Background: an optimization exercise with open tools, aiming at small area. Do not read the settings as production practice. At most, simulation tests tie the RTL to the original design; equivalence was not proved. The series may have gaps, and a smaller design here may also do less where the tests do not look. The RTL of runs 2, 4 and 5 was laid out without a check of its function.

**Run 1: where the registers sit**

Other sequential cells in the stronger gray, the rest of the logic in the fainter gray.
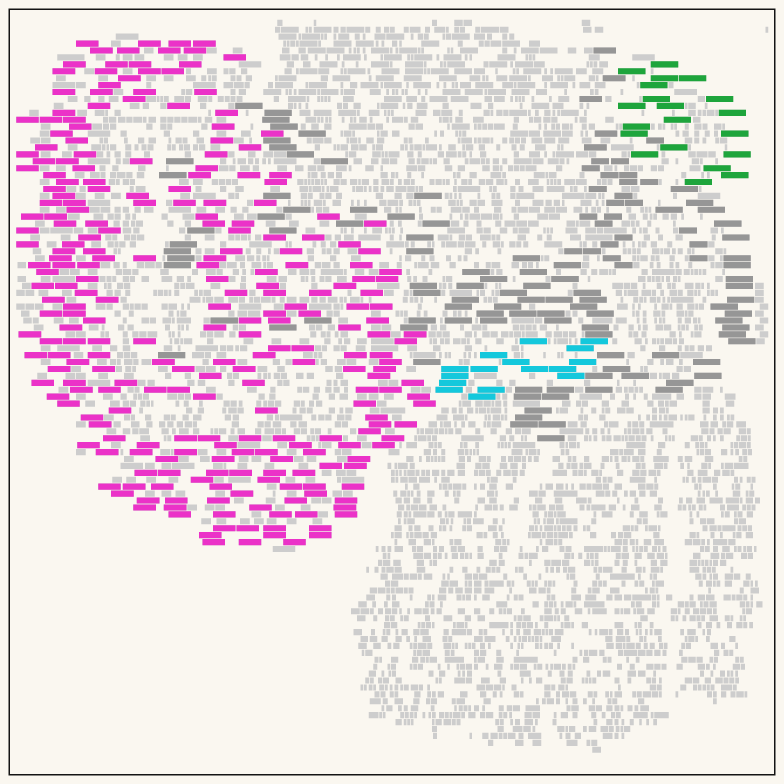
**Run 1: flops by top-level scope**

The bar under the picture is 100 um long. Other sequential cells in the stronger gray, the rest of the logic in the fainter gray.
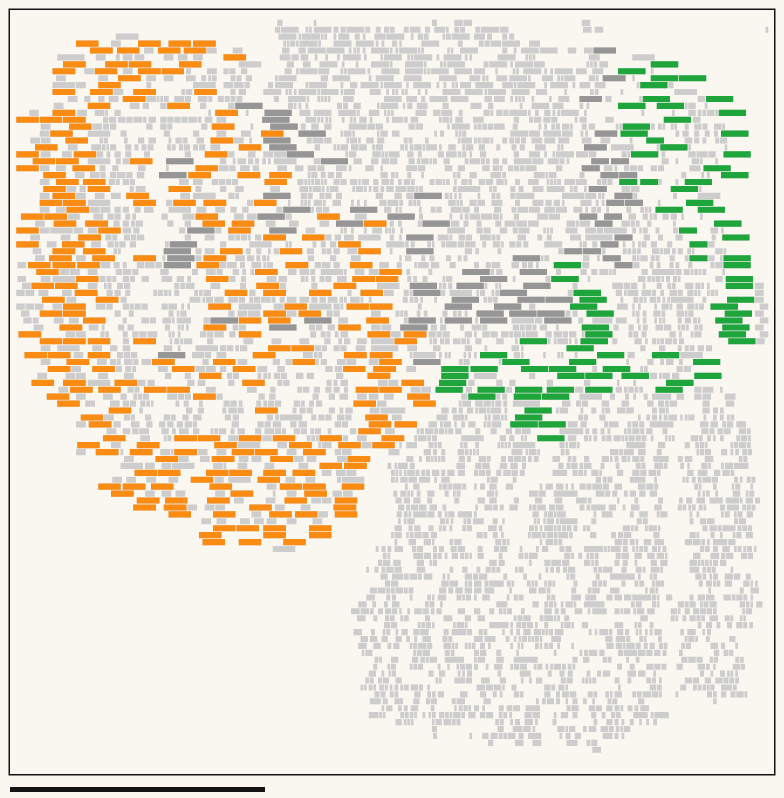
**Run 1: clock nets**

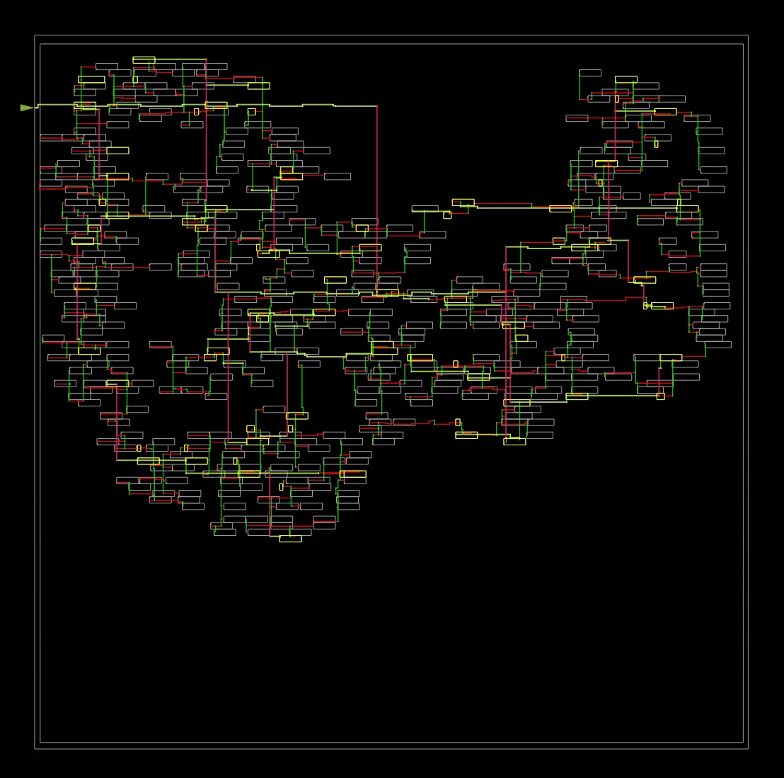
**Run 1: a small window of the routed layout**

Region (140, 80) to (160, 100) um. Cells in gray, sequential cells in the stronger gray; small squares are vias.
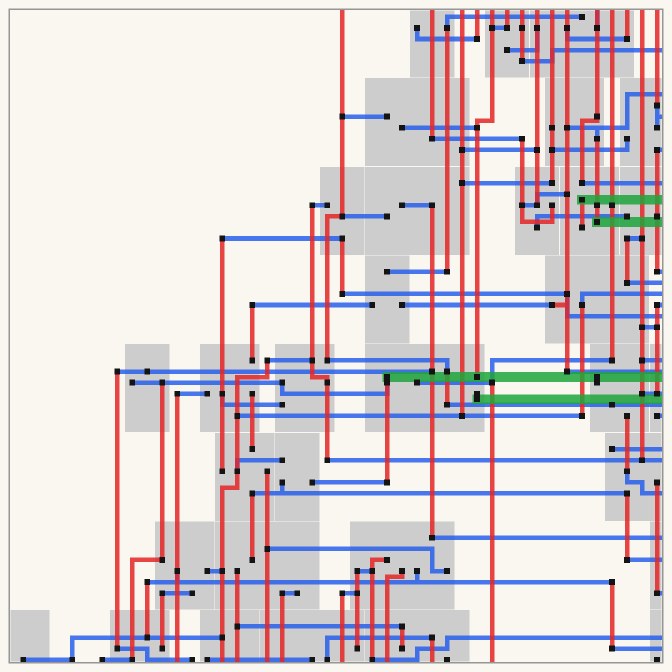
<file path="design/flow/design.v">
module aluCPU(
    input [15:0] data1,  
    input [15:0] data2,  
    input [1:0] sel,  
    output reg [15:0] result
); 
    parameter [1:0] 
        SUM = 2'b00,
        SUB = 2'b01,
        MUL = 2'b10;
    reg [31:0] mul_full;  
    always @(*) begin
        case(sel)
            SUM: begin
                result = data1 + data2;
            end
            SUB: begin
                result = data1 - data2;
            end
            MUL: begin
                mul_full = $signed(data1) * $signed(data2);  
                result = mul_full[15:0];  
            end
            default: result = 16'd0;  
        endcase 
    end 
endmodule 
module memoryCPU (
    input clock,
    input reset,  
    input regWrite,               
    input [3:0] write_reg_addr,   
    input [15:0] write_data,      
    input [3:0] read_reg_addr_1, 
    input [3:0] read_reg_addr_2, 
    output [15:0] read_data_1,    
    output [15:0] read_data_2     
);
    reg [15:0] register [0:15];  
    integer i;
    always @ (posedge clock or negedge reset) begin
        if (~reset) begin
            for (i = 0; i < 16; i = i + 1) begin
                register[i] <= 16'd0;
            end
        end
        else if (regWrite) begin   
            register[write_reg_addr] <= write_data;
        end
    end
    assign read_data_1 = register[read_reg_addr_1]; 
    assign read_data_2 = register[read_reg_addr_2];
endmodule
module lcd_controller (
    input clk,
    input reset_n,           
    input rst_n,             
    input start,            
    input [2:0] opcode,     
    input [3:0] reg_idx,    
    input signed [15:0] value, 
    output reg [7:0] lcd_data,
    output reg lcd_rs,      
    output wire lcd_rw,      
    output reg lcd_en,      
    output wire lcd_on,     
    output wire lcd_blon    
);
    assign lcd_rw = 1'b0; 
    assign lcd_on   = (state != STATE_IDLE);
    assign lcd_blon = (state != STATE_IDLE);
    localparam STATE_IDLE = 0, STATE_INIT = 1, STATE_READY = 2, 
               STATE_WRITE_LINE1 = 3, STATE_LINE2_ADDR = 4, STATE_WRITE_LINE2 = 5;
    reg [3:0] state; 
    reg [5:0] char_index; 
    reg [19:0] counter;
    reg wait_flag;
    reg [2:0] op_store;
    reg [3:0] reg_store;
    reg signed [15:0] val_store;
    reg first_boot; 
    reg [15:0] unsigned_val;
    reg is_negative;
    reg [3:0] digit_10000, digit_1000, digit_100, digit_10, digit_1;
    reg prev_reset_n;        
    reg system_active;       
    function [7:0] init_cmds(input [5:0] idx);
        case(idx)
            6'd0: init_cmds = 8'h38;
            6'd1: init_cmds = 8'h38;
            6'd2: init_cmds = 8'h0C;
            6'd3: init_cmds = 8'h01;
            6'd4: init_cmds = 8'h06;
            default: init_cmds = 8'h00;
        endcase
    endfunction
    function [39:0] get_op_string(input [2:0] op);
        case(op)
            3'b000: get_op_string = "LOAD ";
            3'b001: get_op_string = "ADD  ";
            3'b010: get_op_string = "ADDI ";
            3'b011: get_op_string = "SUB  ";
            3'b100: get_op_string = "SUBI ";
            3'b101: get_op_string = "MUL  ";
            3'b110: get_op_string = "CLEAR";
            3'b111: get_op_string = "DPL  ";
            default: get_op_string = "ERR  ";
        endcase
    endfunction
    always @(posedge clk) begin
      if (!rst_n) begin
        system_active <= 0;
        prev_reset_n <= 1;
        state <= STATE_IDLE;
        lcd_en <= 0;
      end else begin
        prev_reset_n <= reset_n;
        if (prev_reset_n == 1'b1 && reset_n == 1'b0) begin
            system_active <= ~system_active; 
        end
        if (system_active == 1'b0) begin
            state <= STATE_IDLE;
            lcd_en <= 0;
            wait_flag <= 0;
            counter <= 0;
            char_index <= 0;
            first_boot <= 1;  
        end 
        else begin
            if (state == STATE_IDLE) begin
                state <= STATE_INIT;
                char_index <= 0;
                wait_flag <= 0;
                first_boot <= 1;
            end
            else if (wait_flag) begin
                if (counter < 20'd2000) begin 
                    counter <= counter + 1;
                    if (counter == 20'd40) lcd_en <= 0; 
                end else begin
                    wait_flag <= 0;
                    counter <= 0;
                end
            end else begin
                case (state)
                    STATE_INIT: begin
                        lcd_rs <= 0;
                        lcd_data <= init_cmds(char_index);
                        lcd_en <= 1; 
                        wait_flag <= 1;
                        if (char_index < 4) 
                            char_index <= char_index + 1;
                        else begin
                            char_index <= 0;
                            op_store <= 3'b000;
                            reg_store <= 4'b0000;
                            val_store <= 16'd0;
                            unsigned_val <= 16'd0;
                            is_negative <= 0;
                            state <= STATE_WRITE_LINE1; 
                        end
                    end
                    STATE_READY: begin
                        if (start) begin
                            op_store <= opcode;
                            reg_store <= reg_idx;
                            val_store <= value;
                            if (value < 0) begin
                                is_negative <= 1;
                                unsigned_val <= -value;
                            end else begin
                                is_negative <= 0;
                                unsigned_val <= value;
                            end
                            lcd_rs <= 0;
                            lcd_data <= 8'h01; 
                            lcd_en <= 1;
                            wait_flag <= 1;
                            state <= STATE_WRITE_LINE1;
                            char_index <= 0;
                        end
                    end
                    STATE_WRITE_LINE1: begin
                        digit_10000 <= (unsigned_val / 10000) % 10;
                        digit_1000  <= (unsigned_val / 1000) % 10;
                        digit_100   <= (unsigned_val / 100) % 10;
                        digit_10    <= (unsigned_val / 10) % 10;
                        digit_1     <= (unsigned_val) % 10;
                        lcd_rs <= 1;
                        lcd_en <= 1;
                        wait_flag <= 1;
                        if (char_index < 5) begin
                            if (first_boot)
                                lcd_data <= " "; 
                            else
                                lcd_data <= get_op_string(op_store) >> (8 * (4 - char_index));
                        end 
                        else begin
                            if (op_store == 3'b110 && !first_boot) begin
                                lcd_data <= " ";
                            end else begin
                                if (char_index == 5) lcd_data <= " ";
                                else if (char_index == 6) lcd_data <= "[";
                                else if (char_index >= 7 && char_index <= 10) 
                                    lcd_data <= reg_store[10 - char_index] ? "1" : "0";
                                else if (char_index == 11) lcd_data <= "]";
                            end
                        end
                        if (char_index < 11)
                            char_index <= char_index + 1;
                        else begin
                            char_index <= 0;
                            if (op_store == 3'b110 && !first_boot) begin
                                state <= STATE_READY;
                            end else begin
                                state <= STATE_LINE2_ADDR;
                            end
                        end
                    end
                    STATE_LINE2_ADDR: begin
                        lcd_rs <= 0;
                        lcd_data <= 8'hC0;
                        lcd_en <= 1;
                        wait_flag <= 1;
                        state <= STATE_WRITE_LINE2;
                    end
                    STATE_WRITE_LINE2: begin
                        lcd_rs <= 1;
                        lcd_en <= 1;
                        wait_flag <= 1;
                        case(char_index)
                            0: lcd_data <= is_negative ? "-" : "+";
                            1: lcd_data <= 8'h30 + digit_10000;
                            2: lcd_data <= 8'h30 + digit_1000;
                            3: lcd_data <= 8'h30 + digit_100;
                            4: lcd_data <= 8'h30 + digit_10;
                            5: lcd_data <= 8'h30 + digit_1;
                        endcase
                        if (char_index < 5)
                            char_index <= char_index + 1;
                        else begin
                            first_boot <= 0;
                            state <= STATE_READY;
                        end
                    end
                endcase
            end
        end
      end
    end
endmodule
module miniCPU (
    input [17:0] switches,  
    input ligar,       
    input enviar,      
    input clk,         
    input rst_n,       
    output [7:0] LCD_DATA,
    output LCD_RS,
    output LCD_RW,
    output LCD_EN,
    output LCD_ON,
    output LCD_BLON
);
    wire [2:0] opcode = switches [17:15];
    wire [3:0] reg_dest = switches [14:11];
    wire [3:0] reg_input1 = switches[10:7];
    wire [3:0] reg_input2 = switches [6:3];
    wire signal = switches[6];
    wire [15:0] imediato_module = {10'd0, switches[5:0]};
    wire [15:0] imediato = (signal) ? (-imediato_module) : imediato_module;
    wire [15:0] mem_read_data1;
    wire [15:0] mem_read_data2;
    wire [15:0] alu_result;
    reg write_enable;
    reg [15:0] mem_write;
    reg [1:0] alu_selector;
    reg [15:0] alu_input_2;
    reg soft_reset; 
    wire memory_reset_signal = ligar & ~soft_reset;  
    parameter [2:0] LOAD = 3'b000, ADD = 3'b001, ADDI = 3'b010, SUB = 3'b011,
                    SUBI = 3'b100, MUL = 3'b101, CLEAR = 3'b110, DISPLAY = 3'b111;                   
    memoryCPU Memo (
        .clock(clk),
        .reset(memory_reset_signal),
        .regWrite(write_enable),
        .write_reg_addr(reg_dest),
        .write_data(mem_write),
        .read_reg_addr_1(reg_input1),
        .read_reg_addr_2(reg_input2),
        .read_data_1(mem_read_data1),
        .read_data_2(mem_read_data2)
    );
    aluCPU ALU (
        .data1(mem_read_data1),
        .data2(alu_input_2),
        .sel(alu_selector),
        .result(alu_result)
    );
    reg lcd_start_signal;
    reg [15:0] lcd_value_reg;
    reg [3:0] lcd_reg_idx;
    wire [3:0] current_lcd_reg_idx = (opcode == DISPLAY) ? reg_input1 : reg_dest;
    reg [15:0] current_lcd_value;
    lcd_controller LCD (
        .clk(clk),
        .reset_n(ligar),
        .rst_n(rst_n),
        .start(lcd_start_signal),
        .opcode(opcode),
        .reg_idx(lcd_reg_idx),   
        .value(lcd_value_reg),  
        .lcd_data(LCD_DATA),
        .lcd_rs(LCD_RS),
        .lcd_rw(LCD_RW),
        .lcd_en(LCD_EN),
        .lcd_on(LCD_ON),
        .lcd_blon(LCD_BLON)
    );
    always @(*) begin
        if (opcode == LOAD)
            current_lcd_value = imediato;
        else if (opcode == DISPLAY)
            current_lcd_value = mem_read_data1;
        else
            current_lcd_value = alu_result;
    end
    reg [2:0] state;
    parameter [2:0] IDLE = 3'd0, EXECUTE = 3'd1, WRITE = 3'd2, WAIT_RELEASE = 3'd3;                 
    always @(posedge clk or negedge ligar) begin 
        if (~ligar) begin
            state <= IDLE;
            write_enable <= 0;
            soft_reset <= 0;
            lcd_start_signal <= 0;
        end
        else begin
            case(state)
                IDLE: begin  
                    write_enable <= 0;
                    soft_reset <= 0;
                    lcd_start_signal <= 0;  
                    if (!enviar) begin
                        state <= EXECUTE;
                    end
                end
                EXECUTE: begin  
                    state <= WRITE;
                end
                WRITE: begin  
                    lcd_start_signal <= 1;  
                    if (opcode == CLEAR) begin
                        soft_reset <= 1;
                        write_enable <= 0;
                    end
                    else if (opcode != DISPLAY) begin
                        write_enable <= 1;
                    end
                    state <= WAIT_RELEASE;
                end
                WAIT_RELEASE: begin  
                    write_enable <= 0;  
                    soft_reset <= 0;  
                    lcd_start_signal <= 0;  
                    if (enviar) begin  
                        state <= IDLE;  
                    end
                end
            endcase
        end
    end
    always @(posedge clk) begin
        if (state == EXECUTE) begin
            case(opcode)
                ADD: begin alu_selector <= 2'b00; alu_input_2 <= mem_read_data2; end
                ADDI: begin alu_selector <= 2'b00; alu_input_2 <= imediato; end
                SUB: begin alu_selector <= 2'b01; alu_input_2 <= mem_read_data2; end
                SUBI: begin alu_selector <= 2'b01; alu_input_2 <= imediato; end
                MUL: begin alu_selector <= 2'b10; alu_input_2 <= imediato; end
                default: begin alu_selector <= 2'b00; alu_input_2 <= 16'd0; end
            endcase
        end
        if (state == WRITE) begin
            lcd_reg_idx <= current_lcd_reg_idx;
            lcd_value_reg <= current_lcd_value;
            if (opcode != CLEAR && opcode != DISPLAY) begin
                if (opcode == LOAD)
                    mem_write <= imediato;
                else
                    mem_write <= alu_result;
            end
        end
    end
endmodule
</file>
<file path="design/flow/config.mk">
export PLATFORM = sky130hd
export DESIGN_NAME = miniCPU
export DESIGN_NICKNAME = miniCPU
export VERILOG_FILES = /design/flow/design.v
export SDC_FILE = /design/flow/constraint.sdc
export NUM_CORES = 4
export LEC_CHECK = 0
export CAP_MARGIN = 20
export CORE_MARGIN = 2
export CORE_UTILIZATION = 40
export SLEW_MARGIN = 20
</file>
<file path="design/flow/run.sh">
#!/bin/bash
# synth_recipe.tcl (not shown) runs the flow's synth.tcl, then flattens the netlist and writes it again
# the make line also repeats each setting of config.mk as NAME=value (left out here)
make -C /OpenROAD-flow-scripts/flow DESIGN_CONFIG=/design/flow/config.mk WORK_HOME=/design/flow/orfs CLKGATE_MAP_FILE= SYNTH_SCRIPT=/design/flow/synth_recipe.tcl finish
</file>
<file path="design/flow/constraint.sdc">
create_clock -name core_clock -period 20.0 [get_ports {clk}]
set_input_delay 4.0000 -clock core_clock [delete_from_list [all_inputs] [get_ports {clk}]]
set_output_delay 4.0000 -clock core_clock [all_outputs]
set_load 0.01 [all_outputs]
</file>
==> impl_results.md, run 1 <==
- XOR/XNOR Fraction of Synth Area: 0.0483
- Final min period: 12.05 ns
- Hold_buf cts: 0
- FP Rows: 108
- Most common cell after layout, fill and taps aside: nor2_1
- Final setup margin: 7.95 ns
- Clock tree buffer depth: 3
- Most frequent cells in the layout: nor2_1 (299), nand2_1 (288), mux2_2 (264)
- Endpoint class of the critical path: flip-flop
- Netlist cell types: 131
- Core Footprint: 86900 um^2
- Tcrit/Tclk final: 0.603
- Rel. slew slack: 0.141
- Placed Area: 36700 um^2
- Post-CTS setup repair buffer count: 0
- I/O Buffers: 33
- Status: finished clean
- Synthesized area per cell: 9.01 um^2
- Synth Cell Area: 35100 um^2
- Dominant cell type by area after synthesis: dfrtp_1
- TritonCTS clock tree: built
- Initial core utilization: 0.404
- Critical path launch point type: flip-flop
- Post-synthesis sequential area ratio: 0.315
- Worst path arrival time: 12.38 ns
- Final Max Slew Viols: 0
- Synth Area in Simple Gates: 0.176
- Post-synthesis instance total: 3892
- Post-route ant nets: 0
- Fmax: 83.0 MHz
- Die height: 300 um
- CP dominant cell by count: nand3_1
- Antenna violations before repair: 2
-- 'where the registers sit' (at the start) --
Key: cyan = LCD.unsigned_val [placed flops 16]; green = LCD.counter [placed flops 20, where north-east]; magenta = Memo.register [placed flops 256]
Another 127 sequential cells are not colored.
final core utilization: 0.439
Register Area: 11000 um^2
Seq/total area: 0.289

-- 'flops by top-level scope' (at the start) --
Key: green = LCD [placed flops 86]; orange = Memo [placed flops 256]
Another 77 sequential cells are not colored.
Finished Layout Cells: 5016
Die Area: 90100 um^2

-- 'clock nets' (at the start) --
total CTS buffers: 44
worst-skew pair later-pin latency: 0.63 ns

-- 'a small window of the routed layout' (at the start) --
Key: green = metal 3; blue = metal 1; red = metal 2
26 logic cells have their middle in the window. Most frequent: xnor2_1 (4), o21ai_0 (4), nand2_1 (4). Sequential cells in the window: 0.

[run 1: layer usage]
| layer | global-route usage | part of all wire | wire length (um) | vias up |
|---|---|---|---|---|
| li1 | - | - | - | 14300 |
| met1 | 0.349 | 0.43 | 49800 | 15500 |
| met2 | 0.394 | 0.44 | 51300 | 1549 |
| met3 | 0.0520 | 0.092 | 10800 | 391 |
| met4 | 0.0945 | 0.043 | 5010 | 4 |
| met5 | 0 | 0.00025 | 29 | - |
[run 1: synthesized netlist by cell type, drive strengths merged, types with 52 or more instances]
master  count
a22oi     197
edfxtp    134
xnor2     141
nand3     104
dfrtp     261
o21ai     201
nand2     295
nand4      60
nor3       99
and2      101
nand2b     59
a21oi     245
fa         80
nor2      314
mux2      266
ha        112
buf        52
inv       186
clkbuf    185
[run 1: cell families (layout without fill, tap and decap cells)]
kind of cell,Yosys count,after routing
buf+inv,427,387
other cells,1,10
fa+ha+maj,208,208
compound gates,1122,1122
xor+xnor,190,190
flops,419,419
simple gates,1227,1227
mux,298,298
[run 1: area by class of cell]
| class | count | area [um^2] | share of cell area |
|---|---|---|---|
| inverter | 190 | 713 | 0.0187 |
| timing repair buffer | 116 | 986 | 0.0258 |
| multi-input combinational | 3055 | 22500 | 0.589 |
| tap | 1155 | 1450 | 0.0378 |
| clock buffer | 66 | 1310 | 0.0342 |
| clock inverter | 15 | 193 | 0.00505 |
| sequential | 419 | 11000 | 0.289 |
[run 1: critical path, delay by kind of cell, from the launching register on]
family / cells / cell delay [ns]
compound gates: 16 / 5.63
simple gates: 13 / 4.74
flops: 1 / 0.36
fa+ha+maj: 1 / 0.36
xor+xnor: 2 / 0.32
buf+inv: 2 / 0.31
[run 1: path summary, 6_finish.rpt]
path,start,to,slack [ns],depth (start not counted)
min in group asynchronous,soft_reset$_DFFE_PN0P_,Memo.register[4][15]$_DFFE_PN0P_,0.58,2
max in group asynchronous,ligar,Memo.register[13][10]$_DFFE_PN0P_,14.66,3
worst min register to register,LCD.unsigned_val[0]$_SDFFCE_PN0P_,LCD.digit_1[0]$_DFFE_PP_,0.46,0
worst min-delay path,LCD.unsigned_val[0]$_SDFFCE_PN0P_,LCD.digit_1[0]$_DFFE_PP_,0.46,0
worst max register to register,LCD.unsigned_val[14]$_SDFFCE_PN0P_,LCD.digit_10[3]$_DFFE_PP_,7.95,34
worst max-delay path,LCD.unsigned_val[14]$_SDFFCE_PN0P_,LCD.digit_10[3]$_DFFE_PP_,7.95,34
[run 1: stage by stage]
step / hold WS (ns) / std cells / utilization
CTS: 0.460 / 5015 / 0.439
detailed placement: 0.446 / 4934 / 0.422
global placement: 0.441 / 4934 / 0.422
floorplan: 0.427 / 3901 / -
global route: 0.481 / 5016 / 0.439
finish: 0.456 / 5016 / 0.439
--- run 2 (changed files replaced; the others as in run 1) ---
removed: design/flow/run.sh
==> design/flow/design.v <==
module aluCPU(
    input [15:0] data1,
    input [15:0] data2,
    input [15:0] imm,
    input pass,
    input use_imm,
    input add,
    input sub,
    input mul,
    output [15:0] result
);
    wire [15:0] r0 = data1 & {16{pass | add | sub | (mul & data2[0])}};
    wire [15:0] r1 = (imm & {16{use_imm}})
                   | ((data2 ^ {16{sub}}) & {16{add | sub}})
                   | ({data1[14:0], 1'b0} & {16{mul & data2[1]}});
    wire [15:0] r2 = {data1[13:0], 2'b0} & {16{mul & data2[2]}};
    wire [15:0] r3 = {data1[12:0], 3'b0} & {16{mul & data2[3]}};
    wire [15:0] r4 = {data1[11:0], 4'b0} & {16{mul & data2[4]}};
    wire [15:0] r5 = {data1[10:0], 5'b0} & {16{mul & data2[5]}};
    wire neg = mul & data2[6];
    wire [15:0] r6 = {~data1[9:0] & {10{neg}}, 6'b0};
    wire [15:0] r7 = {9'd0, neg, 5'd0, sub};
    function [31:0] csa(input [15:0] a, input [15:0] b, input [15:0] c);
        reg [15:0] s, k;
        begin
            s = a ^ b ^ c;
            k = (a & b) | (a & c) | (b & c);
            csa = {k[14:0], 1'b0, s};
        end
    endfunction
    wire [31:0] l1a = csa(r0, r1, r2);
    wire [31:0] l1b = csa(r3, r4, r5);
    wire [31:0] l2a = csa(l1a[15:0], l1a[31:16], l1b[15:0]);
    wire [31:0] l2b = csa(l1b[31:16], r6, r7);
    wire [31:0] l3 = csa(l2a[15:0], l2a[31:16], l2b[15:0]);
    wire [31:0] l4 = csa(l3[15:0], l3[31:16], l2b[31:16]);
    wire [15:0] x = l4[15:0], y = l4[31:16];
    wire [16:0] c;
    assign c[0] = 1'b0;
    genvar g;
    generate
        for (g = 0; g < 16; g = g + 1) begin : rca
            assign result[g] = x[g] ^ y[g] ^ c[g];
            assign c[g+1] = (x[g] & y[g]) | (x[g] & c[g]) | (y[g] & c[g]);
        end
    endgenerate
endmodule
module memoryCPU (
    input clock,
    input clear,
    input regWrite,
    input [3:0] write_reg_addr,
    input [15:0] write_data,
    input [3:0] read_reg_addr,
    output reg [15:0] read_data
);
    reg [15:0] register [0:15];
    wire [15:0] wdata = write_data & {16{~clear}};
    integer i;
    always @(posedge clock) begin
        for (i = 0; i < 16; i = i + 1)
            if (clear | (regWrite & (write_reg_addr == i)))
                register[i] <= wdata;
    end
    always @(*) begin
        read_data = 16'd0;
        for (i = 0; i < 16; i = i + 1)
            read_data = read_data | (register[i] & {16{read_reg_addr == i}});
    end
endmodule
module lcd_controller (
    input clk,
    input reset_n,           
    input rst_n,             
    input start,
    input [2:0] opcode,
    input load,
    input [3:0] reg_idx,
    input [15:0] value,
    output reg [7:0] lcd_data,
    output reg lcd_rs,
    output wire lcd_rw,
    output reg lcd_en,
    output wire lcd_on,
    output wire lcd_blon
);
    localparam [2:0] STATE_IDLE = 0, STATE_INIT = 1, STATE_READY = 2,
                     STATE_WRITE_LINE1 = 3, STATE_LINE2_ADDR = 4, STATE_WRITE_LINE2 = 5;
    reg [2:0] state;
    reg [3:0] char_index;
    reg [10:0] counter;       
    reg wait_flag;
    reg [2:0] op_store;
    reg [3:0] reg_store;
    reg [15:0] val;           
    reg first_boot;
    reg prev_reset_n;
    reg system_active;
    assign lcd_rw = 1'b0;
    assign lcd_on = (state != STATE_IDLE);
    assign lcd_blon = (state != STATE_IDLE);
    function [7:0] init_cmds(input [3:0] idx);
        case (idx)
            4'd0: init_cmds = 8'h38;
            4'd1: init_cmds = 8'h38;
            4'd2: init_cmds = 8'h0C;
            4'd3: init_cmds = 8'h01;
            default: init_cmds = 8'h06;
        endcase
    endfunction
    function [39:0] get_op_string(input [2:0] op);
        case (op)
            3'b000: get_op_string = "LOAD ";
            3'b001: get_op_string = "ADD  ";
            3'b010: get_op_string = "ADDI ";
            3'b011: get_op_string = "SUB  ";
            3'b100: get_op_string = "SUBI ";
            3'b101: get_op_string = "MUL  ";
            3'b110: get_op_string = "CLEAR";
            default: get_op_string = "DPL  ";
        endcase
    endfunction
    wire val_neg = val[15];
    reg [15:0] step_k;
    always @(*) begin
        case ({val_neg, char_index[2:0]})
            4'b0001: step_k = -16'd10000;
            4'b0010: step_k = -16'd1000;
            4'b0011: step_k = -16'd100;
            4'b0100: step_k = -16'd10;
            4'b1001: step_k = 16'd10000;
            4'b1010: step_k = 16'd1000;
            4'b1011: step_k = 16'd100;
            4'b1100: step_k = 16'd10;
            4'b1101: step_k = 16'd1;
            default: step_k = -16'd1;
        endcase
    end
    wire [15:0] step_sum;
    wire [16:0] step_c;
    assign step_c[0] = 1'b0;
    genvar g;
    generate
        for (g = 0; g < 16; g = g + 1) begin : rca
            assign step_sum[g] = val[g] ^ step_k[g] ^ step_c[g];
            assign step_c[g+1] = (val[g] & step_k[g]) | (val[g] & step_c[g]) | (step_k[g] & step_c[g]);
        end
    endgenerate
    wire step_ok = val_neg ? (step_sum[15] | (step_sum == 16'd0)) : ~step_sum[15];
    wire extracting = (state == STATE_WRITE_LINE2) && wait_flag && !lcd_en && (char_index != 4'd0);
    wire is_clear = (op_store == 3'b110) && !first_boot;
    wire [39:0] op_str = get_op_string(op_store);
    always @(posedge clk) begin
        if (load && state == STATE_READY) begin
            reg_store <= reg_idx;
            val <= value;
        end else if (extracting && step_ok) begin
            val <= step_sum;
        end
        if (!rst_n) begin
            system_active <= 0;
            prev_reset_n <= 1;
            state <= STATE_IDLE;
            lcd_en <= 0;
        end else begin
            prev_reset_n <= reset_n;
            if (prev_reset_n == 1'b1 && reset_n == 1'b0)
                system_active <= ~system_active;
            if (system_active == 1'b0) begin
                state <= STATE_IDLE;
                lcd_en <= 0;
                wait_flag <= 0;
                counter <= 0;
                char_index <= 0;
                first_boot <= 1;
            end else if (state == STATE_IDLE) begin
                state <= STATE_INIT;
                char_index <= 0;
                wait_flag <= 0;
                first_boot <= 1;
            end else if (wait_flag) begin
                if (counter != 11'd935) begin
                    counter <= {counter[9:0], ~(counter[10] ^ counter[8])};
                    if (counter == 11'd1648) begin
                        lcd_en <= 0;
                        lcd_data[3:0] <= 4'd0;
                    end
                end else begin
                    wait_flag <= 0;
                    counter <= 0;
                end
                if (extracting && step_ok)
                    lcd_data[3:0] <= lcd_data[3:0] + 1'b1;
            end else begin
                case (state)
                    STATE_INIT: begin
                        lcd_rs <= 0;
                        lcd_data <= init_cmds(char_index);
                        lcd_en <= 1;
                        wait_flag <= 1;
                        if (char_index != 4'd4)
                            char_index <= char_index + 1'b1;
                        else begin
                            char_index <= 0;
                            state <= STATE_WRITE_LINE1;
                        end
                    end
                    STATE_READY: begin
                        if (start) begin
                            op_store <= opcode;
                            lcd_rs <= 0;
                            lcd_data <= 8'h01;
                            lcd_en <= 1;
                            wait_flag <= 1;
                            state <= STATE_WRITE_LINE1;
                            char_index <= 0;
                        end
                    end
                    STATE_WRITE_LINE1: begin
                        lcd_rs <= 1;
                        lcd_en <= 1;
                        wait_flag <= 1;
                        if (char_index < 5) begin
                            if (first_boot)
                                lcd_data <= " ";
                            else
                                lcd_data <= op_str >> (8 * (4 - char_index));
                        end else if (is_clear) begin
                            lcd_data <= " ";
                        end else begin
                            case (char_index)
                                4'd5: lcd_data <= " ";
                                4'd6: lcd_data <= "[";
                                4'd11: lcd_data <= "]";
                                default: lcd_data <= (reg_store[10 - char_index] && !first_boot) ? "1" : "0";
                            endcase
                        end
                        if (char_index != 4'd11)
                            char_index <= char_index + 1'b1;
                        else begin
                            char_index <= 0;
                            if (is_clear)
                                state <= STATE_READY;
                            else
                                state <= STATE_LINE2_ADDR;
                        end
                    end
                    STATE_LINE2_ADDR: begin
                        lcd_rs <= 0;
                        lcd_data <= 8'hC0;
                        lcd_en <= 1;
                        wait_flag <= 1;
                        state <= STATE_WRITE_LINE2;
                    end
                    STATE_WRITE_LINE2: begin
                        lcd_rs <= 1;
                        lcd_en <= 1;
                        wait_flag <= 1;
                        if (char_index == 4'd0)
                            lcd_data <= (val_neg && !first_boot) ? "-" : "+";
                        else
                            lcd_data <= {4'h3, first_boot ? 4'd0 : lcd_data[3:0]};
                        if (char_index != 4'd5)
                            char_index <= char_index + 1'b1;
                        else begin
                            first_boot <= 0;
                            state <= STATE_READY;
                        end
                    end
                    default: ;
                endcase
            end
        end
    end
endmodule
module miniCPU (
    input [17:0] switches,
    input ligar,
    input enviar,
    input clk,
    input rst_n,
    output [7:0] LCD_DATA,
    output LCD_RS,
    output LCD_RW,
    output LCD_EN,
    output LCD_ON,
    output LCD_BLON
);
    wire [2:0] opcode = switches[17:15];
    wire [3:0] reg_dest = switches[14:11];
    wire [3:0] reg_input1 = switches[10:7];
    wire [3:0] reg_input2 = switches[6:3];
    wire signal = switches[6];
    wire [15:0] imediato_module = {10'd0, switches[5:0]};
    wire [15:0] imediato = signal ? -imediato_module : imediato_module;
    localparam [2:0] LOAD = 3'b000, ADD = 3'b001, ADDI = 3'b010, SUB = 3'b011,
                     SUBI = 3'b100, MUL = 3'b101, CLEAR = 3'b110, DISPLAY = 3'b111;
    localparam [1:0] IDLE = 2'd0, EXECUTE = 2'd1, WRITE = 2'd2, WAIT_RELEASE = 2'd3;
    localparam [1:0] SEL_ADD = 2'b00, SEL_SUB = 2'b01, SEL_MUL = 2'b10, SEL_PASS = 2'b11;
    reg [1:0] state;
    reg write_enable;
    reg soft_reset;
    reg lcd_start_signal;
    reg [15:0] work;
    reg [1:0] alu_selector;
    wire [15:0] mem_read_data;
    wire [15:0] alu_result;
    reg ligar_high;
    always @(posedge clk or negedge ligar)
        if (~ligar) ligar_high <= 1'b0;
        else ligar_high <= 1'b1;
    wire memory_clear = ~ligar_high | soft_reset;
    wire executing = (state == EXECUTE);
    wire writing = (state == WRITE);
    wire [3:0] read_addr = executing ? reg_input2 : reg_input1;
    memoryCPU Memo (
        .clock(clk),
        .clear(memory_clear),
        .regWrite(write_enable),
        .write_reg_addr(reg_dest),
        .write_data(work),
        .read_reg_addr(read_addr),
        .read_data(mem_read_data)
    );
    wire op_rr = (opcode == ADD) | (opcode == SUB);
    wire w_load = (opcode == LOAD);
    wire w_pass = (opcode == DISPLAY) | (alu_selector == SEL_PASS);
    wire w_op = ~w_load & ~w_pass;
    wire m_pass = executing ? op_rr : (~w_load & w_pass);
    wire m_imm = executing ? ~op_rr : w_load;
    wire m_add = ~executing & w_op & (alu_selector == SEL_ADD);
    wire m_sub = ~executing & w_op & (alu_selector == SEL_SUB);
    wire m_mul = ~executing & w_op & (alu_selector == SEL_MUL);
    aluCPU ALU (
        .data1(mem_read_data),
        .data2(work),
        .imm(imediato),
        .pass(m_pass),
        .use_imm(m_imm),
        .add(m_add),
        .sub(m_sub),
        .mul(m_mul),
        .result(alu_result)
    );
    wire [3:0] current_lcd_reg_idx = (opcode == DISPLAY) ? reg_input1 : reg_dest;
    lcd_controller LCD (
        .clk(clk),
        .reset_n(ligar),
        .rst_n(rst_n),
        .start(lcd_start_signal),
        .opcode(opcode),
        .load(writing),
        .reg_idx(current_lcd_reg_idx),
        .value(alu_result),
        .lcd_data(LCD_DATA),
        .lcd_rs(LCD_RS),
        .lcd_rw(LCD_RW),
        .lcd_en(LCD_EN),
        .lcd_on(LCD_ON),
        .lcd_blon(LCD_BLON)
    );
    always @(posedge clk or negedge ligar) begin
        if (~ligar) begin
            state <= IDLE;
            write_enable <= 0;
            soft_reset <= 0;
            lcd_start_signal <= 0;
        end else begin
            case (state)
                IDLE: begin
                    write_enable <= 0;
                    soft_reset <= 0;
                    lcd_start_signal <= 0;
                    if (!enviar) state <= EXECUTE;
                end
                EXECUTE: state <= WRITE;
                WRITE: begin
                    lcd_start_signal <= 1;
                    if (opcode == CLEAR) begin
                        soft_reset <= 1;
                        write_enable <= 0;
                    end else if (opcode != DISPLAY) begin
                        write_enable <= 1;
                    end
                    state <= WAIT_RELEASE;
                end
                WAIT_RELEASE: begin
                    write_enable <= 0;
                    soft_reset <= 0;
                    lcd_start_signal <= 0;
                    if (enviar) state <= IDLE;
                end
            endcase
        end
    end
    always @(posedge clk) begin
        if (executing) begin
            case (opcode)
                ADD, ADDI: alu_selector <= SEL_ADD;
                SUB, SUBI: alu_selector <= SEL_SUB;
                MUL: alu_selector <= SEL_MUL;
                default: alu_selector <= SEL_PASS;
            endcase
        end
        if (executing | writing)
            work <= alu_result;
    end
endmodule
==> design/flow/flow/run.sh <==
#!/bin/bash
# Standard synthesis, then a stronger ABC area pass over the combinational
# logic only (flip-flops, adders and tie cells are kept as they are, with
# their names), then the standard layout from that netlist.
set -euo pipefail
WORK=$(pwd)
R=$WORK/orfs/results/${FLOW_PLATFORM}/miniCPU/base
LIB=$FLOW_HOME/platforms/${FLOW_PLATFORM}/lib/sky130_fd_sc_hd__tt_025C_1v80.lib

bash standard.sh synth > synth_standard.log 2>&1
cp "$R/1_2_yosys.v" "$WORK/1_2_yosys.standard.v"

DU=$(sed -n '/DONT_USE_CELLS/,/^$/p' "$FLOW_HOME/platforms/${FLOW_PLATFORM}/config.mk" | tr -d '\\' \
     | grep -o 'sky130_fd_sc_hd__[a-z0-9_]*' | sed 's/^/-dont_use /' | tr '\n' ' ')
cp "$WORK/flow/reopt.abc" "$WORK/reopt.abc"
cat > "$WORK/reopt.ys" <<EOY
read_liberty -wb -ignore_miss_func $LIB
read_verilog $WORK/1_2_yosys.standard.v
hierarchy -top $FLOW_TOP
blackbox =sky130_fd_sc_hd__*df* =sky130_fd_sc_hd__fa_* =sky130_fd_sc_hd__ha_* =sky130_fd_sc_hd__conb_*
flatten -wb
opt_clean
abc -liberty $LIB $DU -script $WORK/reopt.abc
opt_clean -purge
read_liberty -lib -overwrite $LIB
hierarchy -top $FLOW_TOP
splitnets
opt_clean -purge
hilomap -singleton -hicell sky130_fd_sc_hd__conb_1 HI -locell sky130_fd_sc_hd__conb_1 LO
insbuf -buf sky130_fd_sc_hd__buf_4 A X
opt_clean -purge
check -assert -mapped
stat -liberty $LIB
write_verilog -noattr -nohex -nodec $WORK/1_2_yosys.reopt.v
EOY
yosys -s "$WORK/reopt.ys" > reopt.log 2>&1
cp "$WORK/1_2_yosys.reopt.v" "$R/1_2_yosys.v"
rm -f "$R/1_synth.odb" "$R/1_synth.sdc"
bash standard.sh finish > layout.log 2>&1
==> design/flow/flow/reopt.abc <==
strash;&get -n;&deepsyn -T 60;&put;&get -n;&dch -f;&nf -R 1000;&put
==> design/flow/standard.sh <==
#!/bin/bash
# synth_recipe.tcl (not shown) runs the flow's synth.tcl, then flattens the netlist and writes it again
# the make line also repeats each setting of config.mk as NAME=value (left out here)
make -C /OpenROAD-flow-scripts/flow DESIGN_CONFIG=/design/flow/config.mk WORK_HOME=/design/flow/orfs CLKGATE_MAP_FILE= SYNTH_SCRIPT=/design/flow/synth_recipe.tcl "${@:-finish}"
==> design/flow/config.mk <==
export PLATFORM = sky130hd
export DESIGN_NAME = miniCPU
export DESIGN_NICKNAME = miniCPU
export VERILOG_FILES = /design/flow/design.v
export SDC_FILE = /design/flow/constraint.sdc
export NUM_CORES = 4
export LEC_CHECK = 0
export ABC_AREA = 1
export CAP_MARGIN = 20
export CORE_MARGIN = 2
export CORE_UTILIZATION = 40
export SLEW_MARGIN = 20
**Run 2: cell sizes after repair**

The bar under the picture is 50 um long.
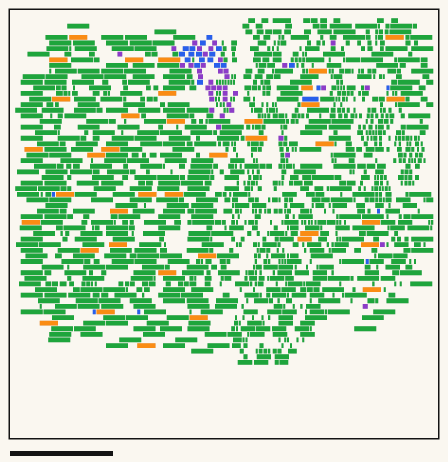
Key: blue = _2 cells [cells 25, share 1.8%, most used o21ai_2]; purple = _3 and _4 cells [cells 39, share 2.9%, most used buf_4]; green = _0 and _1 cells [cells 1257, share 92%, most used edfxtp_1]; orange = _6 and larger [cells 38, share 2.8%, most used clkbuf_16]
Area Growth Syn to Fin: 14.1%
number of non-clock buffers: 71
cell area after layout: 19000 um^2

**Run 2: flops by top-level scope**

The bar under the picture is 50 um long. Other sequential cells in the stronger gray, the rest of the logic in the fainter gray.
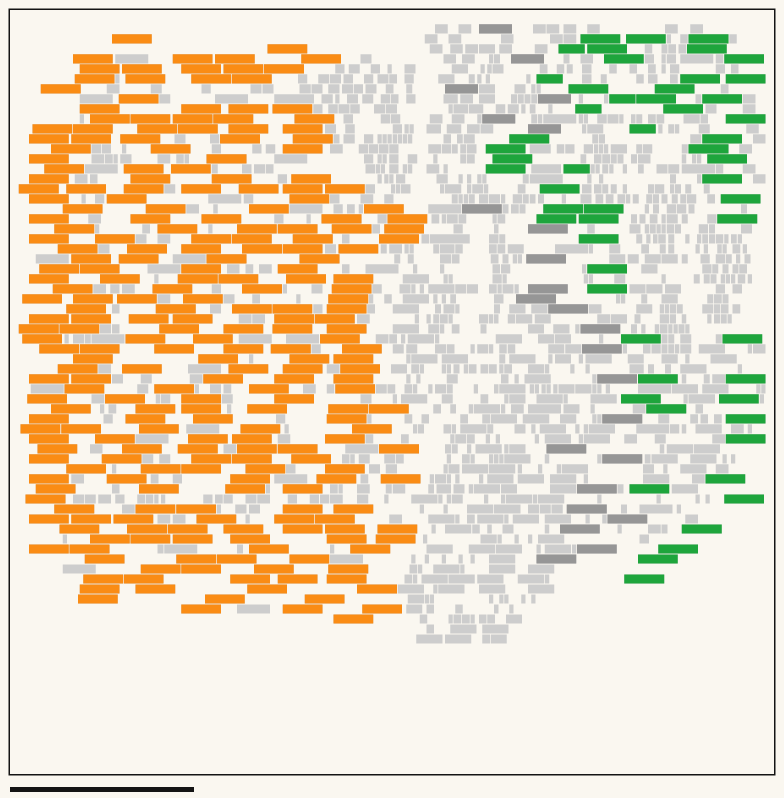
Key: orange = Memo [placed flops 256]; green = LCD [placed flops 55]
Another 24 sequential cells are not colored.

==> impl_results.md, run 2 <==
- Worst-skew pair later-pin latency: 0.54 ns (was 0.63 ns)
- Placed Area: 17900 um^2 (was 36700 um^2)
- Most common cell after layout, fill and taps aside: edfxtp_1 (was nor2_1)
- Initial core utilization: 0.406 (was 0.404)
- FF-to-FF Start: LCD.char_index[0]$_SDFFCE_PP0P_ (was LCD.unsigned_val[14]$_SDFFCE_PN0P_)
- Critical path launch point type: input pin (was flip-flop)
- Most frequent cells in the layout: edfxtp_1 (323), clkinv_1 (115), nand2_1 (101) (was nor2_1 (299), nand2_1 (288), mux2_2 (264))
- Core Footprint: 40900 um^2 (was 86900 um^2)
- Die height: 208 um (was 300 um)
- FP Rows: 74 (was 108)
- Min-delay src: lcd_start_signal$_DFFE_PN0P_ (was LCD.unsigned_val[0]$_SDFFCE_PN0P_)
- Worst path arrival time: 13.78 ns (was 12.38 ns)
- Status: finished clean (unchanged)
- Final core utilization: 0.463 (was 0.439)
- Crit path launch: switches[6] (was LCD.unsigned_val[14]$_SDFFCE_PN0P_)
- Clock tree buffer depth: 3 (unchanged)
- CP dominant cell by count: fa_1 (was nand3_1)
- Antenna violations before repair: 0 (was 2)
- Final min period: 13.52 ns (was 12.05 ns)
- Synthesized area per cell: 13.5 um^2 (was 9.01 um^2)
- Wire length on met1: 18.5 mm (was 49.8 mm)
- Synth Cell Area: 16600 um^2 (was 35100 um^2)
- Final setup margin: 6.48 ns (was 7.95 ns)
- TritonCTS clock tree: built (unchanged)
- Hold_buf cts: 0 (unchanged)
- PostCTS Resize Cnt: 0 (unchanged)
- Rel. slew slack: 0.250 (was 0.141)
- Uppermost routed layer: met4 (was met5)
- Fmax: 74.0 MHz (was 83.0 MHz)
- Post-synthesis instance total: 1233 (was 3892)
- Die Area: 43200 um^2 (was 90100 um^2)
- Max-Cap Viols: 0 (unchanged)
- Met2 WL post-DR: 21.8 mm (was 51.3 mm)
- Total CTS buffers: 34 (was 44)
- I/O Buffers: 33 (unchanged)
- Congestion Overflow GR: 0 (unchanged)
- Post-CTS setup repair buffer count: 0 (unchanged)
- Final Max Slew Viols: 0 (unchanged)
- Tcrit/Tclk final: 0.676 (was 0.603)
- Post-route ant nets: 0 (unchanged)
**Run 2: where the registers sit**

Other sequential cells in the stronger gray, the rest of the logic in the fainter gray.
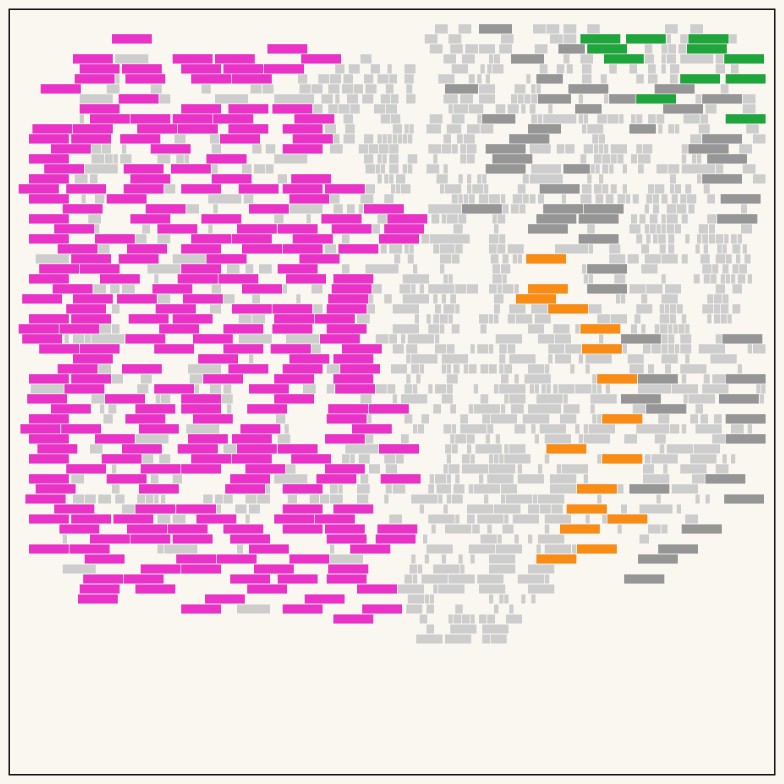
Key: magenta = Memo.register [placed flops 256]; green = LCD.counter [placed flops 11, where north-east]; orange = work [placed flops 16, where east]
Another 52 sequential cells are not colored.

-- run 2: cell types whose count changed in the layout (fill, tap and decap cells not counted), moves of 65 or more --
cell and change:
mux2_2 -264, dfrtp_1 -255, nor2_1 -221, a21oi_1 -210
edfxtp_1 +189, nand2_1 -187, inv_1 -180, a22oi_1 -163
o21ai_0 -137, xnor2_1 -121, clkinv_1 +111, and2_1 -100
nand3_1 -75, ha_1 -65
-- run 2: path summary, 6_finish.rpt --
check | slack, ns | depth (start not counted) | to
max | 6.48 | 39 | LCD.val[15]$_DFFE_PP_
min | 0.51 | 2 | lcd_start_signal$_DFFE_PN0P_
max reg2reg | 9.21 | 26 | LCD.lcd_data[3]$_DFFE_PP_
min reg2reg | 0.51 | 2 | lcd_start_signal$_DFFE_PN0P_
max in group asynchronous | 15.98 | 1 | soft_reset$_DFFE_PN0P_
min in group asynchronous | 3.75 | 1 | state[0]$_DFFE_PN0P_
-- run 2: worst max-delay path, delay by kind of cell --
| family | cells | cell delay, ns |
|---|---|---|
| adders and majority gates | 16 | 5.74 |
| buffers and inverters | 9 | 1.49 |
| AOI/OAI and AO/OA | 5 | 1.09 |
| and+or+nand+nor | 5 | 0.85 |
| xor gates and xnor gates | 4 | 0.59 |
-- run 2: metrics by stage --
stage / cells / hold WS, ns
after detailed placement: 1831 / 0.495
after global placement: 1831 / 0.469
after global routing: 1891 / 0.558
after CTS: 1891 / 0.511
after floorplan: 1233 / 0.451
final: 1891 / 0.508
-- run 2: layout make-up --
| type | instances | area, um^2 | share of cell area |
|---|---|---|---|
| clock inverters | 16 | 153 | 0.00805 |
| multi-input cells | 783 | 6260 | 0.330 |
| inverters | 110 | 413 | 0.0218 |
| clock buffers | 44 | 888 | 0.0468 |
| flip-flops and latches | 335 | 9970 | 0.526 |
| repair buffers | 71 | 616 | 0.0325 |
| well taps | 532 | 666 | 0.0351 |
-- run 2: per-layer routing --
| layer | global-route usage | vias up |
|---|---|---|
| li1 | - | 4892 |
| met1 | 0.278 | 5628 |
| met2 | 0.348 | 511 |
| met3 | 0.0309 | 106 |
| met4 | 0.0756 | 0 |
| met5 | 0 | - |
## Run 3: what changed since run 2
--- a/design/flow/design.v
+++ b/design/flow/design.v
@@ -3,14 +3,9 @@
     input [15:0] data2,
-    input [15:0] imm,
-    input pass,
-    input use_imm,
-    input add,
-    input sub,
-    input mul,
+    input [1:0] sel,
     output [15:0] result
 );
-    wire [15:0] r0 = data1 & {16{pass | add | sub | (mul & data2[0])}};
-    wire [15:0] r1 = (imm & {16{use_imm}})
-                   | ((data2 ^ {16{sub}}) & {16{add | sub}})
-                   | ({data1[14:0], 1'b0} & {16{mul & data2[1]}});
+    wire mul = sel[1];
+    wire sub = ~sel[1] & sel[0];
+    wire [15:0] r0 = data1 & {16{~mul | data2[0]}};
+    wire [15:0] r1 = mul ? ({data1[14:0], 1'b0} & {16{data2[1]}}) : (data2 ^ {16{sub}});
     wire [15:0] r2 = {data1[13:0], 2'b0} & {16{mul & data2[2]}};
@@ -298,3 +293,2 @@
     localparam [1:0] IDLE = 2'd0, EXECUTE = 2'd1, WRITE = 2'd2, WAIT_RELEASE = 2'd3;
-    localparam [1:0] SEL_ADD = 2'b00, SEL_SUB = 2'b01, SEL_MUL = 2'b10, SEL_PASS = 2'b11;
     reg [1:0] state;
@@ -312,5 +306,3 @@
     wire memory_clear = ~ligar_high | soft_reset;
-    wire executing = (state == EXECUTE);
-    wire writing = (state == WRITE);
-    wire [3:0] read_addr = executing ? reg_input2 : reg_input1;
+    wire [3:0] read_addr = (state == EXECUTE) ? reg_input2 : reg_input1;
     memoryCPU Memo (
@@ -324,11 +316,2 @@
     );
-    wire op_rr = (opcode == ADD) | (opcode == SUB);
-    wire w_load = (opcode == LOAD);
-    wire w_pass = (opcode == DISPLAY) | (alu_selector == SEL_PASS);
-    wire w_op = ~w_load & ~w_pass;
-    wire m_pass = executing ? op_rr : (~w_load & w_pass);
-    wire m_imm = executing ? ~op_rr : w_load;
-    wire m_add = ~executing & w_op & (alu_selector == SEL_ADD);
-    wire m_sub = ~executing & w_op & (alu_selector == SEL_SUB);
-    wire m_mul = ~executing & w_op & (alu_selector == SEL_MUL);
     aluCPU ALU (
@@ -336,8 +319,3 @@
         .data2(work),
-        .imm(imediato),
-        .pass(m_pass),
-        .use_imm(m_imm),
-        .add(m_add),
-        .sub(m_sub),
-        .mul(m_mul),
+        .sel(alu_selector),
         .result(alu_result)
@@ -345,2 +323,11 @@
     wire [3:0] current_lcd_reg_idx = (opcode == DISPLAY) ? reg_input1 : reg_dest;
+    reg [15:0] current_lcd_value;
+    always @(*) begin
+        if (opcode == LOAD)
+            current_lcd_value = imediato;
+        else if (opcode == DISPLAY)
+            current_lcd_value = mem_read_data;
+        else
+            current_lcd_value = alu_result;
+    end
     lcd_controller LCD (
@@ -351,5 +338,5 @@
         .opcode(opcode),
-        .load(writing),
+        .load(state == WRITE),
         .reg_idx(current_lcd_reg_idx),
-        .value(alu_result),
+        .value(current_lcd_value),
         .lcd_data(LCD_DATA),
@@ -396,12 +383,14 @@
     always @(posedge clk) begin
-        if (executing) begin
+        if (state == EXECUTE) begin
             case (opcode)
-                ADD, ADDI: alu_selector <= SEL_ADD;
-                SUB, SUBI: alu_selector <= SEL_SUB;
-                MUL: alu_selector <= SEL_MUL;
-                default: alu_selector <= SEL_PASS;
+                ADD: begin alu_selector <= 2'b00; work <= mem_read_data; end
+                ADDI: begin alu_selector <= 2'b00; work <= imediato; end
+                SUB: begin alu_selector <= 2'b01; work <= mem_read_data; end
+                SUBI: begin alu_selector <= 2'b01; work <= imediato; end
+                MUL: begin alu_selector <= 2'b10; work <= imediato; end
+                default: begin alu_selector <= 2'b00; work <= 16'd0; end
             endcase
+        end else if (state == WRITE) begin
+            work <= current_lcd_value;
         end
-        if (executing | writing)
-            work <= alu_result;
     end
==> design/flow/run.sh (new file) <==
#!/bin/bash
# synth_recipe.tcl (not shown) runs the flow's synth.tcl, then flattens the netlist and writes it again
# the make line also repeats each setting of config.mk as NAME=value (left out here)
make -C /OpenROAD-flow-scripts/flow DESIGN_CONFIG=/design/flow/config.mk WORK_HOME=/design/flow/orfs CLKGATE_MAP_FILE= SYNTH_SCRIPT=/design/flow/synth_recipe.tcl finish
removed: design/flow/flow/run.sh
removed: design/flow/flow/reopt.abc
removed: design/flow/standard.sh
**Run 3: cell sizes after repair**

The bar under the picture is 50 um long.
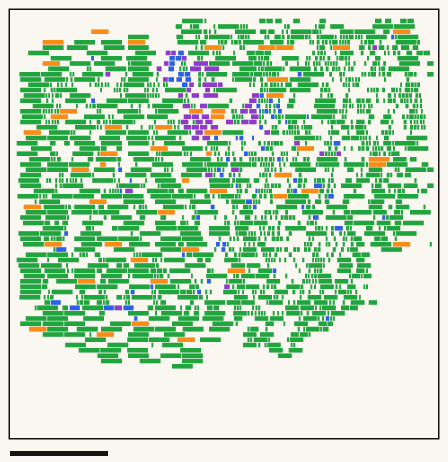
Key: orange = _6 and larger [cells 48, share 2.6%, most used clkbuf_16]; purple = _3 and _4 cells [cells 52, share 2.8%, most used nor2_4]; green = _0 and _1 cells [cells 1655, share 91%, most used nand2_1]; blue = _2 cells [cells 72, share 3.9%, most used nor2_2]

**Run 3: flops by top-level scope**

The bar under the picture is 50 um long. Other sequential cells in the stronger gray, the rest of the logic in the fainter gray.
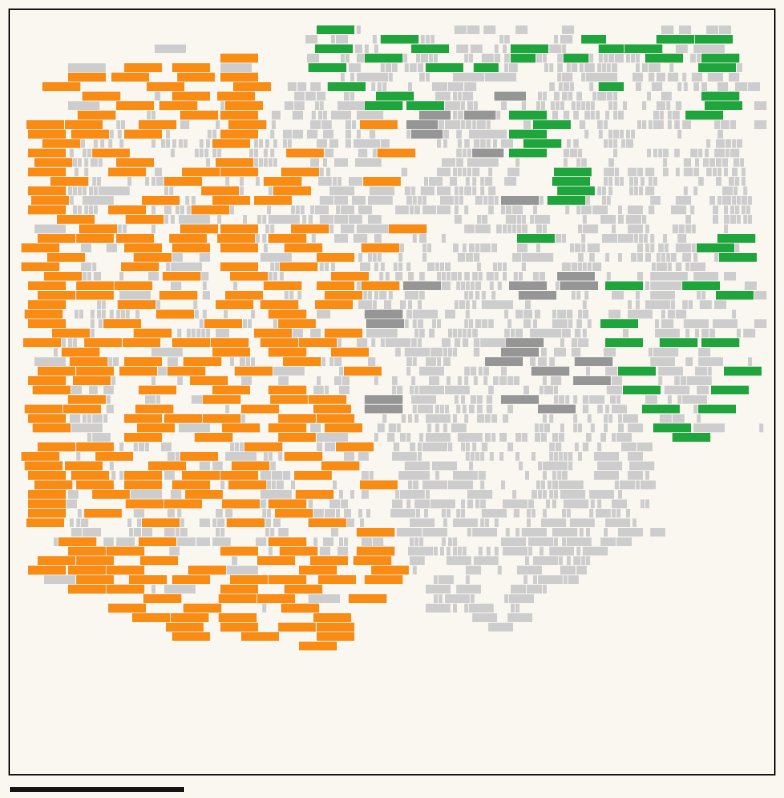
Key: orange = Memo [placed flops 256]; green = LCD [placed flops 55]
Die Area: 48000 um^2
final core utilization: 0.454
Finished Layout Cells: 2427

==> impl_results.md, run 3 <==
- I/O Buffers: 33 (unchanged)
- Netlist cell types: 58
- Post-synthesis sequential area ratio: 0.538
- Synth Area in Simple Gates: 0.167
- Total CTS buffers: 38 (was 34)
- WS Path Type: in -> reg (unchanged)
- Max-Cap Viols: 0 (unchanged)
- Worst-skew pair later-pin latency: 0.56 ns (was 0.54 ns)
- Tcrit/Tclk final: 0.652 (was 0.676)
- CP dominant cell by count: fa_1 (unchanged)
- Worst path arrival time: 13.36 ns (was 13.78 ns)
- Die height: 219 um (was 208 um)
- Count leader, synth: nand2_1
- XOR/XNOR Fraction of Synth Area: 0.00615
- FF-to-FF Start: LCD.char_index[0]$_SDFFCE_PP0P_ (unchanged)
- Worst reg-to-reg path cell count: 26 (unchanged)
- Congestion Overflow GR: 0 (unchanged)
- TritonCTS clock tree: built (unchanged)
- Placed cells: 2360 (was 1831)
- Uppermost routed layer: met4 (unchanged)
- Hold_buf cts: 0 (unchanged)
- Most common cell after layout, fill and taps aside: nand2_1 (was edfxtp_1)
- Final min period: 13.05 ns (was 13.52 ns)
- Wire length on met1: 21.4 mm (was 18.5 mm)
- Met2 WL post-DR: 24.0 mm (was 21.8 mm)
- Synthesized area per cell: 10.5 um^2 (was 13.5 um^2)
- R2R setup slack: 9.02 ns (was 9.21 ns)
- Initial DRC count: 1252 (was 1123)
- Status: finished clean (unchanged)
- Synth Cell Area: 18500 um^2 (was 16600 um^2)
- Final WL: 50.2 mm (was 45.2 mm)
- HPWL Detailed: 34.3 mm (was 29.7 mm)
- Final Max Slew Viols: 0 (unchanged)
- Core Footprint: 45600 um^2 (was 40900 um^2)
- Vias in the first global route: 12.9k (was 11.2k)
- Most frequent cells in the layout: nand2_1 (371), edfxtp_1 (323), inv_1 (230) (was edfxtp_1 (323), clkinv_1 (115), nand2_1 (101))
- PostCTS Resize Cnt: 0 (unchanged)
- Post-CTS setup repair buffer count: 0 (unchanged)
- FP Rows: 78 (was 74)
- Min-delay src: LCD.prev_reset_n$_SDFF_PN1_ (was lcd_start_signal$_DFFE_PN0P_)
- Antenna violations before repair: 0 (unchanged)
- WL met3: 3.36 mm (was 3.41 mm)
- Critical path launch point type: input pin (unchanged)
- CP max-delay cell: clkdlybuf4s50_1 (unchanged)
- Dominant cell type by area after synthesis: edfxtp_1
- Reg2reg end: LCD.val[9]$_DFFE_PP_ (was LCD.lcd_data[3]$_DFFE_PP_)
- Rel. slew slack: 0.261 (was 0.250)
- Post-synthesis instance total: 1763 (was 1233)
**Run 3: where the registers sit**

Other sequential cells in the stronger gray, the rest of the logic in the fainter gray.
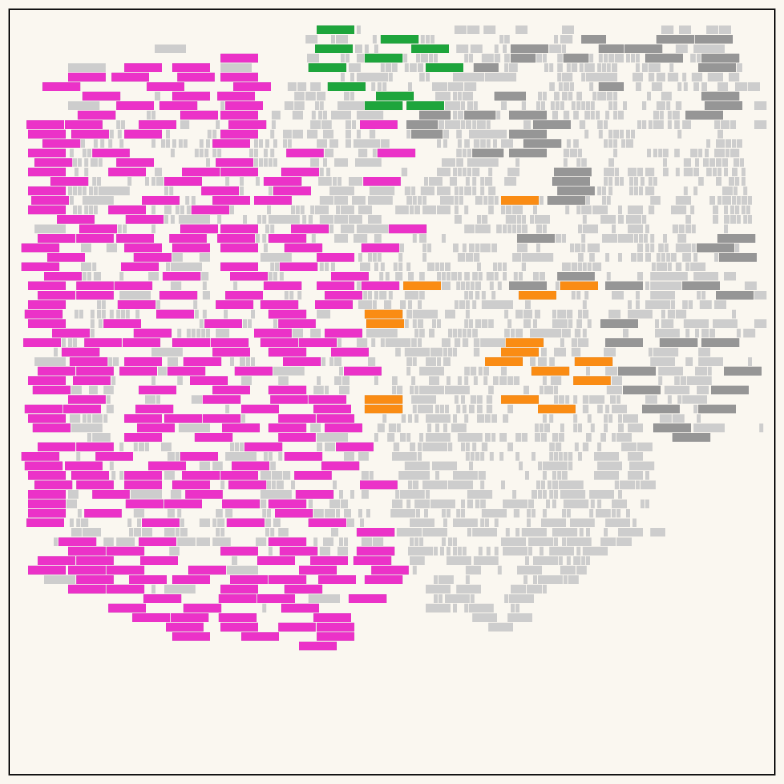
Key: green = LCD.counter [placed flops 11, where north]; magenta = Memo.register [placed flops 256]; orange = work [placed flops 16]
Another 52 sequential cells are not colored.
Seq/total area: 0.481

==> run 3: cell families (layout without fill, tap and decap cells) <==
family,after synthesis,after routing
AO/OA/AOI/OAI,285,285
AND/OR/NAND/NOR,693,693
flip-flops,335,335
adder cells (fa/ha/maj),123,123
buffers and inverters,298,362
multiplexers,14,14
XOR/XNOR,13,13
other,2,2
==> run 3: per-stage QoR <==
| stage | hold slack, ns | area (um^2) | utilization | worst slack (ns) |
|---|---|---|---|---|
| floorplan | 0.443 | 18500 | - | 7.74 |
| detailed placement | 0.466 | 19500 | 0.428 | 6.40 |
| finish | 0.475 | 20700 | 0.454 | 6.95 |
| global placement | 0.460 | 19500 | 0.428 | 6.64 |
| CTS | 0.476 | 20700 | 0.454 | 6.98 |
| global route | 0.502 | 20700 | 0.454 | 6.26 |
==> run 3: cell type report <==
class / instances / area [um^2] / share of cell area
sequential: 335 / 9970 / 0.481
tap: 600 / 751 / 0.0362
inverter: 246 / 928 / 0.0448
multi-input combinational: 1130 / 7430 / 0.359
timing repair buffer: 49 / 454 / 0.0219
clock inverter: 20 / 199 / 0.00960
clock buffer: 47 / 985 / 0.0475
==> run 3: worst max-delay path, delay by kind of cell <==
kind            cells  cell delay, ns
simple gates       18            1.68
xor+xnor            1            0.22
fa+ha+maj          16            5.49
compound gates      3            0.63
buf+inv             9            1.32
==> run 3: worst max path at each step <==
stage	start	endpoint	slack, ns
2_1_floorplan	switches[6]	work[15]$_DFFE_PP_	7.74
3_3_place_gp	switches[6]	LCD.val[15]$_DFFE_PP_	6.64
3_5_place_dp	switches[6]	LCD.val[15]$_DFFE_PP_	6.40
4_1_cts	switches[6]	work[15]$_DFFE_PP_	6.98
5_1_grt	switches[6]	work[15]$_DFFE_PP_	6.26
6_report	switches[6]	work[15]$_DFFE_PP_	6.95
==> run 3: layer usage <==
metal,vias to the layer above,global-route usage
met1,6500,0.288
met5,-,0
li1,6025,-
met4,0,0.0658
met3,104,0.0276
met2,533,0.354
==> run 4: a larger rewrite; changed files in full <==
==> design/flow/design.v <==
module aluCPU(
    input [15:0] data1,
    input [15:0] data2,
    input [15:0] imm,
    input pass,
    input use_imm,
    input add,
    input sub,
    input mul,
    output [15:0] result
);
    wire [15:0] r0 = data1 & {16{pass | add | sub | (mul & data2[0])}};
    wire [15:0] r1 = (imm & {16{use_imm}})
                   | ((data2 ^ {16{sub}}) & {16{add | sub}})
                   | ({data1[14:0], 1'b0} & {16{mul & data2[1]}});
    wire [15:0] r2 = {data1[13:0], 2'b0} & {16{mul & data2[2]}};
    wire [15:0] r3 = {data1[12:0], 3'b0} & {16{mul & data2[3]}};
    wire [15:0] r4 = {data1[11:0], 4'b0} & {16{mul & data2[4]}};
    wire [15:0] r5 = {data1[10:0], 5'b0} & {16{mul & data2[5]}};
    wire neg = mul & data2[6];
    wire [15:0] r6 = {~data1[9:0] & {10{neg}}, 6'b0};
    wire [15:0] r7 = {9'd0, neg, 5'd0, sub};
    function [31:0] csa(input [15:0] a, input [15:0] b, input [15:0] c);
        reg [15:0] s, k;
        begin
            s = a ^ b ^ c;
            k = (a & b) | (a & c) | (b & c);
            csa = {k[14:0], 1'b0, s};
        end
    endfunction
    wire [31:0] l1a = csa(r0, r1, r2);
    wire [31:0] l1b = csa(r3, r4, r5);
    wire [31:0] l2a = csa(l1a[15:0], l1a[31:16], l1b[15:0]);
    wire [31:0] l2b = csa(l1b[31:16], r6, r7);
    wire [31:0] l3 = csa(l2a[15:0], l2a[31:16], l2b[15:0]);
    wire [31:0] l4 = csa(l3[15:0], l3[31:16], l2b[31:16]);
    wire [15:0] x = l4[15:0], y = l4[31:16];
    wire [16:0] c;
    assign c[0] = 1'b0;
    genvar g;
    generate
        for (g = 0; g < 16; g = g + 1) begin : rca
            assign result[g] = x[g] ^ y[g] ^ c[g];
            assign c[g+1] = (x[g] & y[g]) | (x[g] & c[g]) | (y[g] & c[g]);
        end
    endgenerate
endmodule
module memoryCPU (
    input clock,
    input clear,
    input regWrite,
    input [3:0] write_reg_addr,
    input [15:0] write_data,
    input [3:0] read_reg_addr,
    output [15:0] read_data
);
    reg phase;
    reg write_d;
    reg [3:0] addr_d;
    reg clear_d;
    reg [7:0] ring_a [0:15];
    reg [7:0] ring_b [0:15];
    always @(posedge clock) begin
        phase <= ~phase;
        write_d <= regWrite;
        addr_d <= write_reg_addr;
        clear_d <= clear;
    end
    wire clr = clear | clear_d;
    wire [3:0] waddr = regWrite ? write_reg_addr : addr_d;
    wire wen = regWrite | write_d;
    wire [7:0] wbits = (phase ? write_data[7:0] : write_data[15:8]) & {8{~clr}};
    integer i;
    always @(posedge clock) begin
        for (i = 0; i < 16; i = i + 1) begin
            ring_b[i] <= ring_a[i];
            if (clr | (wen & (waddr == i)))
                ring_a[i] <= wbits;
            else
                ring_a[i] <= ring_b[i];
        end
    end
    reg [7:0] rd_a, rd_b;
    always @(*) begin
        rd_a = 8'd0;
        rd_b = 8'd0;
        for (i = 0; i < 16; i = i + 1) begin
            rd_a = rd_a | (ring_a[i] & {8{read_reg_addr == i}});
            rd_b = rd_b | (ring_b[i] & {8{read_reg_addr == i}});
        end
    end
    assign read_data = (phase ? {rd_a, rd_b} : {rd_b, rd_a}) & {16{~clear_d}};
endmodule
module lcd_controller (
    input clk,
    input reset_n,           
    input rst_n,             
    input start,
    input [2:0] opcode,
    input load,
    input [3:0] reg_idx,
    input [15:0] value,
    output reg [7:0] lcd_data,
    output wire lcd_rs,
    output wire lcd_rw,
    output reg lcd_en,
    output wire lcd_on,
    output wire lcd_blon
);
    localparam [2:0] STATE_IDLE = 0, STATE_INIT = 1, STATE_READY = 2,
                     STATE_WRITE_LINE1 = 3, STATE_LINE2_ADDR = 4, STATE_WRITE_LINE2 = 5;
    reg [2:0] state;
    reg [3:0] char_index;     
    reg [10:0] counter;       
    reg wait_flag;
    reg [2:0] op_store;
    reg [3:0] reg_store;
    reg [15:0] val;           
    reg [3:0] digit;          
    reg first_boot;
    reg prev_reset_n;
    reg system_active;
    assign lcd_rw = 1'b0;
    assign lcd_on = (state != STATE_IDLE);
    assign lcd_blon = (state != STATE_IDLE);
    function [39:0] get_op_string(input [2:0] op);
        case (op)
            3'b000: get_op_string = "LOAD ";
            3'b001: get_op_string = "ADD  ";
            3'b010: get_op_string = "ADDI ";
            3'b011: get_op_string = "SUB  ";
            3'b100: get_op_string = "SUBI ";
            3'b101: get_op_string = "MUL  ";
            3'b110: get_op_string = "CLEAR";
            default: get_op_string = "DPL  ";
        endcase
    endfunction
    wire val_neg = val[15];
    reg [15:0] step_k;
    always @(*) begin
        case ({val_neg, char_index[2:0]})
            4'b0001: step_k = -16'd10000;
            4'b0010: step_k = -16'd1000;
            4'b0011: step_k = -16'd100;
            4'b0100: step_k = -16'd10;
            4'b1001: step_k = 16'd10000;
            4'b1010: step_k = 16'd1000;
            4'b1011: step_k = 16'd100;
            4'b1100: step_k = 16'd10;
            4'b1101: step_k = 16'd1;
            default: step_k = -16'd1;
        endcase
    end
    wire [15:0] step_sum;
    wire [16:0] step_c;
    assign step_c[0] = 1'b0;
    genvar g;
    generate
        for (g = 0; g < 16; g = g + 1) begin : rca
            assign step_sum[g] = val[g] ^ step_k[g] ^ step_c[g];
            assign step_c[g+1] = (val[g] & step_k[g]) | (val[g] & step_c[g]) | (step_k[g] & step_c[g]);
        end
    endgenerate
    wire step_ok = val_neg ? (step_sum[15] | (step_sum == 16'd0)) : ~step_sum[15];
    wire extracting = (state == STATE_WRITE_LINE2) && wait_flag && !lcd_en &&
                      (char_index != 4'd0) && !first_boot;
    wire is_clear = (op_store == 3'b110) && !first_boot;
    wire [39:0] op_str = get_op_string(op_store);
    wire [3:0] ci_prev = char_index - 1'b1;
    always @(*) begin
        lcd_data = 8'hxx;
        case (state)
            STATE_INIT:
                case (char_index)
                    4'd1, 4'd2: lcd_data = 8'h38;
                    4'd3: lcd_data = 8'h0C;
                    default: lcd_data = 8'h01;
                endcase
            STATE_WRITE_LINE1:
                if (char_index == 4'd0)
                    lcd_data = first_boot ? 8'h06 : 8'h01;
                else if (ci_prev < 5)
                    lcd_data = first_boot ? " " : op_str >> (8 * (4 - ci_prev));
                else if (is_clear || ci_prev == 4'd5)
                    lcd_data = " ";
                else if (ci_prev == 4'd6)
                    lcd_data = "[";
                else
                    lcd_data = (reg_store[10 - ci_prev] && !first_boot) ? "1" : "0";
            STATE_LINE2_ADDR:
                lcd_data = "]";
            STATE_WRITE_LINE2:
                if (char_index == 4'd0)
                    lcd_data = 8'hC0;
                else if (char_index == 4'd1)
                    lcd_data = (val_neg && !first_boot) ? "-" : "+";
                else
                    lcd_data = {4'h3, digit};
            default:  
                lcd_data = is_clear ? " " : {4'h3, digit};
        endcase
    end
    assign lcd_rs = ((char_index != 4'd0) && (state == STATE_WRITE_LINE1 || state == STATE_WRITE_LINE2))
                  || state == STATE_LINE2_ADDR || state == STATE_READY;
    always @(posedge clk) begin
        if (load && state == STATE_READY) begin
            reg_store <= reg_idx;
            val <= value;
        end else if (extracting && step_ok) begin
            val <= step_sum;
        end
        if (!rst_n) begin
            system_active <= 0;
            prev_reset_n <= 1;
            state <= STATE_IDLE;
            lcd_en <= 0;
        end else begin
            prev_reset_n <= reset_n;
            if (prev_reset_n == 1'b1 && reset_n == 1'b0)
                system_active <= ~system_active;
            if (system_active == 1'b0) begin
                state <= STATE_IDLE;
                lcd_en <= 0;
                wait_flag <= 0;
                counter <= 0;
                char_index <= 0;
                first_boot <= 1;
            end else if (state == STATE_IDLE) begin
                state <= STATE_INIT;
                char_index <= 0;
                wait_flag <= 0;
                first_boot <= 1;
            end else if (wait_flag) begin
                if (counter != 11'd935) begin
                    counter <= {counter[9:0], ~(counter[10] ^ counter[8])};
                    if (counter == 11'd1648) begin
                        lcd_en <= 0;
                        digit <= 4'd0;
                    end
                end else begin
                    wait_flag <= 0;
                    counter <= 0;
                end
                if (extracting && step_ok)
                    digit <= digit + 1'b1;
            end else begin
                case (state)
                    STATE_INIT: begin
                        lcd_en <= 1;
                        wait_flag <= 1;
                        if (char_index != 4'd4)
                            char_index <= char_index + 1'b1;
                        else begin
                            char_index <= 0;
                            op_store <= 3'b000;
                            state <= STATE_WRITE_LINE1;
                        end
                    end
                    STATE_READY: begin
                        if (start) begin
                            op_store <= opcode;
                            lcd_en <= 1;
                            wait_flag <= 1;
                            state <= STATE_WRITE_LINE1;
                            char_index <= 0;
                        end
                    end
                    STATE_WRITE_LINE1: begin
                        lcd_en <= 1;
                        wait_flag <= 1;
                        if (char_index != 4'd11)
                            char_index <= char_index + 1'b1;
                        else begin
                            char_index <= 0;
                            if (is_clear)
                                state <= STATE_READY;
                            else
                                state <= STATE_LINE2_ADDR;
                        end
                    end
                    STATE_LINE2_ADDR: begin
                        lcd_en <= 1;
                        wait_flag <= 1;
                        state <= STATE_WRITE_LINE2;
                    end
                    STATE_WRITE_LINE2: begin
                        lcd_en <= 1;
                        wait_flag <= 1;
                        if (char_index != 4'd5)
                            char_index <= char_index + 1'b1;
                        else begin
                            first_boot <= 0;
                            state <= STATE_READY;
                        end
                    end
                    default: ;
                endcase
            end
        end
    end
endmodule
module miniCPU (
    input [17:0] switches,
    input ligar,
    input enviar,
    input clk,
    input rst_n,
    output [7:0] LCD_DATA,
    output LCD_RS,
    output LCD_RW,
    output LCD_EN,
    output LCD_ON,
    output LCD_BLON
);
    wire [2:0] opcode = switches[17:15];
    wire [3:0] reg_dest = switches[14:11];
    wire [3:0] reg_input1 = switches[10:7];
    wire [3:0] reg_input2 = switches[6:3];
    wire signal = switches[6];
    wire [15:0] imediato_module = {10'd0, switches[5:0]};
    wire [15:0] imediato = signal ? -imediato_module : imediato_module;
    localparam [2:0] LOAD = 3'b000, ADD = 3'b001, ADDI = 3'b010, SUB = 3'b011,
                     SUBI = 3'b100, MUL = 3'b101, CLEAR = 3'b110, DISPLAY = 3'b111;
    localparam [1:0] IDLE = 2'd0, EXECUTE = 2'd1, WRITE = 2'd2, WAIT_RELEASE = 2'd3;
    localparam [1:0] SEL_ADD = 2'b00, SEL_SUB = 2'b01, SEL_MUL = 2'b10, SEL_PASS = 2'b11;
    reg [1:0] state;
    reg write_enable;
    reg soft_reset;
    reg lcd_start_signal;
    reg [15:0] work;
    reg [1:0] alu_selector;
    wire [15:0] mem_read_data;
    wire [15:0] alu_result;
    reg ligar_high;
    always @(posedge clk or negedge ligar)
        if (~ligar) ligar_high <= 1'b0;
        else ligar_high <= 1'b1;
    wire memory_clear = ~ligar_high | soft_reset;
    wire executing = (state == EXECUTE);
    wire writing = (state == WRITE);
    wire [3:0] read_addr = executing ? reg_input2 : reg_input1;
    memoryCPU Memo (
        .clock(clk),
        .clear(memory_clear),
        .regWrite(write_enable),
        .write_reg_addr(reg_dest),
        .write_data(work),
        .read_reg_addr(read_addr),
        .read_data(mem_read_data)
    );
    wire op_rr = (opcode == ADD) | (opcode == SUB);
    wire w_load = (opcode == LOAD);
    wire w_pass = (opcode == DISPLAY) | (alu_selector == SEL_PASS);
    wire w_op = ~w_load & ~w_pass;
    wire m_pass = executing ? op_rr : (~w_load & w_pass);
    wire m_imm = executing ? ~op_rr : w_load;
    wire m_add = ~executing & w_op & (alu_selector == SEL_ADD);
    wire m_sub = ~executing & w_op & (alu_selector == SEL_SUB);
    wire m_mul = ~executing & w_op & (alu_selector == SEL_MUL);
    aluCPU ALU (
        .data1(mem_read_data),
        .data2(work),
        .imm(imediato),
        .pass(m_pass),
        .use_imm(m_imm),
        .add(m_add),
        .sub(m_sub),
        .mul(m_mul),
        .result(alu_result)
    );
    wire [3:0] current_lcd_reg_idx = (opcode == DISPLAY) ? reg_input1 : reg_dest;
    lcd_controller LCD (
        .clk(clk),
        .reset_n(ligar),
        .rst_n(rst_n),
        .start(lcd_start_signal),
        .opcode(opcode),
        .load(writing),
        .reg_idx(current_lcd_reg_idx),
        .value(alu_result),
        .lcd_data(LCD_DATA),
        .lcd_rs(LCD_RS),
        .lcd_rw(LCD_RW),
        .lcd_en(LCD_EN),
        .lcd_on(LCD_ON),
        .lcd_blon(LCD_BLON)
    );
    always @(posedge clk or negedge ligar) begin
        if (~ligar) begin
            state <= IDLE;
            write_enable <= 0;
            soft_reset <= 0;
            lcd_start_signal <= 0;
        end else begin
            case (state)
                IDLE: begin
                    write_enable <= 0;
                    soft_reset <= 0;
                    lcd_start_signal <= 0;
                    if (!enviar) state <= EXECUTE;
                end
                EXECUTE: state <= WRITE;
                WRITE: begin
                    lcd_start_signal <= 1;
                    if (opcode == CLEAR) begin
                        soft_reset <= 1;
                        write_enable <= 0;
                    end else if (opcode != DISPLAY) begin
                        write_enable <= 1;
                    end
                    state <= WAIT_RELEASE;
                end
                WAIT_RELEASE: begin
                    write_enable <= 0;
                    soft_reset <= 0;
                    lcd_start_signal <= 0;
                    if (enviar) state <= IDLE;
                end
            endcase
        end
    end
    always @(posedge clk) begin
        if (executing) begin
            case (opcode)
                ADD, ADDI: alu_selector <= SEL_ADD;
                SUB, SUBI: alu_selector <= SEL_SUB;
                MUL: alu_selector <= SEL_MUL;
                default: alu_selector <= SEL_PASS;
            endcase
        end
        if (executing | writing)
            work <= alu_result;
    end
endmodule
==> design/flow/config.mk <==
export PLATFORM = sky130hd
export DESIGN_NAME = miniCPU
export DESIGN_NICKNAME = miniCPU
export VERILOG_FILES = /design/flow/design.v
export SDC_FILE = /design/flow/constraint.sdc
export NUM_CORES = 4
export LEC_CHECK = 0
export ABC_AREA = 1
export CAP_MARGIN = 20
export CORE_MARGIN = 2
export CORE_UTILIZATION = 40
export CTS_CLUSTER_DIAMETER = 60
export CTS_CLUSTER_SIZE = 20
export SLEW_MARGIN = 20
**Run 4: where the registers sit**

Other sequential cells in the stronger gray, the rest of the logic in the fainter gray.
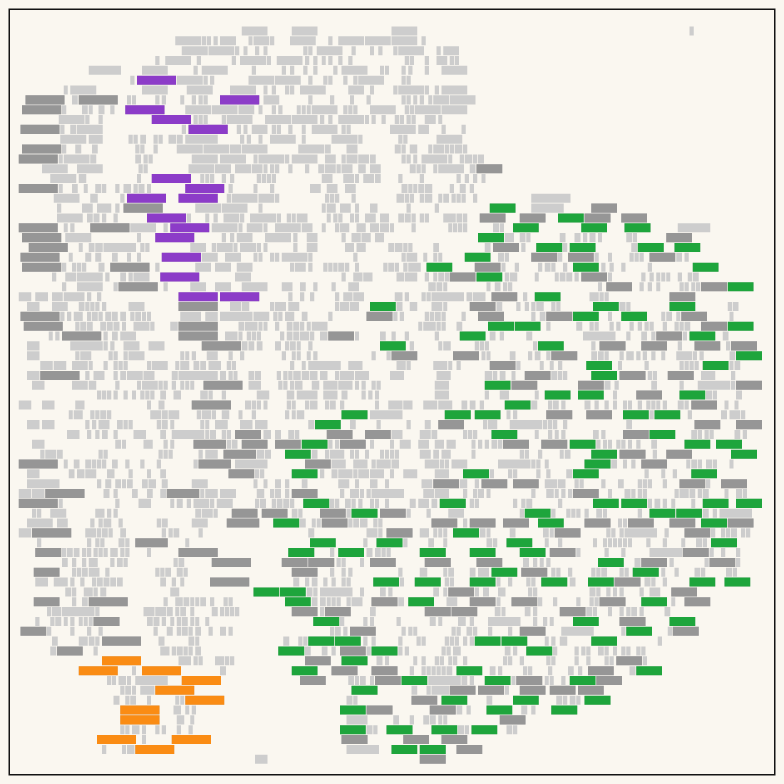
Key: orange = LCD.counter [placed flops 11, where south-west]; purple = work [placed flops 16, where north-west]; green = Memo.ring_a [placed flops 128]
Another 182 sequential cells are not colored.
Seq/total area: 0.391
Register Area: 7400 um^2
final core utilization: 0.449

**Run 4: a small window of the routed layout**

Region (96, 53) to (116, 73) um. Cells in gray, sequential cells in the stronger gray; small squares are vias.
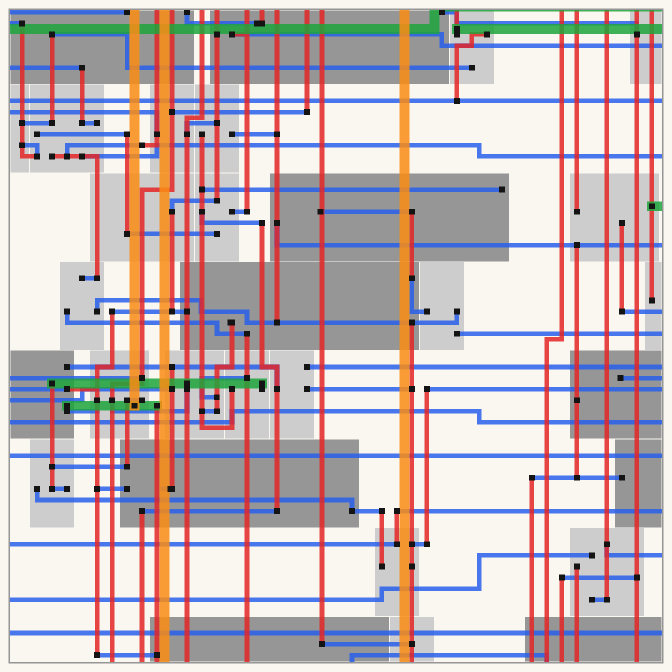
Key: red = metal 2; blue = metal 1; orange = metal 4; green = metal 3
Sequential cells in the window: 7. Netlist names of flops here include Memo.ring_a (4), Memo.ring_b (3). Most frequent: nand2_1 (12), dfxtp_1 (7). 25 logic cells have their middle in the window.

==> impl_results.md, run 4 <==
- Congestion Overflow GR: 0 (unchanged)
- HPWL Detailed: 39.6 mm (was 34.3 mm)
- FP Rows: 75 (was 78)
- Dominant cell type by area after synthesis: dfxtp_1 (was edfxtp_1)
- Netlist cell types: 58 (unchanged)
- Worst path bufs/invs: 7 (was 9)
- Count leader, synth: nand2_1 (unchanged)
- Post-CTS setup repair buffer count: 0 (unchanged)
- Antenna violations before repair: 9 (was 0)
- Clock tree buffer depth: 3 (unchanged)
- Max-Cap Viols: 0 (unchanged)
- Fmax: 74.7 MHz (was 76.6 MHz)
- Die Area: 44600 um^2 (was 48000 um^2)
- CP dominant cell by count: fa_1 (unchanged)
- Hold_buf cts: 0 (unchanged)
- Final min period: 13.38 ns (was 13.05 ns)
- Rel. slew slack: 0.244 (was 0.261)
- Worst path arrival time: 13.73 ns (was 13.36 ns)
- Final Max Slew Viols: 0 (unchanged)
- Area Growth Syn to Fin: 10.3% (was 11.8%)
- Vias in the first global route: 13.9k (was 12.9k)
- TritonCTS clock tree: built (unchanged)
- Post-route ant nets: 0 (unchanged)
- Synth Cell Area: 17200 um^2 (was 18500 um^2)
- Die height: 211 um (was 219 um)
- Final Wtd Congestion: 0.944 (was 0.912)
- Total CTS buffers: 28 (was 38)
- Critical path launch point type: input pin (unchanged)
- Final WL: 51.4 mm (was 50.2 mm)
- Post-synthesis instance total: 2142 (was 1763)
- Status: finished clean (unchanged)
- R2R setup slack: 9.29 ns (was 9.02 ns)
- WS Path Type: in -> reg (unchanged)
- Initial core utilization: 0.407 (was 0.406)
- Most frequent cells in the layout: nand2_1 (669), dfxtp_1 (269), inv_1 (261) (was nand2_1 (371), edfxtp_1 (323), inv_1 (230))
- Most common cell after layout, fill and taps aside: nand2_1 (unchanged)
- Worst-skew pair later-pin latency: 0.61 ns (was 0.56 ns)
- Post-synthesis sequential area ratio: 0.431 (was 0.538)
- Delay-heaviest family, CP: adder cells (unchanged)
- Core Footprint: 42100 um^2 (was 45600 um^2)
- Synth cell count leaders: nand2_1 (669), dfxtp_1 (269), inv_1 (261) (was nand2_1 (371), edfxtp_1 (323), inv_1 (230))
- Initial DRC count: 1170 (was 1252)
- I/O Buffers: 33 (unchanged)
- Endpoint class of the critical path: flip-flop (unchanged)
**Run 4: clock nets**

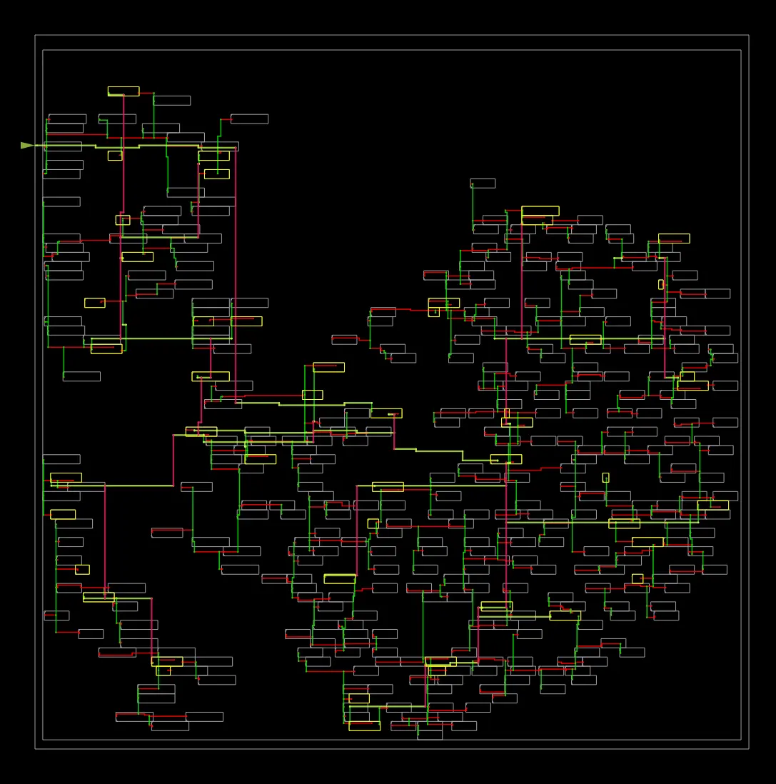
FFs & Latches: 337
skew final: 0.0402 ns
clock sink count: 337

[run 4: cell type report]
type | count | area, um^2
clock inverter | 17 | 253
fill | 4243 | 23200
multi-input combinational | 1472 | 8430
clock buffer | 31 | 722
inverter | 269 | 1010
timing repair buffer | 48 | 443
tap | 539 | 674
sequential | 337 | 7400
antenna | 4 | 10.0
[run 4: cells by family (layout without fill, tap and decap cells)]
group                      Yosys count  in the layout  share of synthesized area
AOI/OAI and AO/OA                  305            305                      0.100
other                                2              6                   0.000438
and+or+nand+nor                   1014           1014                      0.250
adders and majority gates          124            124                      0.124
xor gates and xnor gates            26             26                     0.0133
buffers and inverters              333            365                     0.0805
DFF                                337            337                      0.431
muxes                                1              1                   0.000583
[run 4: through the flow]
step	area [um^2]	worst slack [ns]	hold WS (ns)	cells
after floorplan	17200	7.39	0.331	2142
after global placement	17900	6.16	0.334	2665
after detailed placement	17900	5.96	0.337	2665
after CTS	18900	6.61	0.346	2713
after global routing	18900	6.09	0.349	2714
final	18900	6.62	0.347	2717
[run 4: worst paths after layout]
kind | end | start | cells past startpoint
max | LCD.val[15]$_DFFE_PP_ | switches[6] | 44
max reg2reg | LCD.digit[2]$_SDFFCE_PN0P_ | LCD.char_index[0]$_SDFFCE_PP0P_ | 26
max in group asynchronous | write_enable$_DFFE_PN0P_ | ligar | 1
min | Memo.ring_b[6][5]$_DFF_P_ | Memo.ring_a[6][5]$_DFF_P_ | 0
min reg2reg | Memo.ring_b[6][5]$_DFF_P_ | Memo.ring_a[6][5]$_DFF_P_ | 0
min in group asynchronous | state[1]$_DFFE_PN0P_ | ligar | 1
[run 4: worst reg2reg max path, delay by kind of cell, from the launching register on]
kind	cells	cell delay, ns
and+or+nand+nor	1	0.09
adders and majority gates	17	6.96
buffers and inverters	4	0.80
AOI/OAI and AO/OA	4	1.77
DFF	1	0.72
[run 4: routing by layer]
metal,routed length (um),vias up,track usage
met5,81,-,0
met4,1490,12,0.0622
met3,3070,104,0.0366
met2,23900,444,0.397
met1,22800,6562,0.312
li1,-,6834,-
## Run 5: what changed since run 4
==> design/flow/flow/run.sh (new file) <==
#!/bin/bash
# Standard synthesis, then a stronger ABC area pass over the combinational
# logic only (flip-flops, adders and tie cells are kept as they are, with
# their names), then the standard layout from that netlist with the extra
# make settings in flow/params.sh (clock-tree and port-buffer options).
set -euo pipefail
WORK=$(pwd)
R=$WORK/orfs/results/${FLOW_PLATFORM}/miniCPU/base
LIB=$FLOW_HOME/platforms/${FLOW_PLATFORM}/lib/sky130_fd_sc_hd__tt_025C_1v80.lib
source "$WORK/flow/params.sh"

bash standard.sh synth > synth_standard.log 2>&1
cp "$R/1_2_yosys.v" "$WORK/1_2_yosys.standard.v"

DU=$(sed -n '/DONT_USE_CELLS/,/^$/p' "$FLOW_HOME/platforms/${FLOW_PLATFORM}/config.mk" | tr -d '\\' \
     | grep -o 'sky130_fd_sc_hd__[a-z0-9_]*' | sed 's/^/-dont_use /' | tr '\n' ' ')
cp "$WORK/flow/reopt.abc" "$WORK/reopt.abc"
cat > "$WORK/reopt.ys" <<EOY
read_liberty -wb -ignore_miss_func $LIB
read_verilog $WORK/1_2_yosys.standard.v
hierarchy -top $FLOW_TOP
blackbox =sky130_fd_sc_hd__*df* =sky130_fd_sc_hd__fa_* =sky130_fd_sc_hd__ha_* =sky130_fd_sc_hd__conb_*
flatten -wb
opt_clean
abc -liberty $LIB $DU -script $WORK/reopt.abc
opt_clean -purge
read_liberty -lib -overwrite $LIB
hierarchy -top $FLOW_TOP
splitnets
opt_clean -purge
hilomap -singleton -hicell sky130_fd_sc_hd__conb_1 HI -locell sky130_fd_sc_hd__conb_1 LO
insbuf -buf sky130_fd_sc_hd__buf_4 A X
opt_clean -purge
check -assert -mapped
stat -liberty $LIB
write_verilog -noattr -nohex -nodec $WORK/1_2_yosys.reopt.v
EOY
yosys -s "$WORK/reopt.ys" > reopt.log 2>&1
cp "$WORK/1_2_yosys.reopt.v" "$R/1_2_yosys.v"
rm -f "$R/1_synth.odb" "$R/1_synth.sdc"
bash standard.sh "${LAYOUT_VARS[@]}" finish > layout.log 2>&1
==> design/flow/flow/params.sh (new file) <==
# extra make settings for the layout steps
LAYOUT_VARS=(
  "CTS_ARGS=-sink_clustering_enable -repair_clock_nets -dont_use_dummy_load -sink_clustering_size 16 -sink_clustering_max_diameter 60"
  "BUFFER_PORTS_ARGS=-buffer_cell sky130_fd_sc_hd__buf_1"
)
==> design/flow/flow/reopt.abc (new file) <==
strash;&get -n;&deepsyn -T 60;&put;&get -n;&dch -f;&nf -R 1000;&put
==> design/flow/standard.sh (new file) <==
#!/bin/bash
# synth_recipe.tcl (not shown) runs the flow's synth.tcl, then flattens the netlist and writes it again
# the make line also repeats each setting of config.mk as NAME=value (left out here)
make -C /OpenROAD-flow-scripts/flow DESIGN_CONFIG=/design/flow/config.mk WORK_HOME=/design/flow/orfs CLKGATE_MAP_FILE= SYNTH_SCRIPT=/design/flow/synth_recipe.tcl "${@:-finish}"
--- a/design/flow/config.mk
+++ b/design/flow/config.mk
@@ -11,4 +11,2 @@
 export CORE_UTILIZATION = 40
-export CTS_CLUSTER_DIAMETER = 60
-export CTS_CLUSTER_SIZE = 20
 export SLEW_MARGIN = 20
removed: design/flow/run.sh
**Run 5: cell sizes after repair**

The bar under the picture is 50 um long.
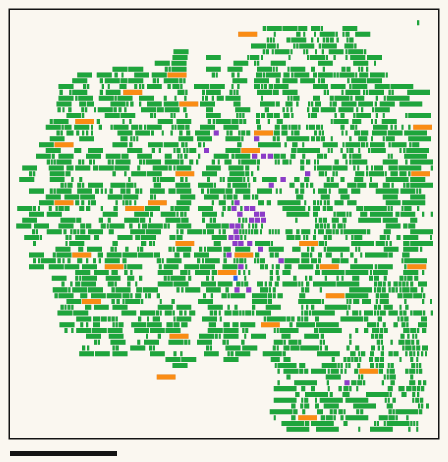
Key: purple = _3 and _4 cells [cells 34, share 2.0%, most used buf_4]; blue = _2 cells [cells 1, share 0.060%, most used nor2_2]; orange = _6 and larger [cells 29, share 1.7%, most used clkbuf_16]; green = _0 and _1 cells [cells 1601, share 96%, most used dfxtp_1]
number of non-clock buffers: 67
cell area after layout: 17200 um^2
final setup margin: 6.06 ns
Area Growth Syn to Fin: 11.3%

**Run 5: clock nets**

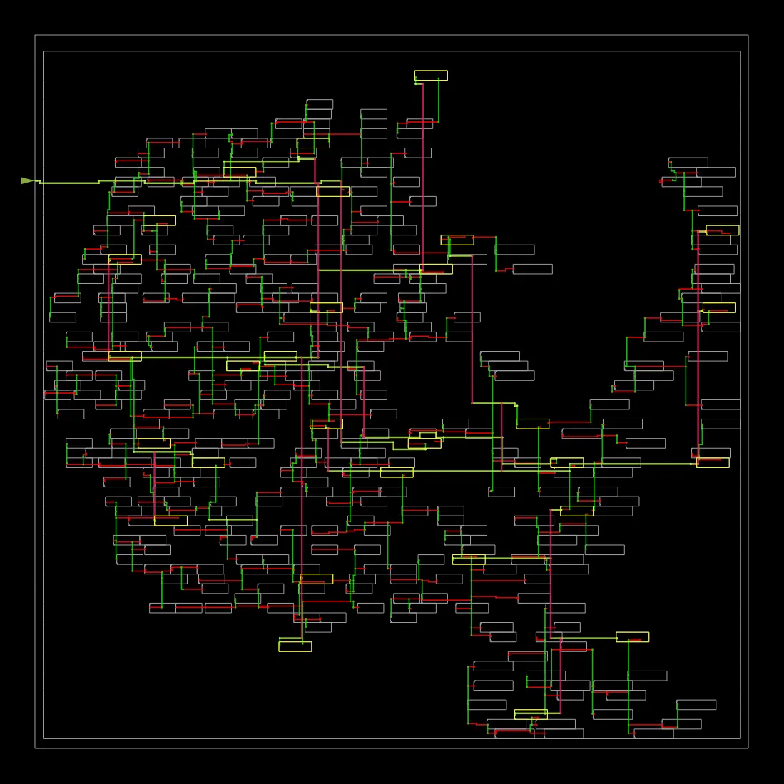
worst-skew pair later-pin latency: 0.59 ns

==> impl_results.md, run 5 <==
- Worst path arrival time: 14.21 ns (was 13.73 ns)
- Placed Area: 16400 um^2 (was 17900 um^2)
- Post-route ant nets: 0 (unchanged)
- GRT busiest layer: met2 (unchanged)
- Synthesized area per cell: 9.83 um^2 (was 8.01 um^2)
- Tcrit/Tclk final: 0.697 (was 0.669)
- Final WL: 44.2 mm (was 51.4 mm)
- Max-Cap Viols: 0 (unchanged)
- Status: finished clean (unchanged)
- Final Wtd Congestion: 0.899 (was 0.944)
- Pre-CTS setup slack: 5.56 ns (was 5.96 ns)
- Fmax: 71.8 MHz (was 74.7 MHz)
- Number of diodes: 0 (was 4)
- PostCTS Resize Cnt: 0 (unchanged)
- CP dominant cell by count: fa_1 (unchanged)
- Endpoint class of the critical path: flip-flop (unchanged)
- CP max-delay cell: fa_1 (was clkdlybuf4s50_1)
- Critical path launch point type: input pin (unchanged)
- WS Path Type: in -> reg (unchanged)
- Congestion Overflow GR: 0 (unchanged)
- Rel. slew slack: 0.265 (was 0.244)
- FP Rows: 71 (was 75)
- Skew final: 0.0788 ns (was 0.0402 ns)
**Run 5: flops by top-level scope**

The bar under the picture is 50 um long. Other sequential cells in the stronger gray, the rest of the logic in the fainter gray.
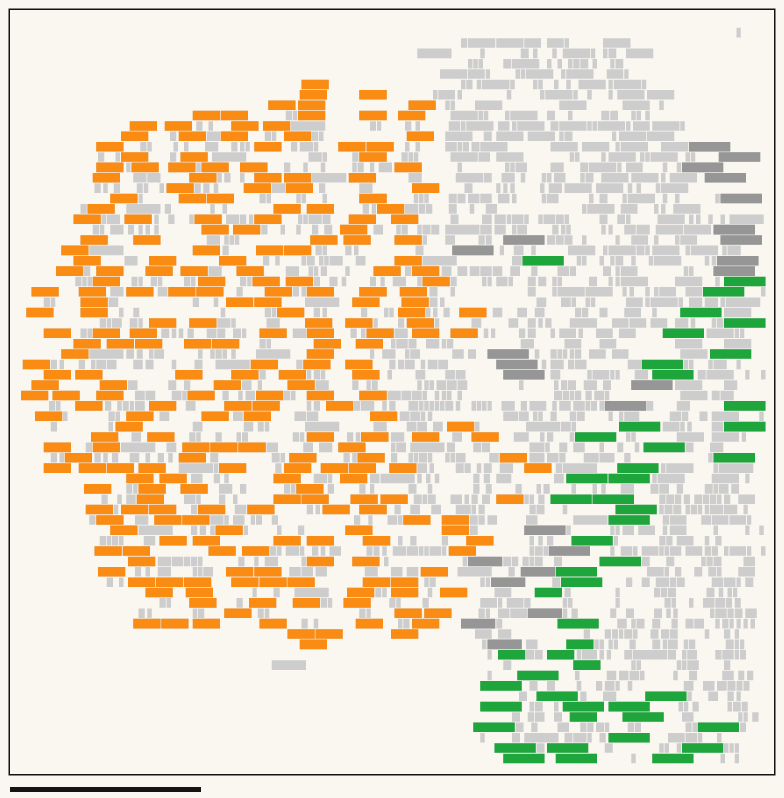
Key: orange = Memo [placed flops 263]; green = LCD [placed flops 50]
Another 24 sequential cells are not colored.

-- run 5: cell types whose count changed in the layout (fill, tap and decap cells not counted), moves of 19 or more --
cell,change
a21oi_1,+50
clkinv_1,+122
clkdlybuf4s50_1,-33
a22oi_1,+37
nand2_1,-459
buf_1,+33
a222oi_1,+46
buf_4,+19
nand3_1,-23
inv_1,-261
and2_0,+36
o21ai_0,-82
-- run 5: final cells by class --
cell class | count | share of cell area
multi-input cells | 1108 | 0.441
flip-flops and latches | 337 | 0.431
inverters | 124 | 0.0271
repair buffers | 67 | 0.0221
clock buffers | 29 | 0.0423
well taps | 511 | 0.0372
-- run 5: per-layer routing --
layer | routed length, um | part of all wire
met1 | 19400 | 0.44
met2 | 20200 | 0.46
met3 | 2650 | 0.060
met4 | 2070 | 0.047
met5 | 0 | 0
-- run 5: path summary, 6_finish.rpt --
kind                       slack, ns                        end                       from  cells after the start
setup / recovery                6.06      LCD.val[15]$_DFFE_PP_                switches[3]                     39
hold / removal                  0.31  Memo.ring_b[2][7]$_DFF_P_  Memo.ring_a[2][7]$_DFF_P_                      0
setup reg to reg                8.79      LCD.val[15]$_DFFE_PP_       state[1]$_DFFE_PN0P_                     40
hold reg to reg                 0.31  Memo.ring_b[2][7]$_DFF_P_  Memo.ring_a[2][7]$_DFF_P_                      0
max in group asynchronous      16.34   write_enable$_DFFE_PN0P_                      ligar                      1
min in group asynchronous       3.35       state[0]$_DFFE_PN0P_                      ligar                      1
-- run 5: critical path: cells and delay by family --
| kind | cells | cell delay (ns) |
|---|---|---|
| AND/OR/NAND/NOR | 6 | 0.76 |
| XOR/XNOR | 6 | 0.96 |
| AO/OA/AOI/OAI | 5 | 1.56 |
| adder cells (fa/ha/maj) | 16 | 6.15 |
| buffers and inverters | 6 | 0.76 |
-- run 5: per-stage QoR --
stage          cells  hold WS, ns  utilization
2_1_floorplan   1570        0.330            -
3_3_place_gp    2147        0.332        0.434
3_5_place_dp    2147        0.336        0.435
4_1_cts         2176        0.302        0.454
5_1_grt         2176        0.315        0.454
6_report        2176        0.307        0.454
## Run 6: what changed since run 5
--- a/design/flow/design.v
+++ b/design/flow/design.v
@@ -57,11 +57,12 @@
     reg phase;
-    reg write_d;
-    reg [3:0] addr_d;
+    reg pending;
+    reg [2:0] pair_d;
     reg clear_d;
-    reg [7:0] ring_a [0:15];
-    reg [7:0] ring_b [0:15];
+    reg [15:0] slot_p [0:7];
+    reg [15:0] slot_q [0:7];
+    wire write_now = regWrite & (write_reg_addr[0] != phase);
     always @(posedge clock) begin
         phase <= ~phase;
-        write_d <= regWrite;
-        addr_d <= write_reg_addr;
+        pending <= regWrite & (write_reg_addr[0] == phase);
+        pair_d <= write_reg_addr[3:1];
         clear_d <= clear;
@@ -69,25 +70,23 @@
     wire clr = clear | clear_d;
-    wire [3:0] waddr = regWrite ? write_reg_addr : addr_d;
-    wire wen = regWrite | write_d;
-    wire [7:0] wbits = (phase ? write_data[7:0] : write_data[15:8]) & {8{~clr}};
+    wire [15:0] wdata = write_data & {16{~clr}};
     integer i;
     always @(posedge clock) begin
-        for (i = 0; i < 16; i = i + 1) begin
-            ring_b[i] <= ring_a[i];
-            if (clr | (wen & (waddr == i)))
-                ring_a[i] <= wbits;
+        for (i = 0; i < 8; i = i + 1) begin
+            slot_q[i] <= slot_p[i];
+            if (clr | (write_now & (write_reg_addr[3:1] == i)) | (pending & (pair_d == i)))
+                slot_p[i] <= wdata;
             else
-                ring_a[i] <= ring_b[i];
+                slot_p[i] <= slot_q[i];
         end
     end
-    reg [7:0] rd_a, rd_b;
+    wire [3:0] slot = {read_reg_addr[3:1], read_reg_addr[0] ^ phase};  
+    reg [15:0] rd;
     always @(*) begin
-        rd_a = 8'd0;
-        rd_b = 8'd0;
-        for (i = 0; i < 16; i = i + 1) begin
-            rd_a = rd_a | (ring_a[i] & {8{read_reg_addr == i}});
-            rd_b = rd_b | (ring_b[i] & {8{read_reg_addr == i}});
+        rd = 16'd0;
+        for (i = 0; i < 8; i = i + 1) begin
+            rd = rd | (slot_p[i] & {16{slot == {i[2:0], 1'b0}}});
+            rd = rd | (slot_q[i] & {16{slot == {i[2:0], 1'b1}}});
         end
     end
-    assign read_data = (phase ? {rd_a, rd_b} : {rd_b, rd_a}) & {16{~clear_d}};
+    assign read_data = rd & {16{~clear_d}};
 endmodule
==> design/flow/flow/params.sh (replaced) <==
# extra make settings for the layout steps
LAYOUT_VARS=(
  "CTS_ARGS=-sink_clustering_enable -repair_clock_nets -dont_use_dummy_load -sink_clustering_size 24 -sink_clustering_max_diameter 80"
  "BUFFER_PORTS_ARGS=-buffer_cell sky130_fd_sc_hd__buf_1"
)
--- a/design/flow/config.mk
+++ b/design/flow/config.mk
@@ -10,3 +10,3 @@
 export CORE_MARGIN = 2
-export CORE_UTILIZATION = 40
+export CORE_UTILIZATION = 55
 export SLEW_MARGIN = 20
**Run 6: flops by top-level scope**

The bar under the picture is 50 um long. Other sequential cells in the stronger gray, the rest of the logic in the fainter gray.
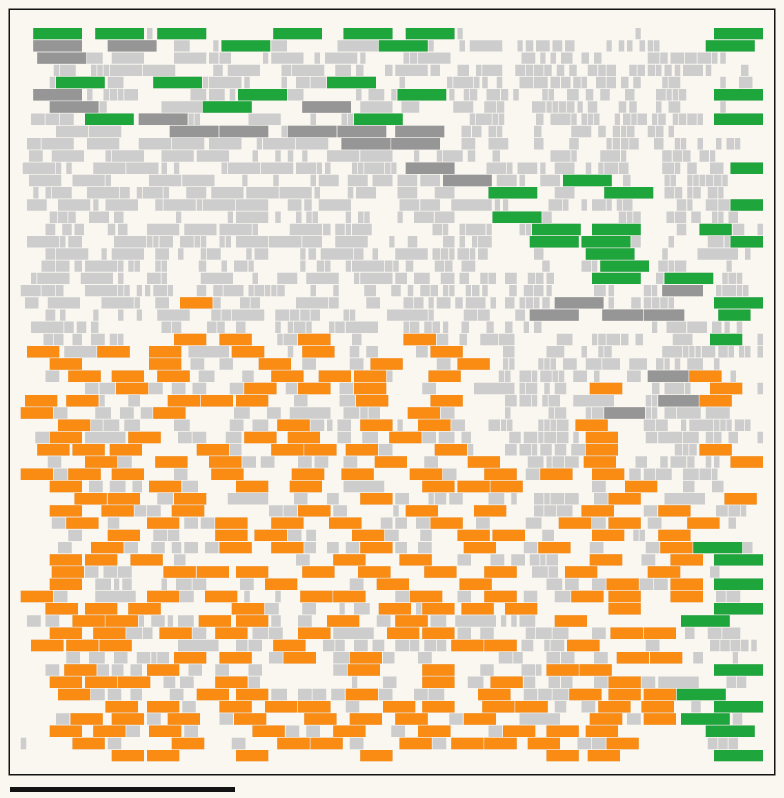
Key: orange = Memo [placed flops 262]; green = LCD [placed flops 50, where all over the die]
Die Area: 28800 um^2
final core utilization: 0.611
Finished Layout Cells: 1792

**Run 6: cell sizes after repair**

The bar under the picture is 50 um long.
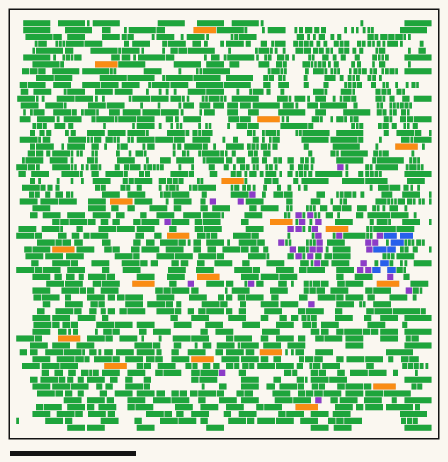
Key: green = _0 and _1 cells [cells 1387, share 96%, most used dfxtp_1]; purple = _3 and _4 cells [cells 36, share 2.5%, most used buf_4]; orange = _6 and larger [cells 19, share 1.3%, most used clkbuf_16]; blue = _2 cells [cells 8, share 0.55%]
Area Growth Syn to Fin: 8.84%
final setup margin: 6.26 ns
cell area after layout: 16500 um^2

==> impl_results.md, run 6 <==
- Status: finished clean (unchanged)
- PostCTS Resize Cnt: 0 (unchanged)
- Most frequent cells in the layout: dfxtp_1 (268), a22o_1 (143), nand2_1 (104) (was dfxtp_1 (269), nand2_1 (210), nor2_1 (174))
- Final min period: 13.74 ns (was 13.94 ns)
- Fmax: 72.8 MHz (was 71.8 MHz)
- Post-synthesis instance total: 1363 (was 1570)
- Tcrit/Tclk final: 0.687 (was 0.697)
- Skew final: 0.0512 ns (was 0.0788 ns)
- Die height: 170 um (was 200 um)
- HPWL Detailed: 30.4 mm (was 32.0 mm)
- Initial DRC count: 1315 (was 1436)
- Hold_buf cts: 0 (unchanged)
- Crit path launch: switches[3] (unchanged)
- Register Area: 7380 um^2 (was 7400 um^2)
- Final WL: 43.7 mm (was 44.2 mm)
- FP Rows: 60 (was 71)
- Final Max Slew Viols: 0 (unchanged)
- Setup crit end: LCD.val[15]$_DFFE_PP_ (unchanged)
- Min Hold Slack: 0.333 ns (was 0.307 ns)
- Reg2reg end: LCD.val[15]$_DFFE_PP_ (unchanged)
- Synth Cell Area: 15100 um^2 (was 15400 um^2)
- Congestion Overflow GR: 0 (unchanged)
- Final Wtd Congestion: 0.914 (was 0.899)
- Worst reg-to-reg path cell count: 37 (was 40)
- Worst path arrival time: 14.01 ns (was 14.21 ns)
- Post-CTS setup repair buffer count: 0 (unchanged)
- R2R setup slack: 8.92 ns (was 8.79 ns)
- Clock tree buffer depth: 3 (unchanged)
- TritonCTS clock tree: built (unchanged)
- Antenna violations before repair: 0 (unchanged)
- Most common cell after layout, fill and taps aside: dfxtp_1 (unchanged)
- FF-to-FF Start: state[1]$_DFFE_PN0P_ (unchanged)
- Rel. slew slack: 0.267 (was 0.265)
- Layout cells sized above 1: 0.0434 (was 0.0384)
- H-Tree Depth: 1 (unchanged)
- Total CTS buffers: 19 (was 29)
- Vias in the first global route: 11.4k (was 12.3k)
- CP max-delay cell: fa_1 (unchanged)
- CP dominant cell by count: fa_1 (unchanged)
- Max-Cap Viols: 0 (unchanged)
- Footprint of the multi-input gates: 7400 um^2 (was 7560 um^2)
- Clock sink count: 336 (was 337)
- Endpoint class of the critical path: flip-flop (unchanged)
- Initial core utilization: 0.561 (was 0.408)
- Synthesized area per cell: 11.1 um^2 (was 9.83 um^2)
**Run 6: where the registers sit**

Other sequential cells in the stronger gray, the rest of the logic in the fainter gray.
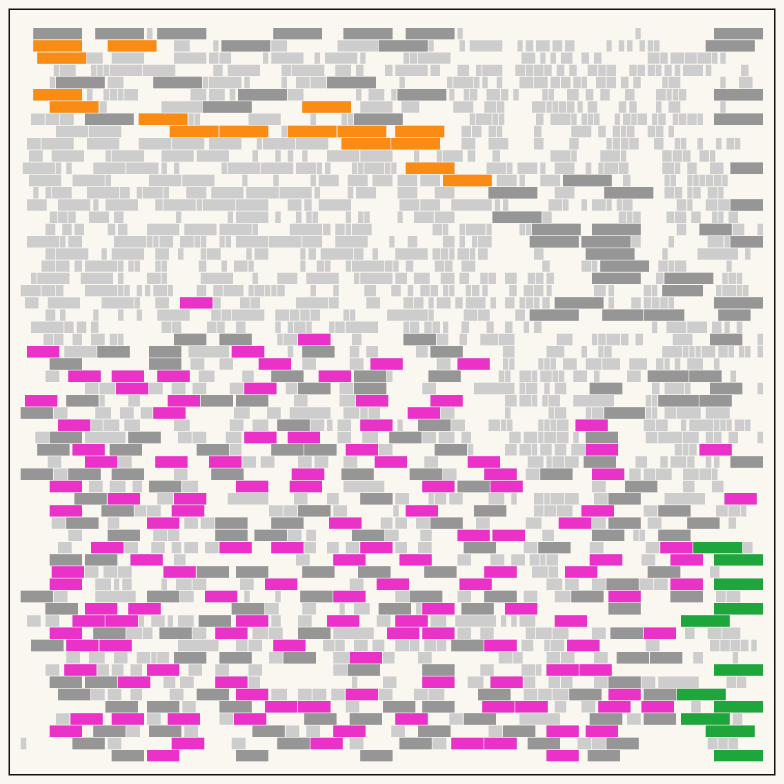
Key: orange = work [placed flops 16]; green = LCD.counter [placed flops 11, where south-east]; magenta = Memo.slot_q [placed flops 128]

==> run 6: cell type report <==
class	instances	share of cell area
inverters	101	0.0230
multi-input cells	925	0.450
repair buffers	69	0.0239
clock buffers	19	0.0289
well taps	341	0.0259
diodes	1	0.000152
flip-flops and latches	336	0.448
==> run 6: critical path, delay by kind of cell <==
family | cells | cell delay (ns)
fa+ha+maj | 16 | 6.54
mux | 1 | 0.18
simple gates | 5 | 0.93
buf+inv | 5 | 0.65
compound gates | 4 | 0.93
xor+xnor | 5 | 0.76
==> run 6: worst min path at each step <==
| stage | depth (start not counted) | endpoint | slack (ns) | from |
|---|---|---|---|---|
| 6_report | 0 | Memo.slot_q[3][2]$_DFF_P_ | 0.33 | Memo.slot_p[3][2]$_DFF_P_ |
| 2_1_floorplan | 0 | Memo.slot_q[0][2]$_DFF_P_ | 0.33 | Memo.slot_p[0][2]$_DFF_P_ |
| 3_3_place_gp | 0 | Memo.slot_q[3][8]$_DFF_P_ | 0.33 | Memo.slot_p[3][8]$_DFF_P_ |
| 4_1_cts | 0 | Memo.slot_q[7][1]$_DFF_P_ | 0.34 | Memo.slot_p[7][1]$_DFF_P_ |
| 5_1_grt | 0 | Memo.slot_q[3][2]$_DFF_P_ | 0.33 | Memo.slot_p[3][2]$_DFF_P_ |
| 3_5_place_dp | 0 | Memo.slot_q[5][1]$_DFF_P_ | 0.34 | Memo.slot_p[5][1]$_DFF_P_ |
==> run 6: stage by stage <==
step | setup slack, ns | instances | area, um^2
after global placement | 5.94 | 1772 | 16000
after detailed placement | 5.69 | 1772 | 16000
after CTS | 6.26 | 1791 | 16500
final | 6.26 | 1792 | 16500
after floorplan | 6.39 | 1363 | 15100
after global routing | 5.54 | 1791 | 16500
==> run 6: routing by layer <==
metal | part of all wire | wire length [um] | vias to the layer above | global-route usage
li1 | - | - | 5242 | -
met3 | 0.095 | 4160 | 92 | 0.0637
met2 | 0.43 | 18800 | 532 | 0.464
met4 | 0.035 | 1530 | 0 | 0.0985
met1 | 0.44 | 19200 | 5643 | 0.448
met5 | 0 | 0 | - | 0
## Run 7: what changed since run 6
==> design/flow/flow/params.sh (replaced) <==
# extra make settings for the layout steps
LAYOUT_VARS=(
  "CTS_ARGS=-sink_clustering_enable -repair_clock_nets -dont_use_dummy_load -sink_clustering_size 12 -sink_clustering_max_diameter 50 -buf_list sky130_fd_sc_hd__clkbuf_8"
  "BUFFER_PORTS_ARGS=-buffer_cell sky130_fd_sc_hd__buf_1"
)
--- a/design/flow/config.mk
+++ b/design/flow/config.mk
@@ -10,3 +10,3 @@
 export CORE_MARGIN = 2
-export CORE_UTILIZATION = 55
+export CORE_UTILIZATION = 40
 export SLEW_MARGIN = 20
**Run 7: clock nets**

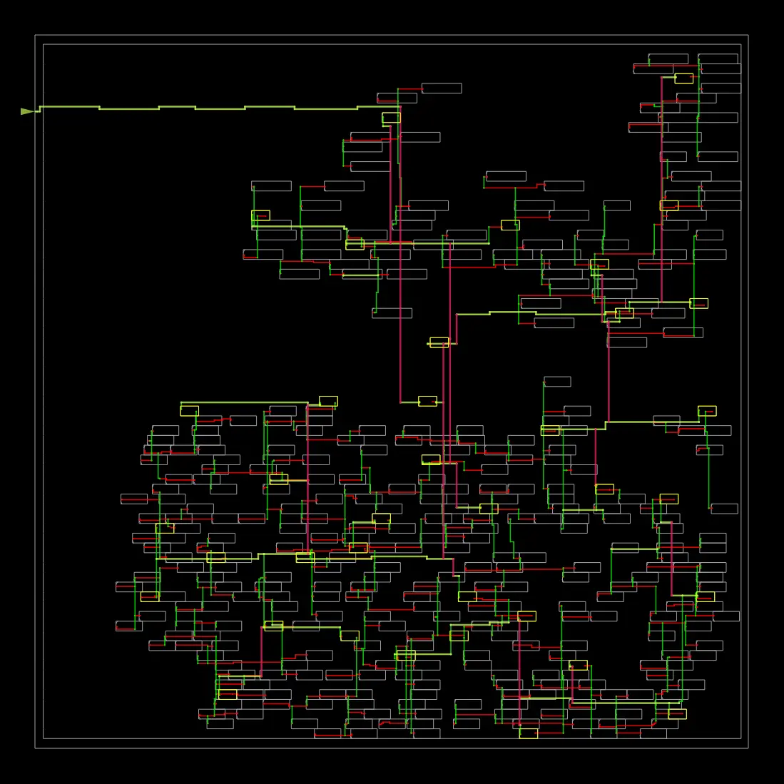
total CTS buffers: 37
clock sink count: 336

**Run 7: where the registers sit**

Other sequential cells in the stronger gray, the rest of the logic in the fainter gray.
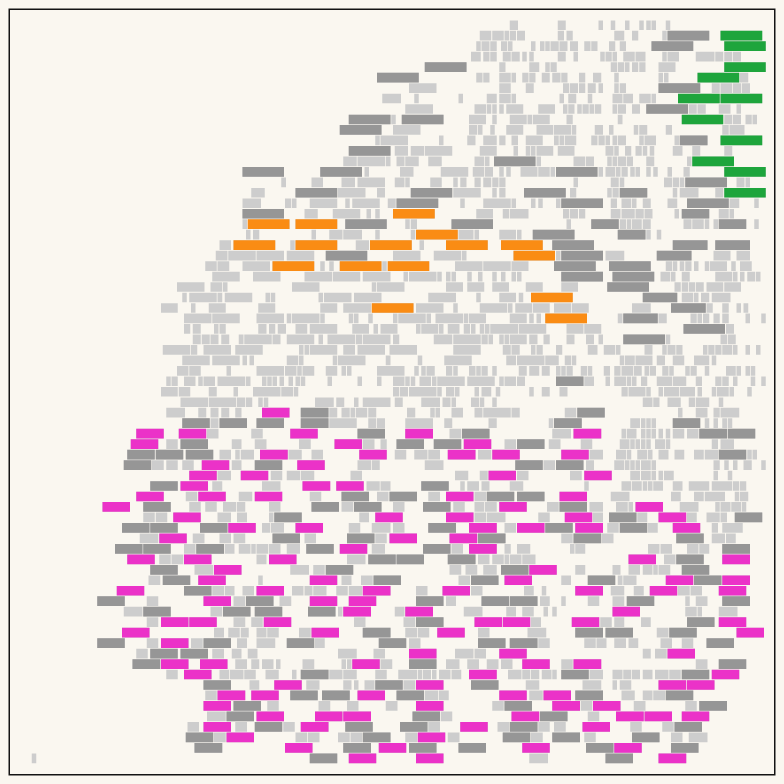
Key: green = LCD.counter [placed flops 11, where north-east]; magenta = Memo.slot_q [placed flops 128]; orange = work [placed flops 16]
Register Area: 7380 um^2
final core utilization: 0.445
Seq/total area: 0.442

==> impl_results.md, run 7 <==
- Most common cell after layout, fill and taps aside: dfxtp_1 (unchanged)
- Footprint of the multi-input gates: 7400 um^2 (unchanged)
- Final WL: 44.0 mm (was 43.7 mm)
- Setup crit end: LCD.val[15]$_DFFE_PP_ (unchanged)
- Die height: 198 um (was 170 um)
- WS Path Type: in -> reg (unchanged)
- Max-Cap Viols: 0 (unchanged)
- CP dominant cell by count: fa_1 (unchanged)
- Synth Cell Area: 15100 um^2 (unchanged)
- Area Growth Syn to Fin: 10.4% (was 8.84%)
- Synthesized area per cell: 11.1 um^2 (unchanged)
- I/O Buffers: 33 (unchanged)
- Hold_buf cts: 0 (unchanged)
- Post-route ant nets: 0 (unchanged)
- FF-to-FF Start: state[1]$_DFFE_PN0P_ (unchanged)
- Reg2reg end: LCD.val[15]$_DFFE_PP_ (unchanged)
- Synth warn: 6 (unchanged)
- Status: finished clean (unchanged)
- Tcrit/Tclk final: 0.685 (was 0.687)
- Worst path arrival time: 13.93 ns (was 14.01 ns)
- Initial core utilization: 0.403 (was 0.561)
- Layout cells sized above 1: 0.0545 (was 0.0434)
- Worst path bufs/invs: 5 (unchanged)
- HPWL Detailed: 30.0 mm (was 30.4 mm)
- Post-CTS setup repair buffer count: 0 (unchanged)
- FP Rows: 71 (was 60)
- Final min period: 13.70 ns (was 13.74 ns)
- Clock tree buffer depth: 3 (unchanged)
- Most frequent cells in the layout: dfxtp_1 (268), a22o_1 (143), nand2_1 (104) (unchanged)
- Delay-heaviest family, CP: adder cells (unchanged)
- H-Tree Depth: 2 (was 1)
- Critical path launch point type: input pin (unchanged)
- Endpoint class of the critical path: flip-flop (unchanged)
- Antenna violations before repair: 1 (was 0)
- Core Footprint: 37500 um^2 (was 27000 um^2)
- Rel. slew slack: 0.231 (was 0.267)
- # fillers: 3529 (was 2259)
- R2R setup slack: 8.86 ns (was 8.92 ns)
- CP max-delay cell: fa_1 (unchanged)
- Critical path depth: 36 (unchanged)
- Congestion Overflow GR: 0 (unchanged)
- Initial DRC count: 1382 (was 1315)
- Number of diodes: 0 (was 1)
- Final Max Slew Viols: 0 (unchanged)
- TritonCTS clock tree: built (unchanged)
- Vias in the first global route: 11.6k (was 11.4k)
- Skew final: 0.0871 ns (was 0.0512 ns)
- PostCTS Resize Cnt: 0 (unchanged)
- Worst reg-to-reg path cell count: 37 (unchanged)
- Final Wtd Congestion: 0.855 (was 0.914)
- Worst-skew pair later-pin latency: 0.58 ns (was 0.53 ns)
**Run 7: flops by top-level scope**

The bar under the picture is 50 um long. Other sequential cells in the stronger gray, the rest of the logic in the fainter gray.
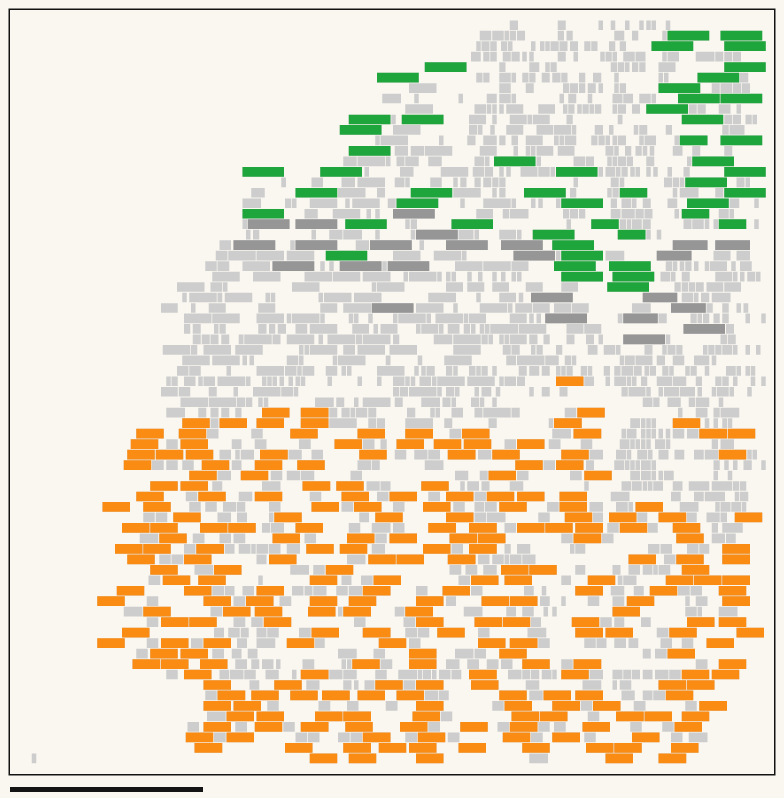
Key: orange = Memo [placed flops 262]; green = LCD [placed flops 50]
Another 24 sequential cells are not colored.
Die Area: 39400 um^2
Finished Layout Cells: 1978

-- run 7: cell type report --
class,instances,share of cell area
clock buffers,37,0.0305
inverters,101,0.0227
multi-input cells,925,0.443
flip-flops and latches,336,0.442
well taps,511,0.0383
repair buffers,68,0.0232
-- run 7: worst min path at each step --
| stage | start | to | slack (ns) | cells after the start |
|---|---|---|---|---|
| 6_report | Memo.slot_p[0][1]$_DFF_P_ | Memo.slot_q[0][1]$_DFF_P_ | 0.32 | 0 |
| 3_5_place_dp | Memo.slot_p[1][10]$_DFF_P_ | Memo.slot_q[1][10]$_DFF_P_ | 0.34 | 0 |
| 4_1_cts | Memo.slot_p[0][1]$_DFF_P_ | Memo.slot_q[0][1]$_DFF_P_ | 0.32 | 0 |
| 3_3_place_gp | Memo.slot_p[6][1]$_DFF_P_ | Memo.slot_q[6][1]$_DFF_P_ | 0.34 | 0 |
| 5_1_grt | Memo.slot_p[0][1]$_DFF_P_ | Memo.slot_q[0][1]$_DFF_P_ | 0.31 | 0 |
| 2_1_floorplan | Memo.slot_p[0][2]$_DFF_P_ | Memo.slot_q[0][2]$_DFF_P_ | 0.33 | 0 |
-- run 7: through the flow --
| step | util | setup slack (ns) | instance area [um^2] | instances | hold slack, ns |
|---|---|---|---|---|---|
| 5_1_grt | 0.445 | 5.52 | 16700 | 1978 | 0.309 |
| 3_3_place_gp | 0.432 | 5.89 | 16200 | 1941 | 0.337 |
| 3_5_place_dp | 0.432 | 5.72 | 16200 | 1941 | 0.336 |
| 4_1_cts | 0.445 | 6.26 | 16700 | 1978 | 0.319 |
| 6_report | 0.445 | 6.30 | 16700 | 1978 | 0.316 |
| 2_1_floorplan | - | 6.39 | 15100 | 1363 | 0.330 |
-- run 7: metal layers --
metal | track usage | up-vias | share of wire | wire length [um]
met5 | 0 | - | 0.00030 | 13
met4 | 0.0663 | 2 | 0.024 | 1060
met3 | 0.0420 | 84 | 0.095 | 4190
met2 | 0.341 | 570 | 0.43 | 19000
met1 | 0.335 | 5761 | 0.45 | 19800
li1 | - | 5279 | - | -
-- run 7: worst reg2reg max path: cells and delay by family (launching register included) --
kind	cells	cell delay (ns)
AO/OA/AOI/OAI	4	0.98
XOR/XNOR	5	0.72
adder cells (fa/ha/maj)	17	6.94
buffers and inverters	5	0.53
flip-flops	1	0.42
multiplexers	1	0.37
AND/OR/NAND/NOR	5	0.88

==> layout pictures side by side <==
A small window of the routed layout.
image #1
Region (90, 50) to (110, 70) um. Cells in gray, sequential cells in the stronger gray; small squares are vias.
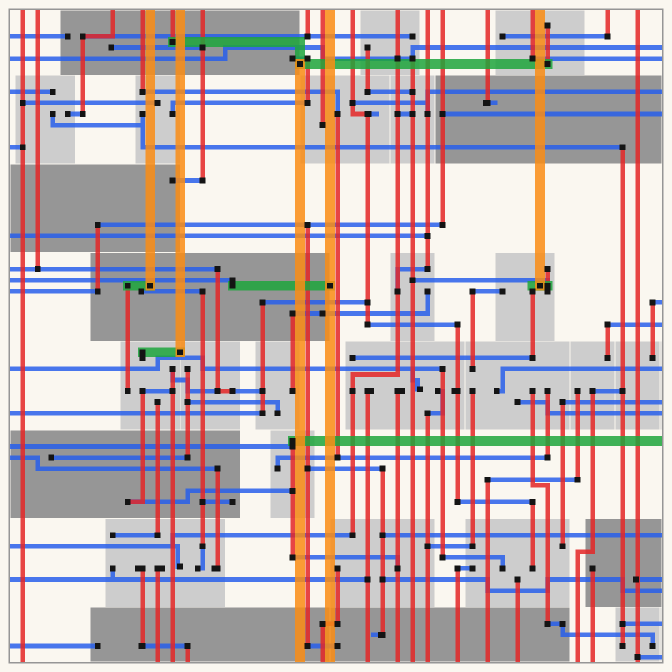
image #2
Region (75, 41) to (95, 61) um. Cells in gray, sequential cells in the stronger gray; small squares are vias.
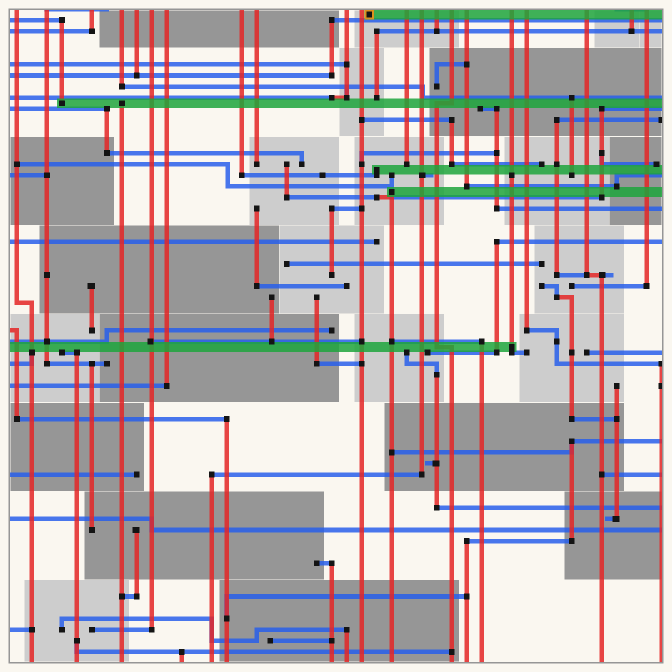
image #3
Region (89, 50) to (109, 70) um. Cells in gray, sequential cells in the stronger gray; small squares are vias.
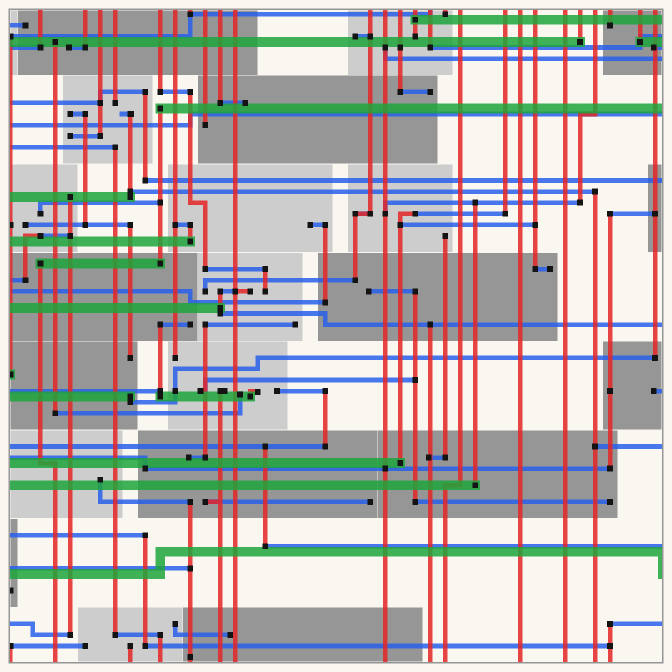
image #4
Region (94, 52) to (114, 72) um. Cells in gray, sequential cells in the stronger gray; small squares are vias.
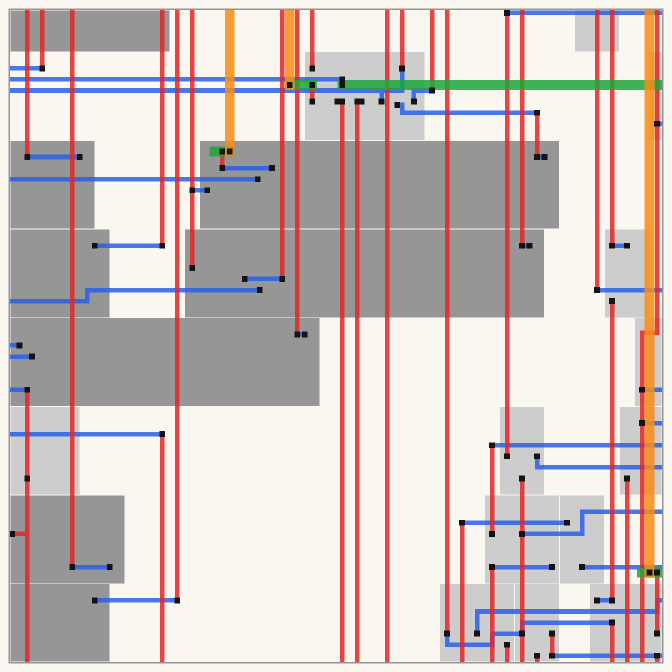
image #5
Region (100, 56) to (120, 76) um. Cells in gray, sequential cells in the stronger gray; small squares are vias.
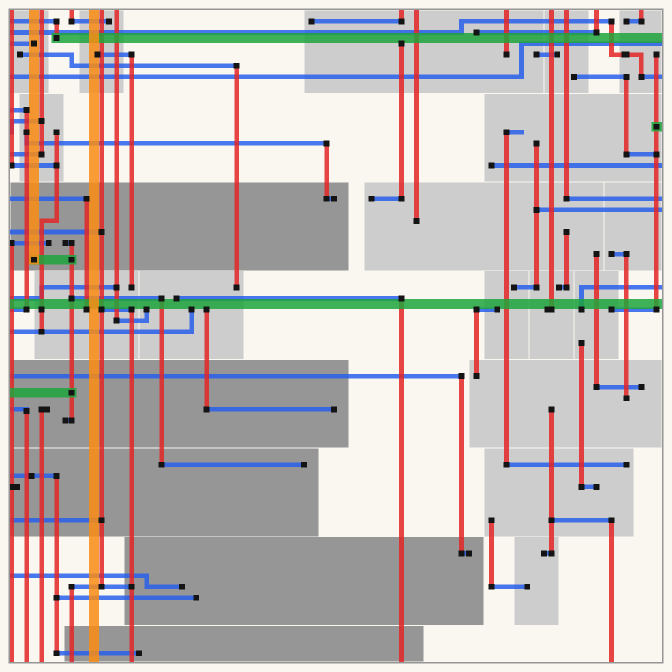
| from | picture |
|---|---|
| run 7 | image #3 |
| run 2 | image #4 |
| run 5 | image #1 |
| run 3 | image #5 |
| run 6 | image #2 |

Key to image #3:
Key: blue = metal 1; green = metal 3; red = metal 2
Sequential cells in the window: 8. 17 logic cells have their middle in the window. Most frequent: dfxtp_1 (8), a22o_1 (5), clkbuf_8 (2). Netlist names of flops here include Memo.slot_p (5), Memo.slot_q (3).


==> screenshots <==
Cell sizes after repair.
shot_01.png
The bar under the picture is 50 um long.
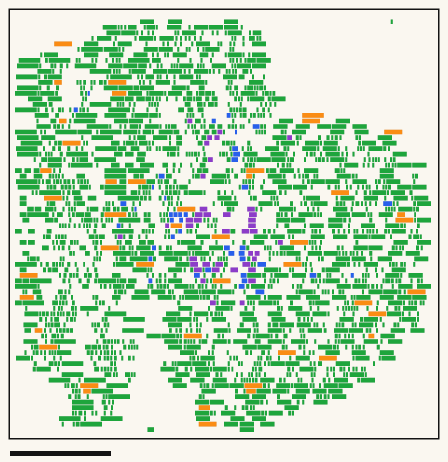
shot_02.png
The bar under the picture is 100 um long.
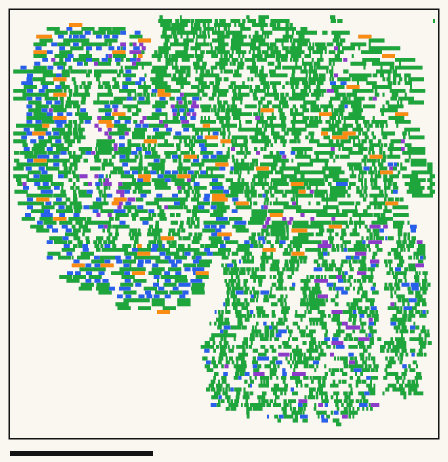
shot_03.png
The bar under the picture is 50 um long.
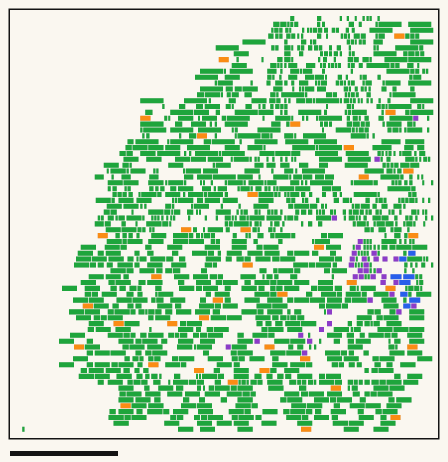
| from | picture |
|---|---|
| run 4 | shot_01.png |
| run 7 | shot_03.png |
| run 1 | shot_02.png |
Of these, largest die: shot_02.png
Of these, fewest cells: shot_03.png

Key to shot_02.png:
Key: orange = _6 and larger [cells 62, share 1.6%, most used clkbuf_16]; blue = _2 cells [cells 377, share 9.8%, most used mux2_2]; green = _0 and _1 cells [cells 3308, share 86%, most used nor2_1]; purple = _3 and _4 cells [cells 114, share 3.0%, most used buf_4]

[port drivers added, routing unchanged]
How much do the figures lean on ideal ports? The routed layouts below were timed once more, with nothing changed but the port constraints.
Step 1: set_driving_cell puts a clkbuf_16 on clk and a buf_2 on each other input, an assumption about the parent block.
Step 2 adds t to the input delays and takes it off the output delays; t is the mean of the earliest and latest rising clock arrival at the registers after step 1. Input paths then give back, and output paths get back, about the clock's delay inside the block.
Three values: no drivers, after step 1, after step 2; two values: the first two.
| run | shift t [ns] | setup slack, ns | latest minus earliest clock arrival (ns) |
|---|---|---|---|
| run 1 | 0.670 | 7.949 / 7.943 / 7.273 | 0.052 / 0.052 |
| run 2 | 0.574 | 6.483 / 6.487 / 5.914 | 0.023 / 0.023 |
| run 3 | 0.597 | 6.952 / 6.942 / 6.346 | 0.037 / 0.037 |
| run 4 | 0.649 | 6.616 / 6.588 / 5.940 | 0.041 / 0.041 |
| run 5 | 0.611 | 6.064 / 6.063 / 5.453 | 0.079 / 0.079 |
| run 6 | 0.553 | 6.259 / 6.281 / 5.727 | 0.052 / 0.051 |
| run 7 | 0.590 | 6.297 / 6.266 / 5.677 | 0.087 / 0.087 |
After both steps every run listed still meets setup and hold.
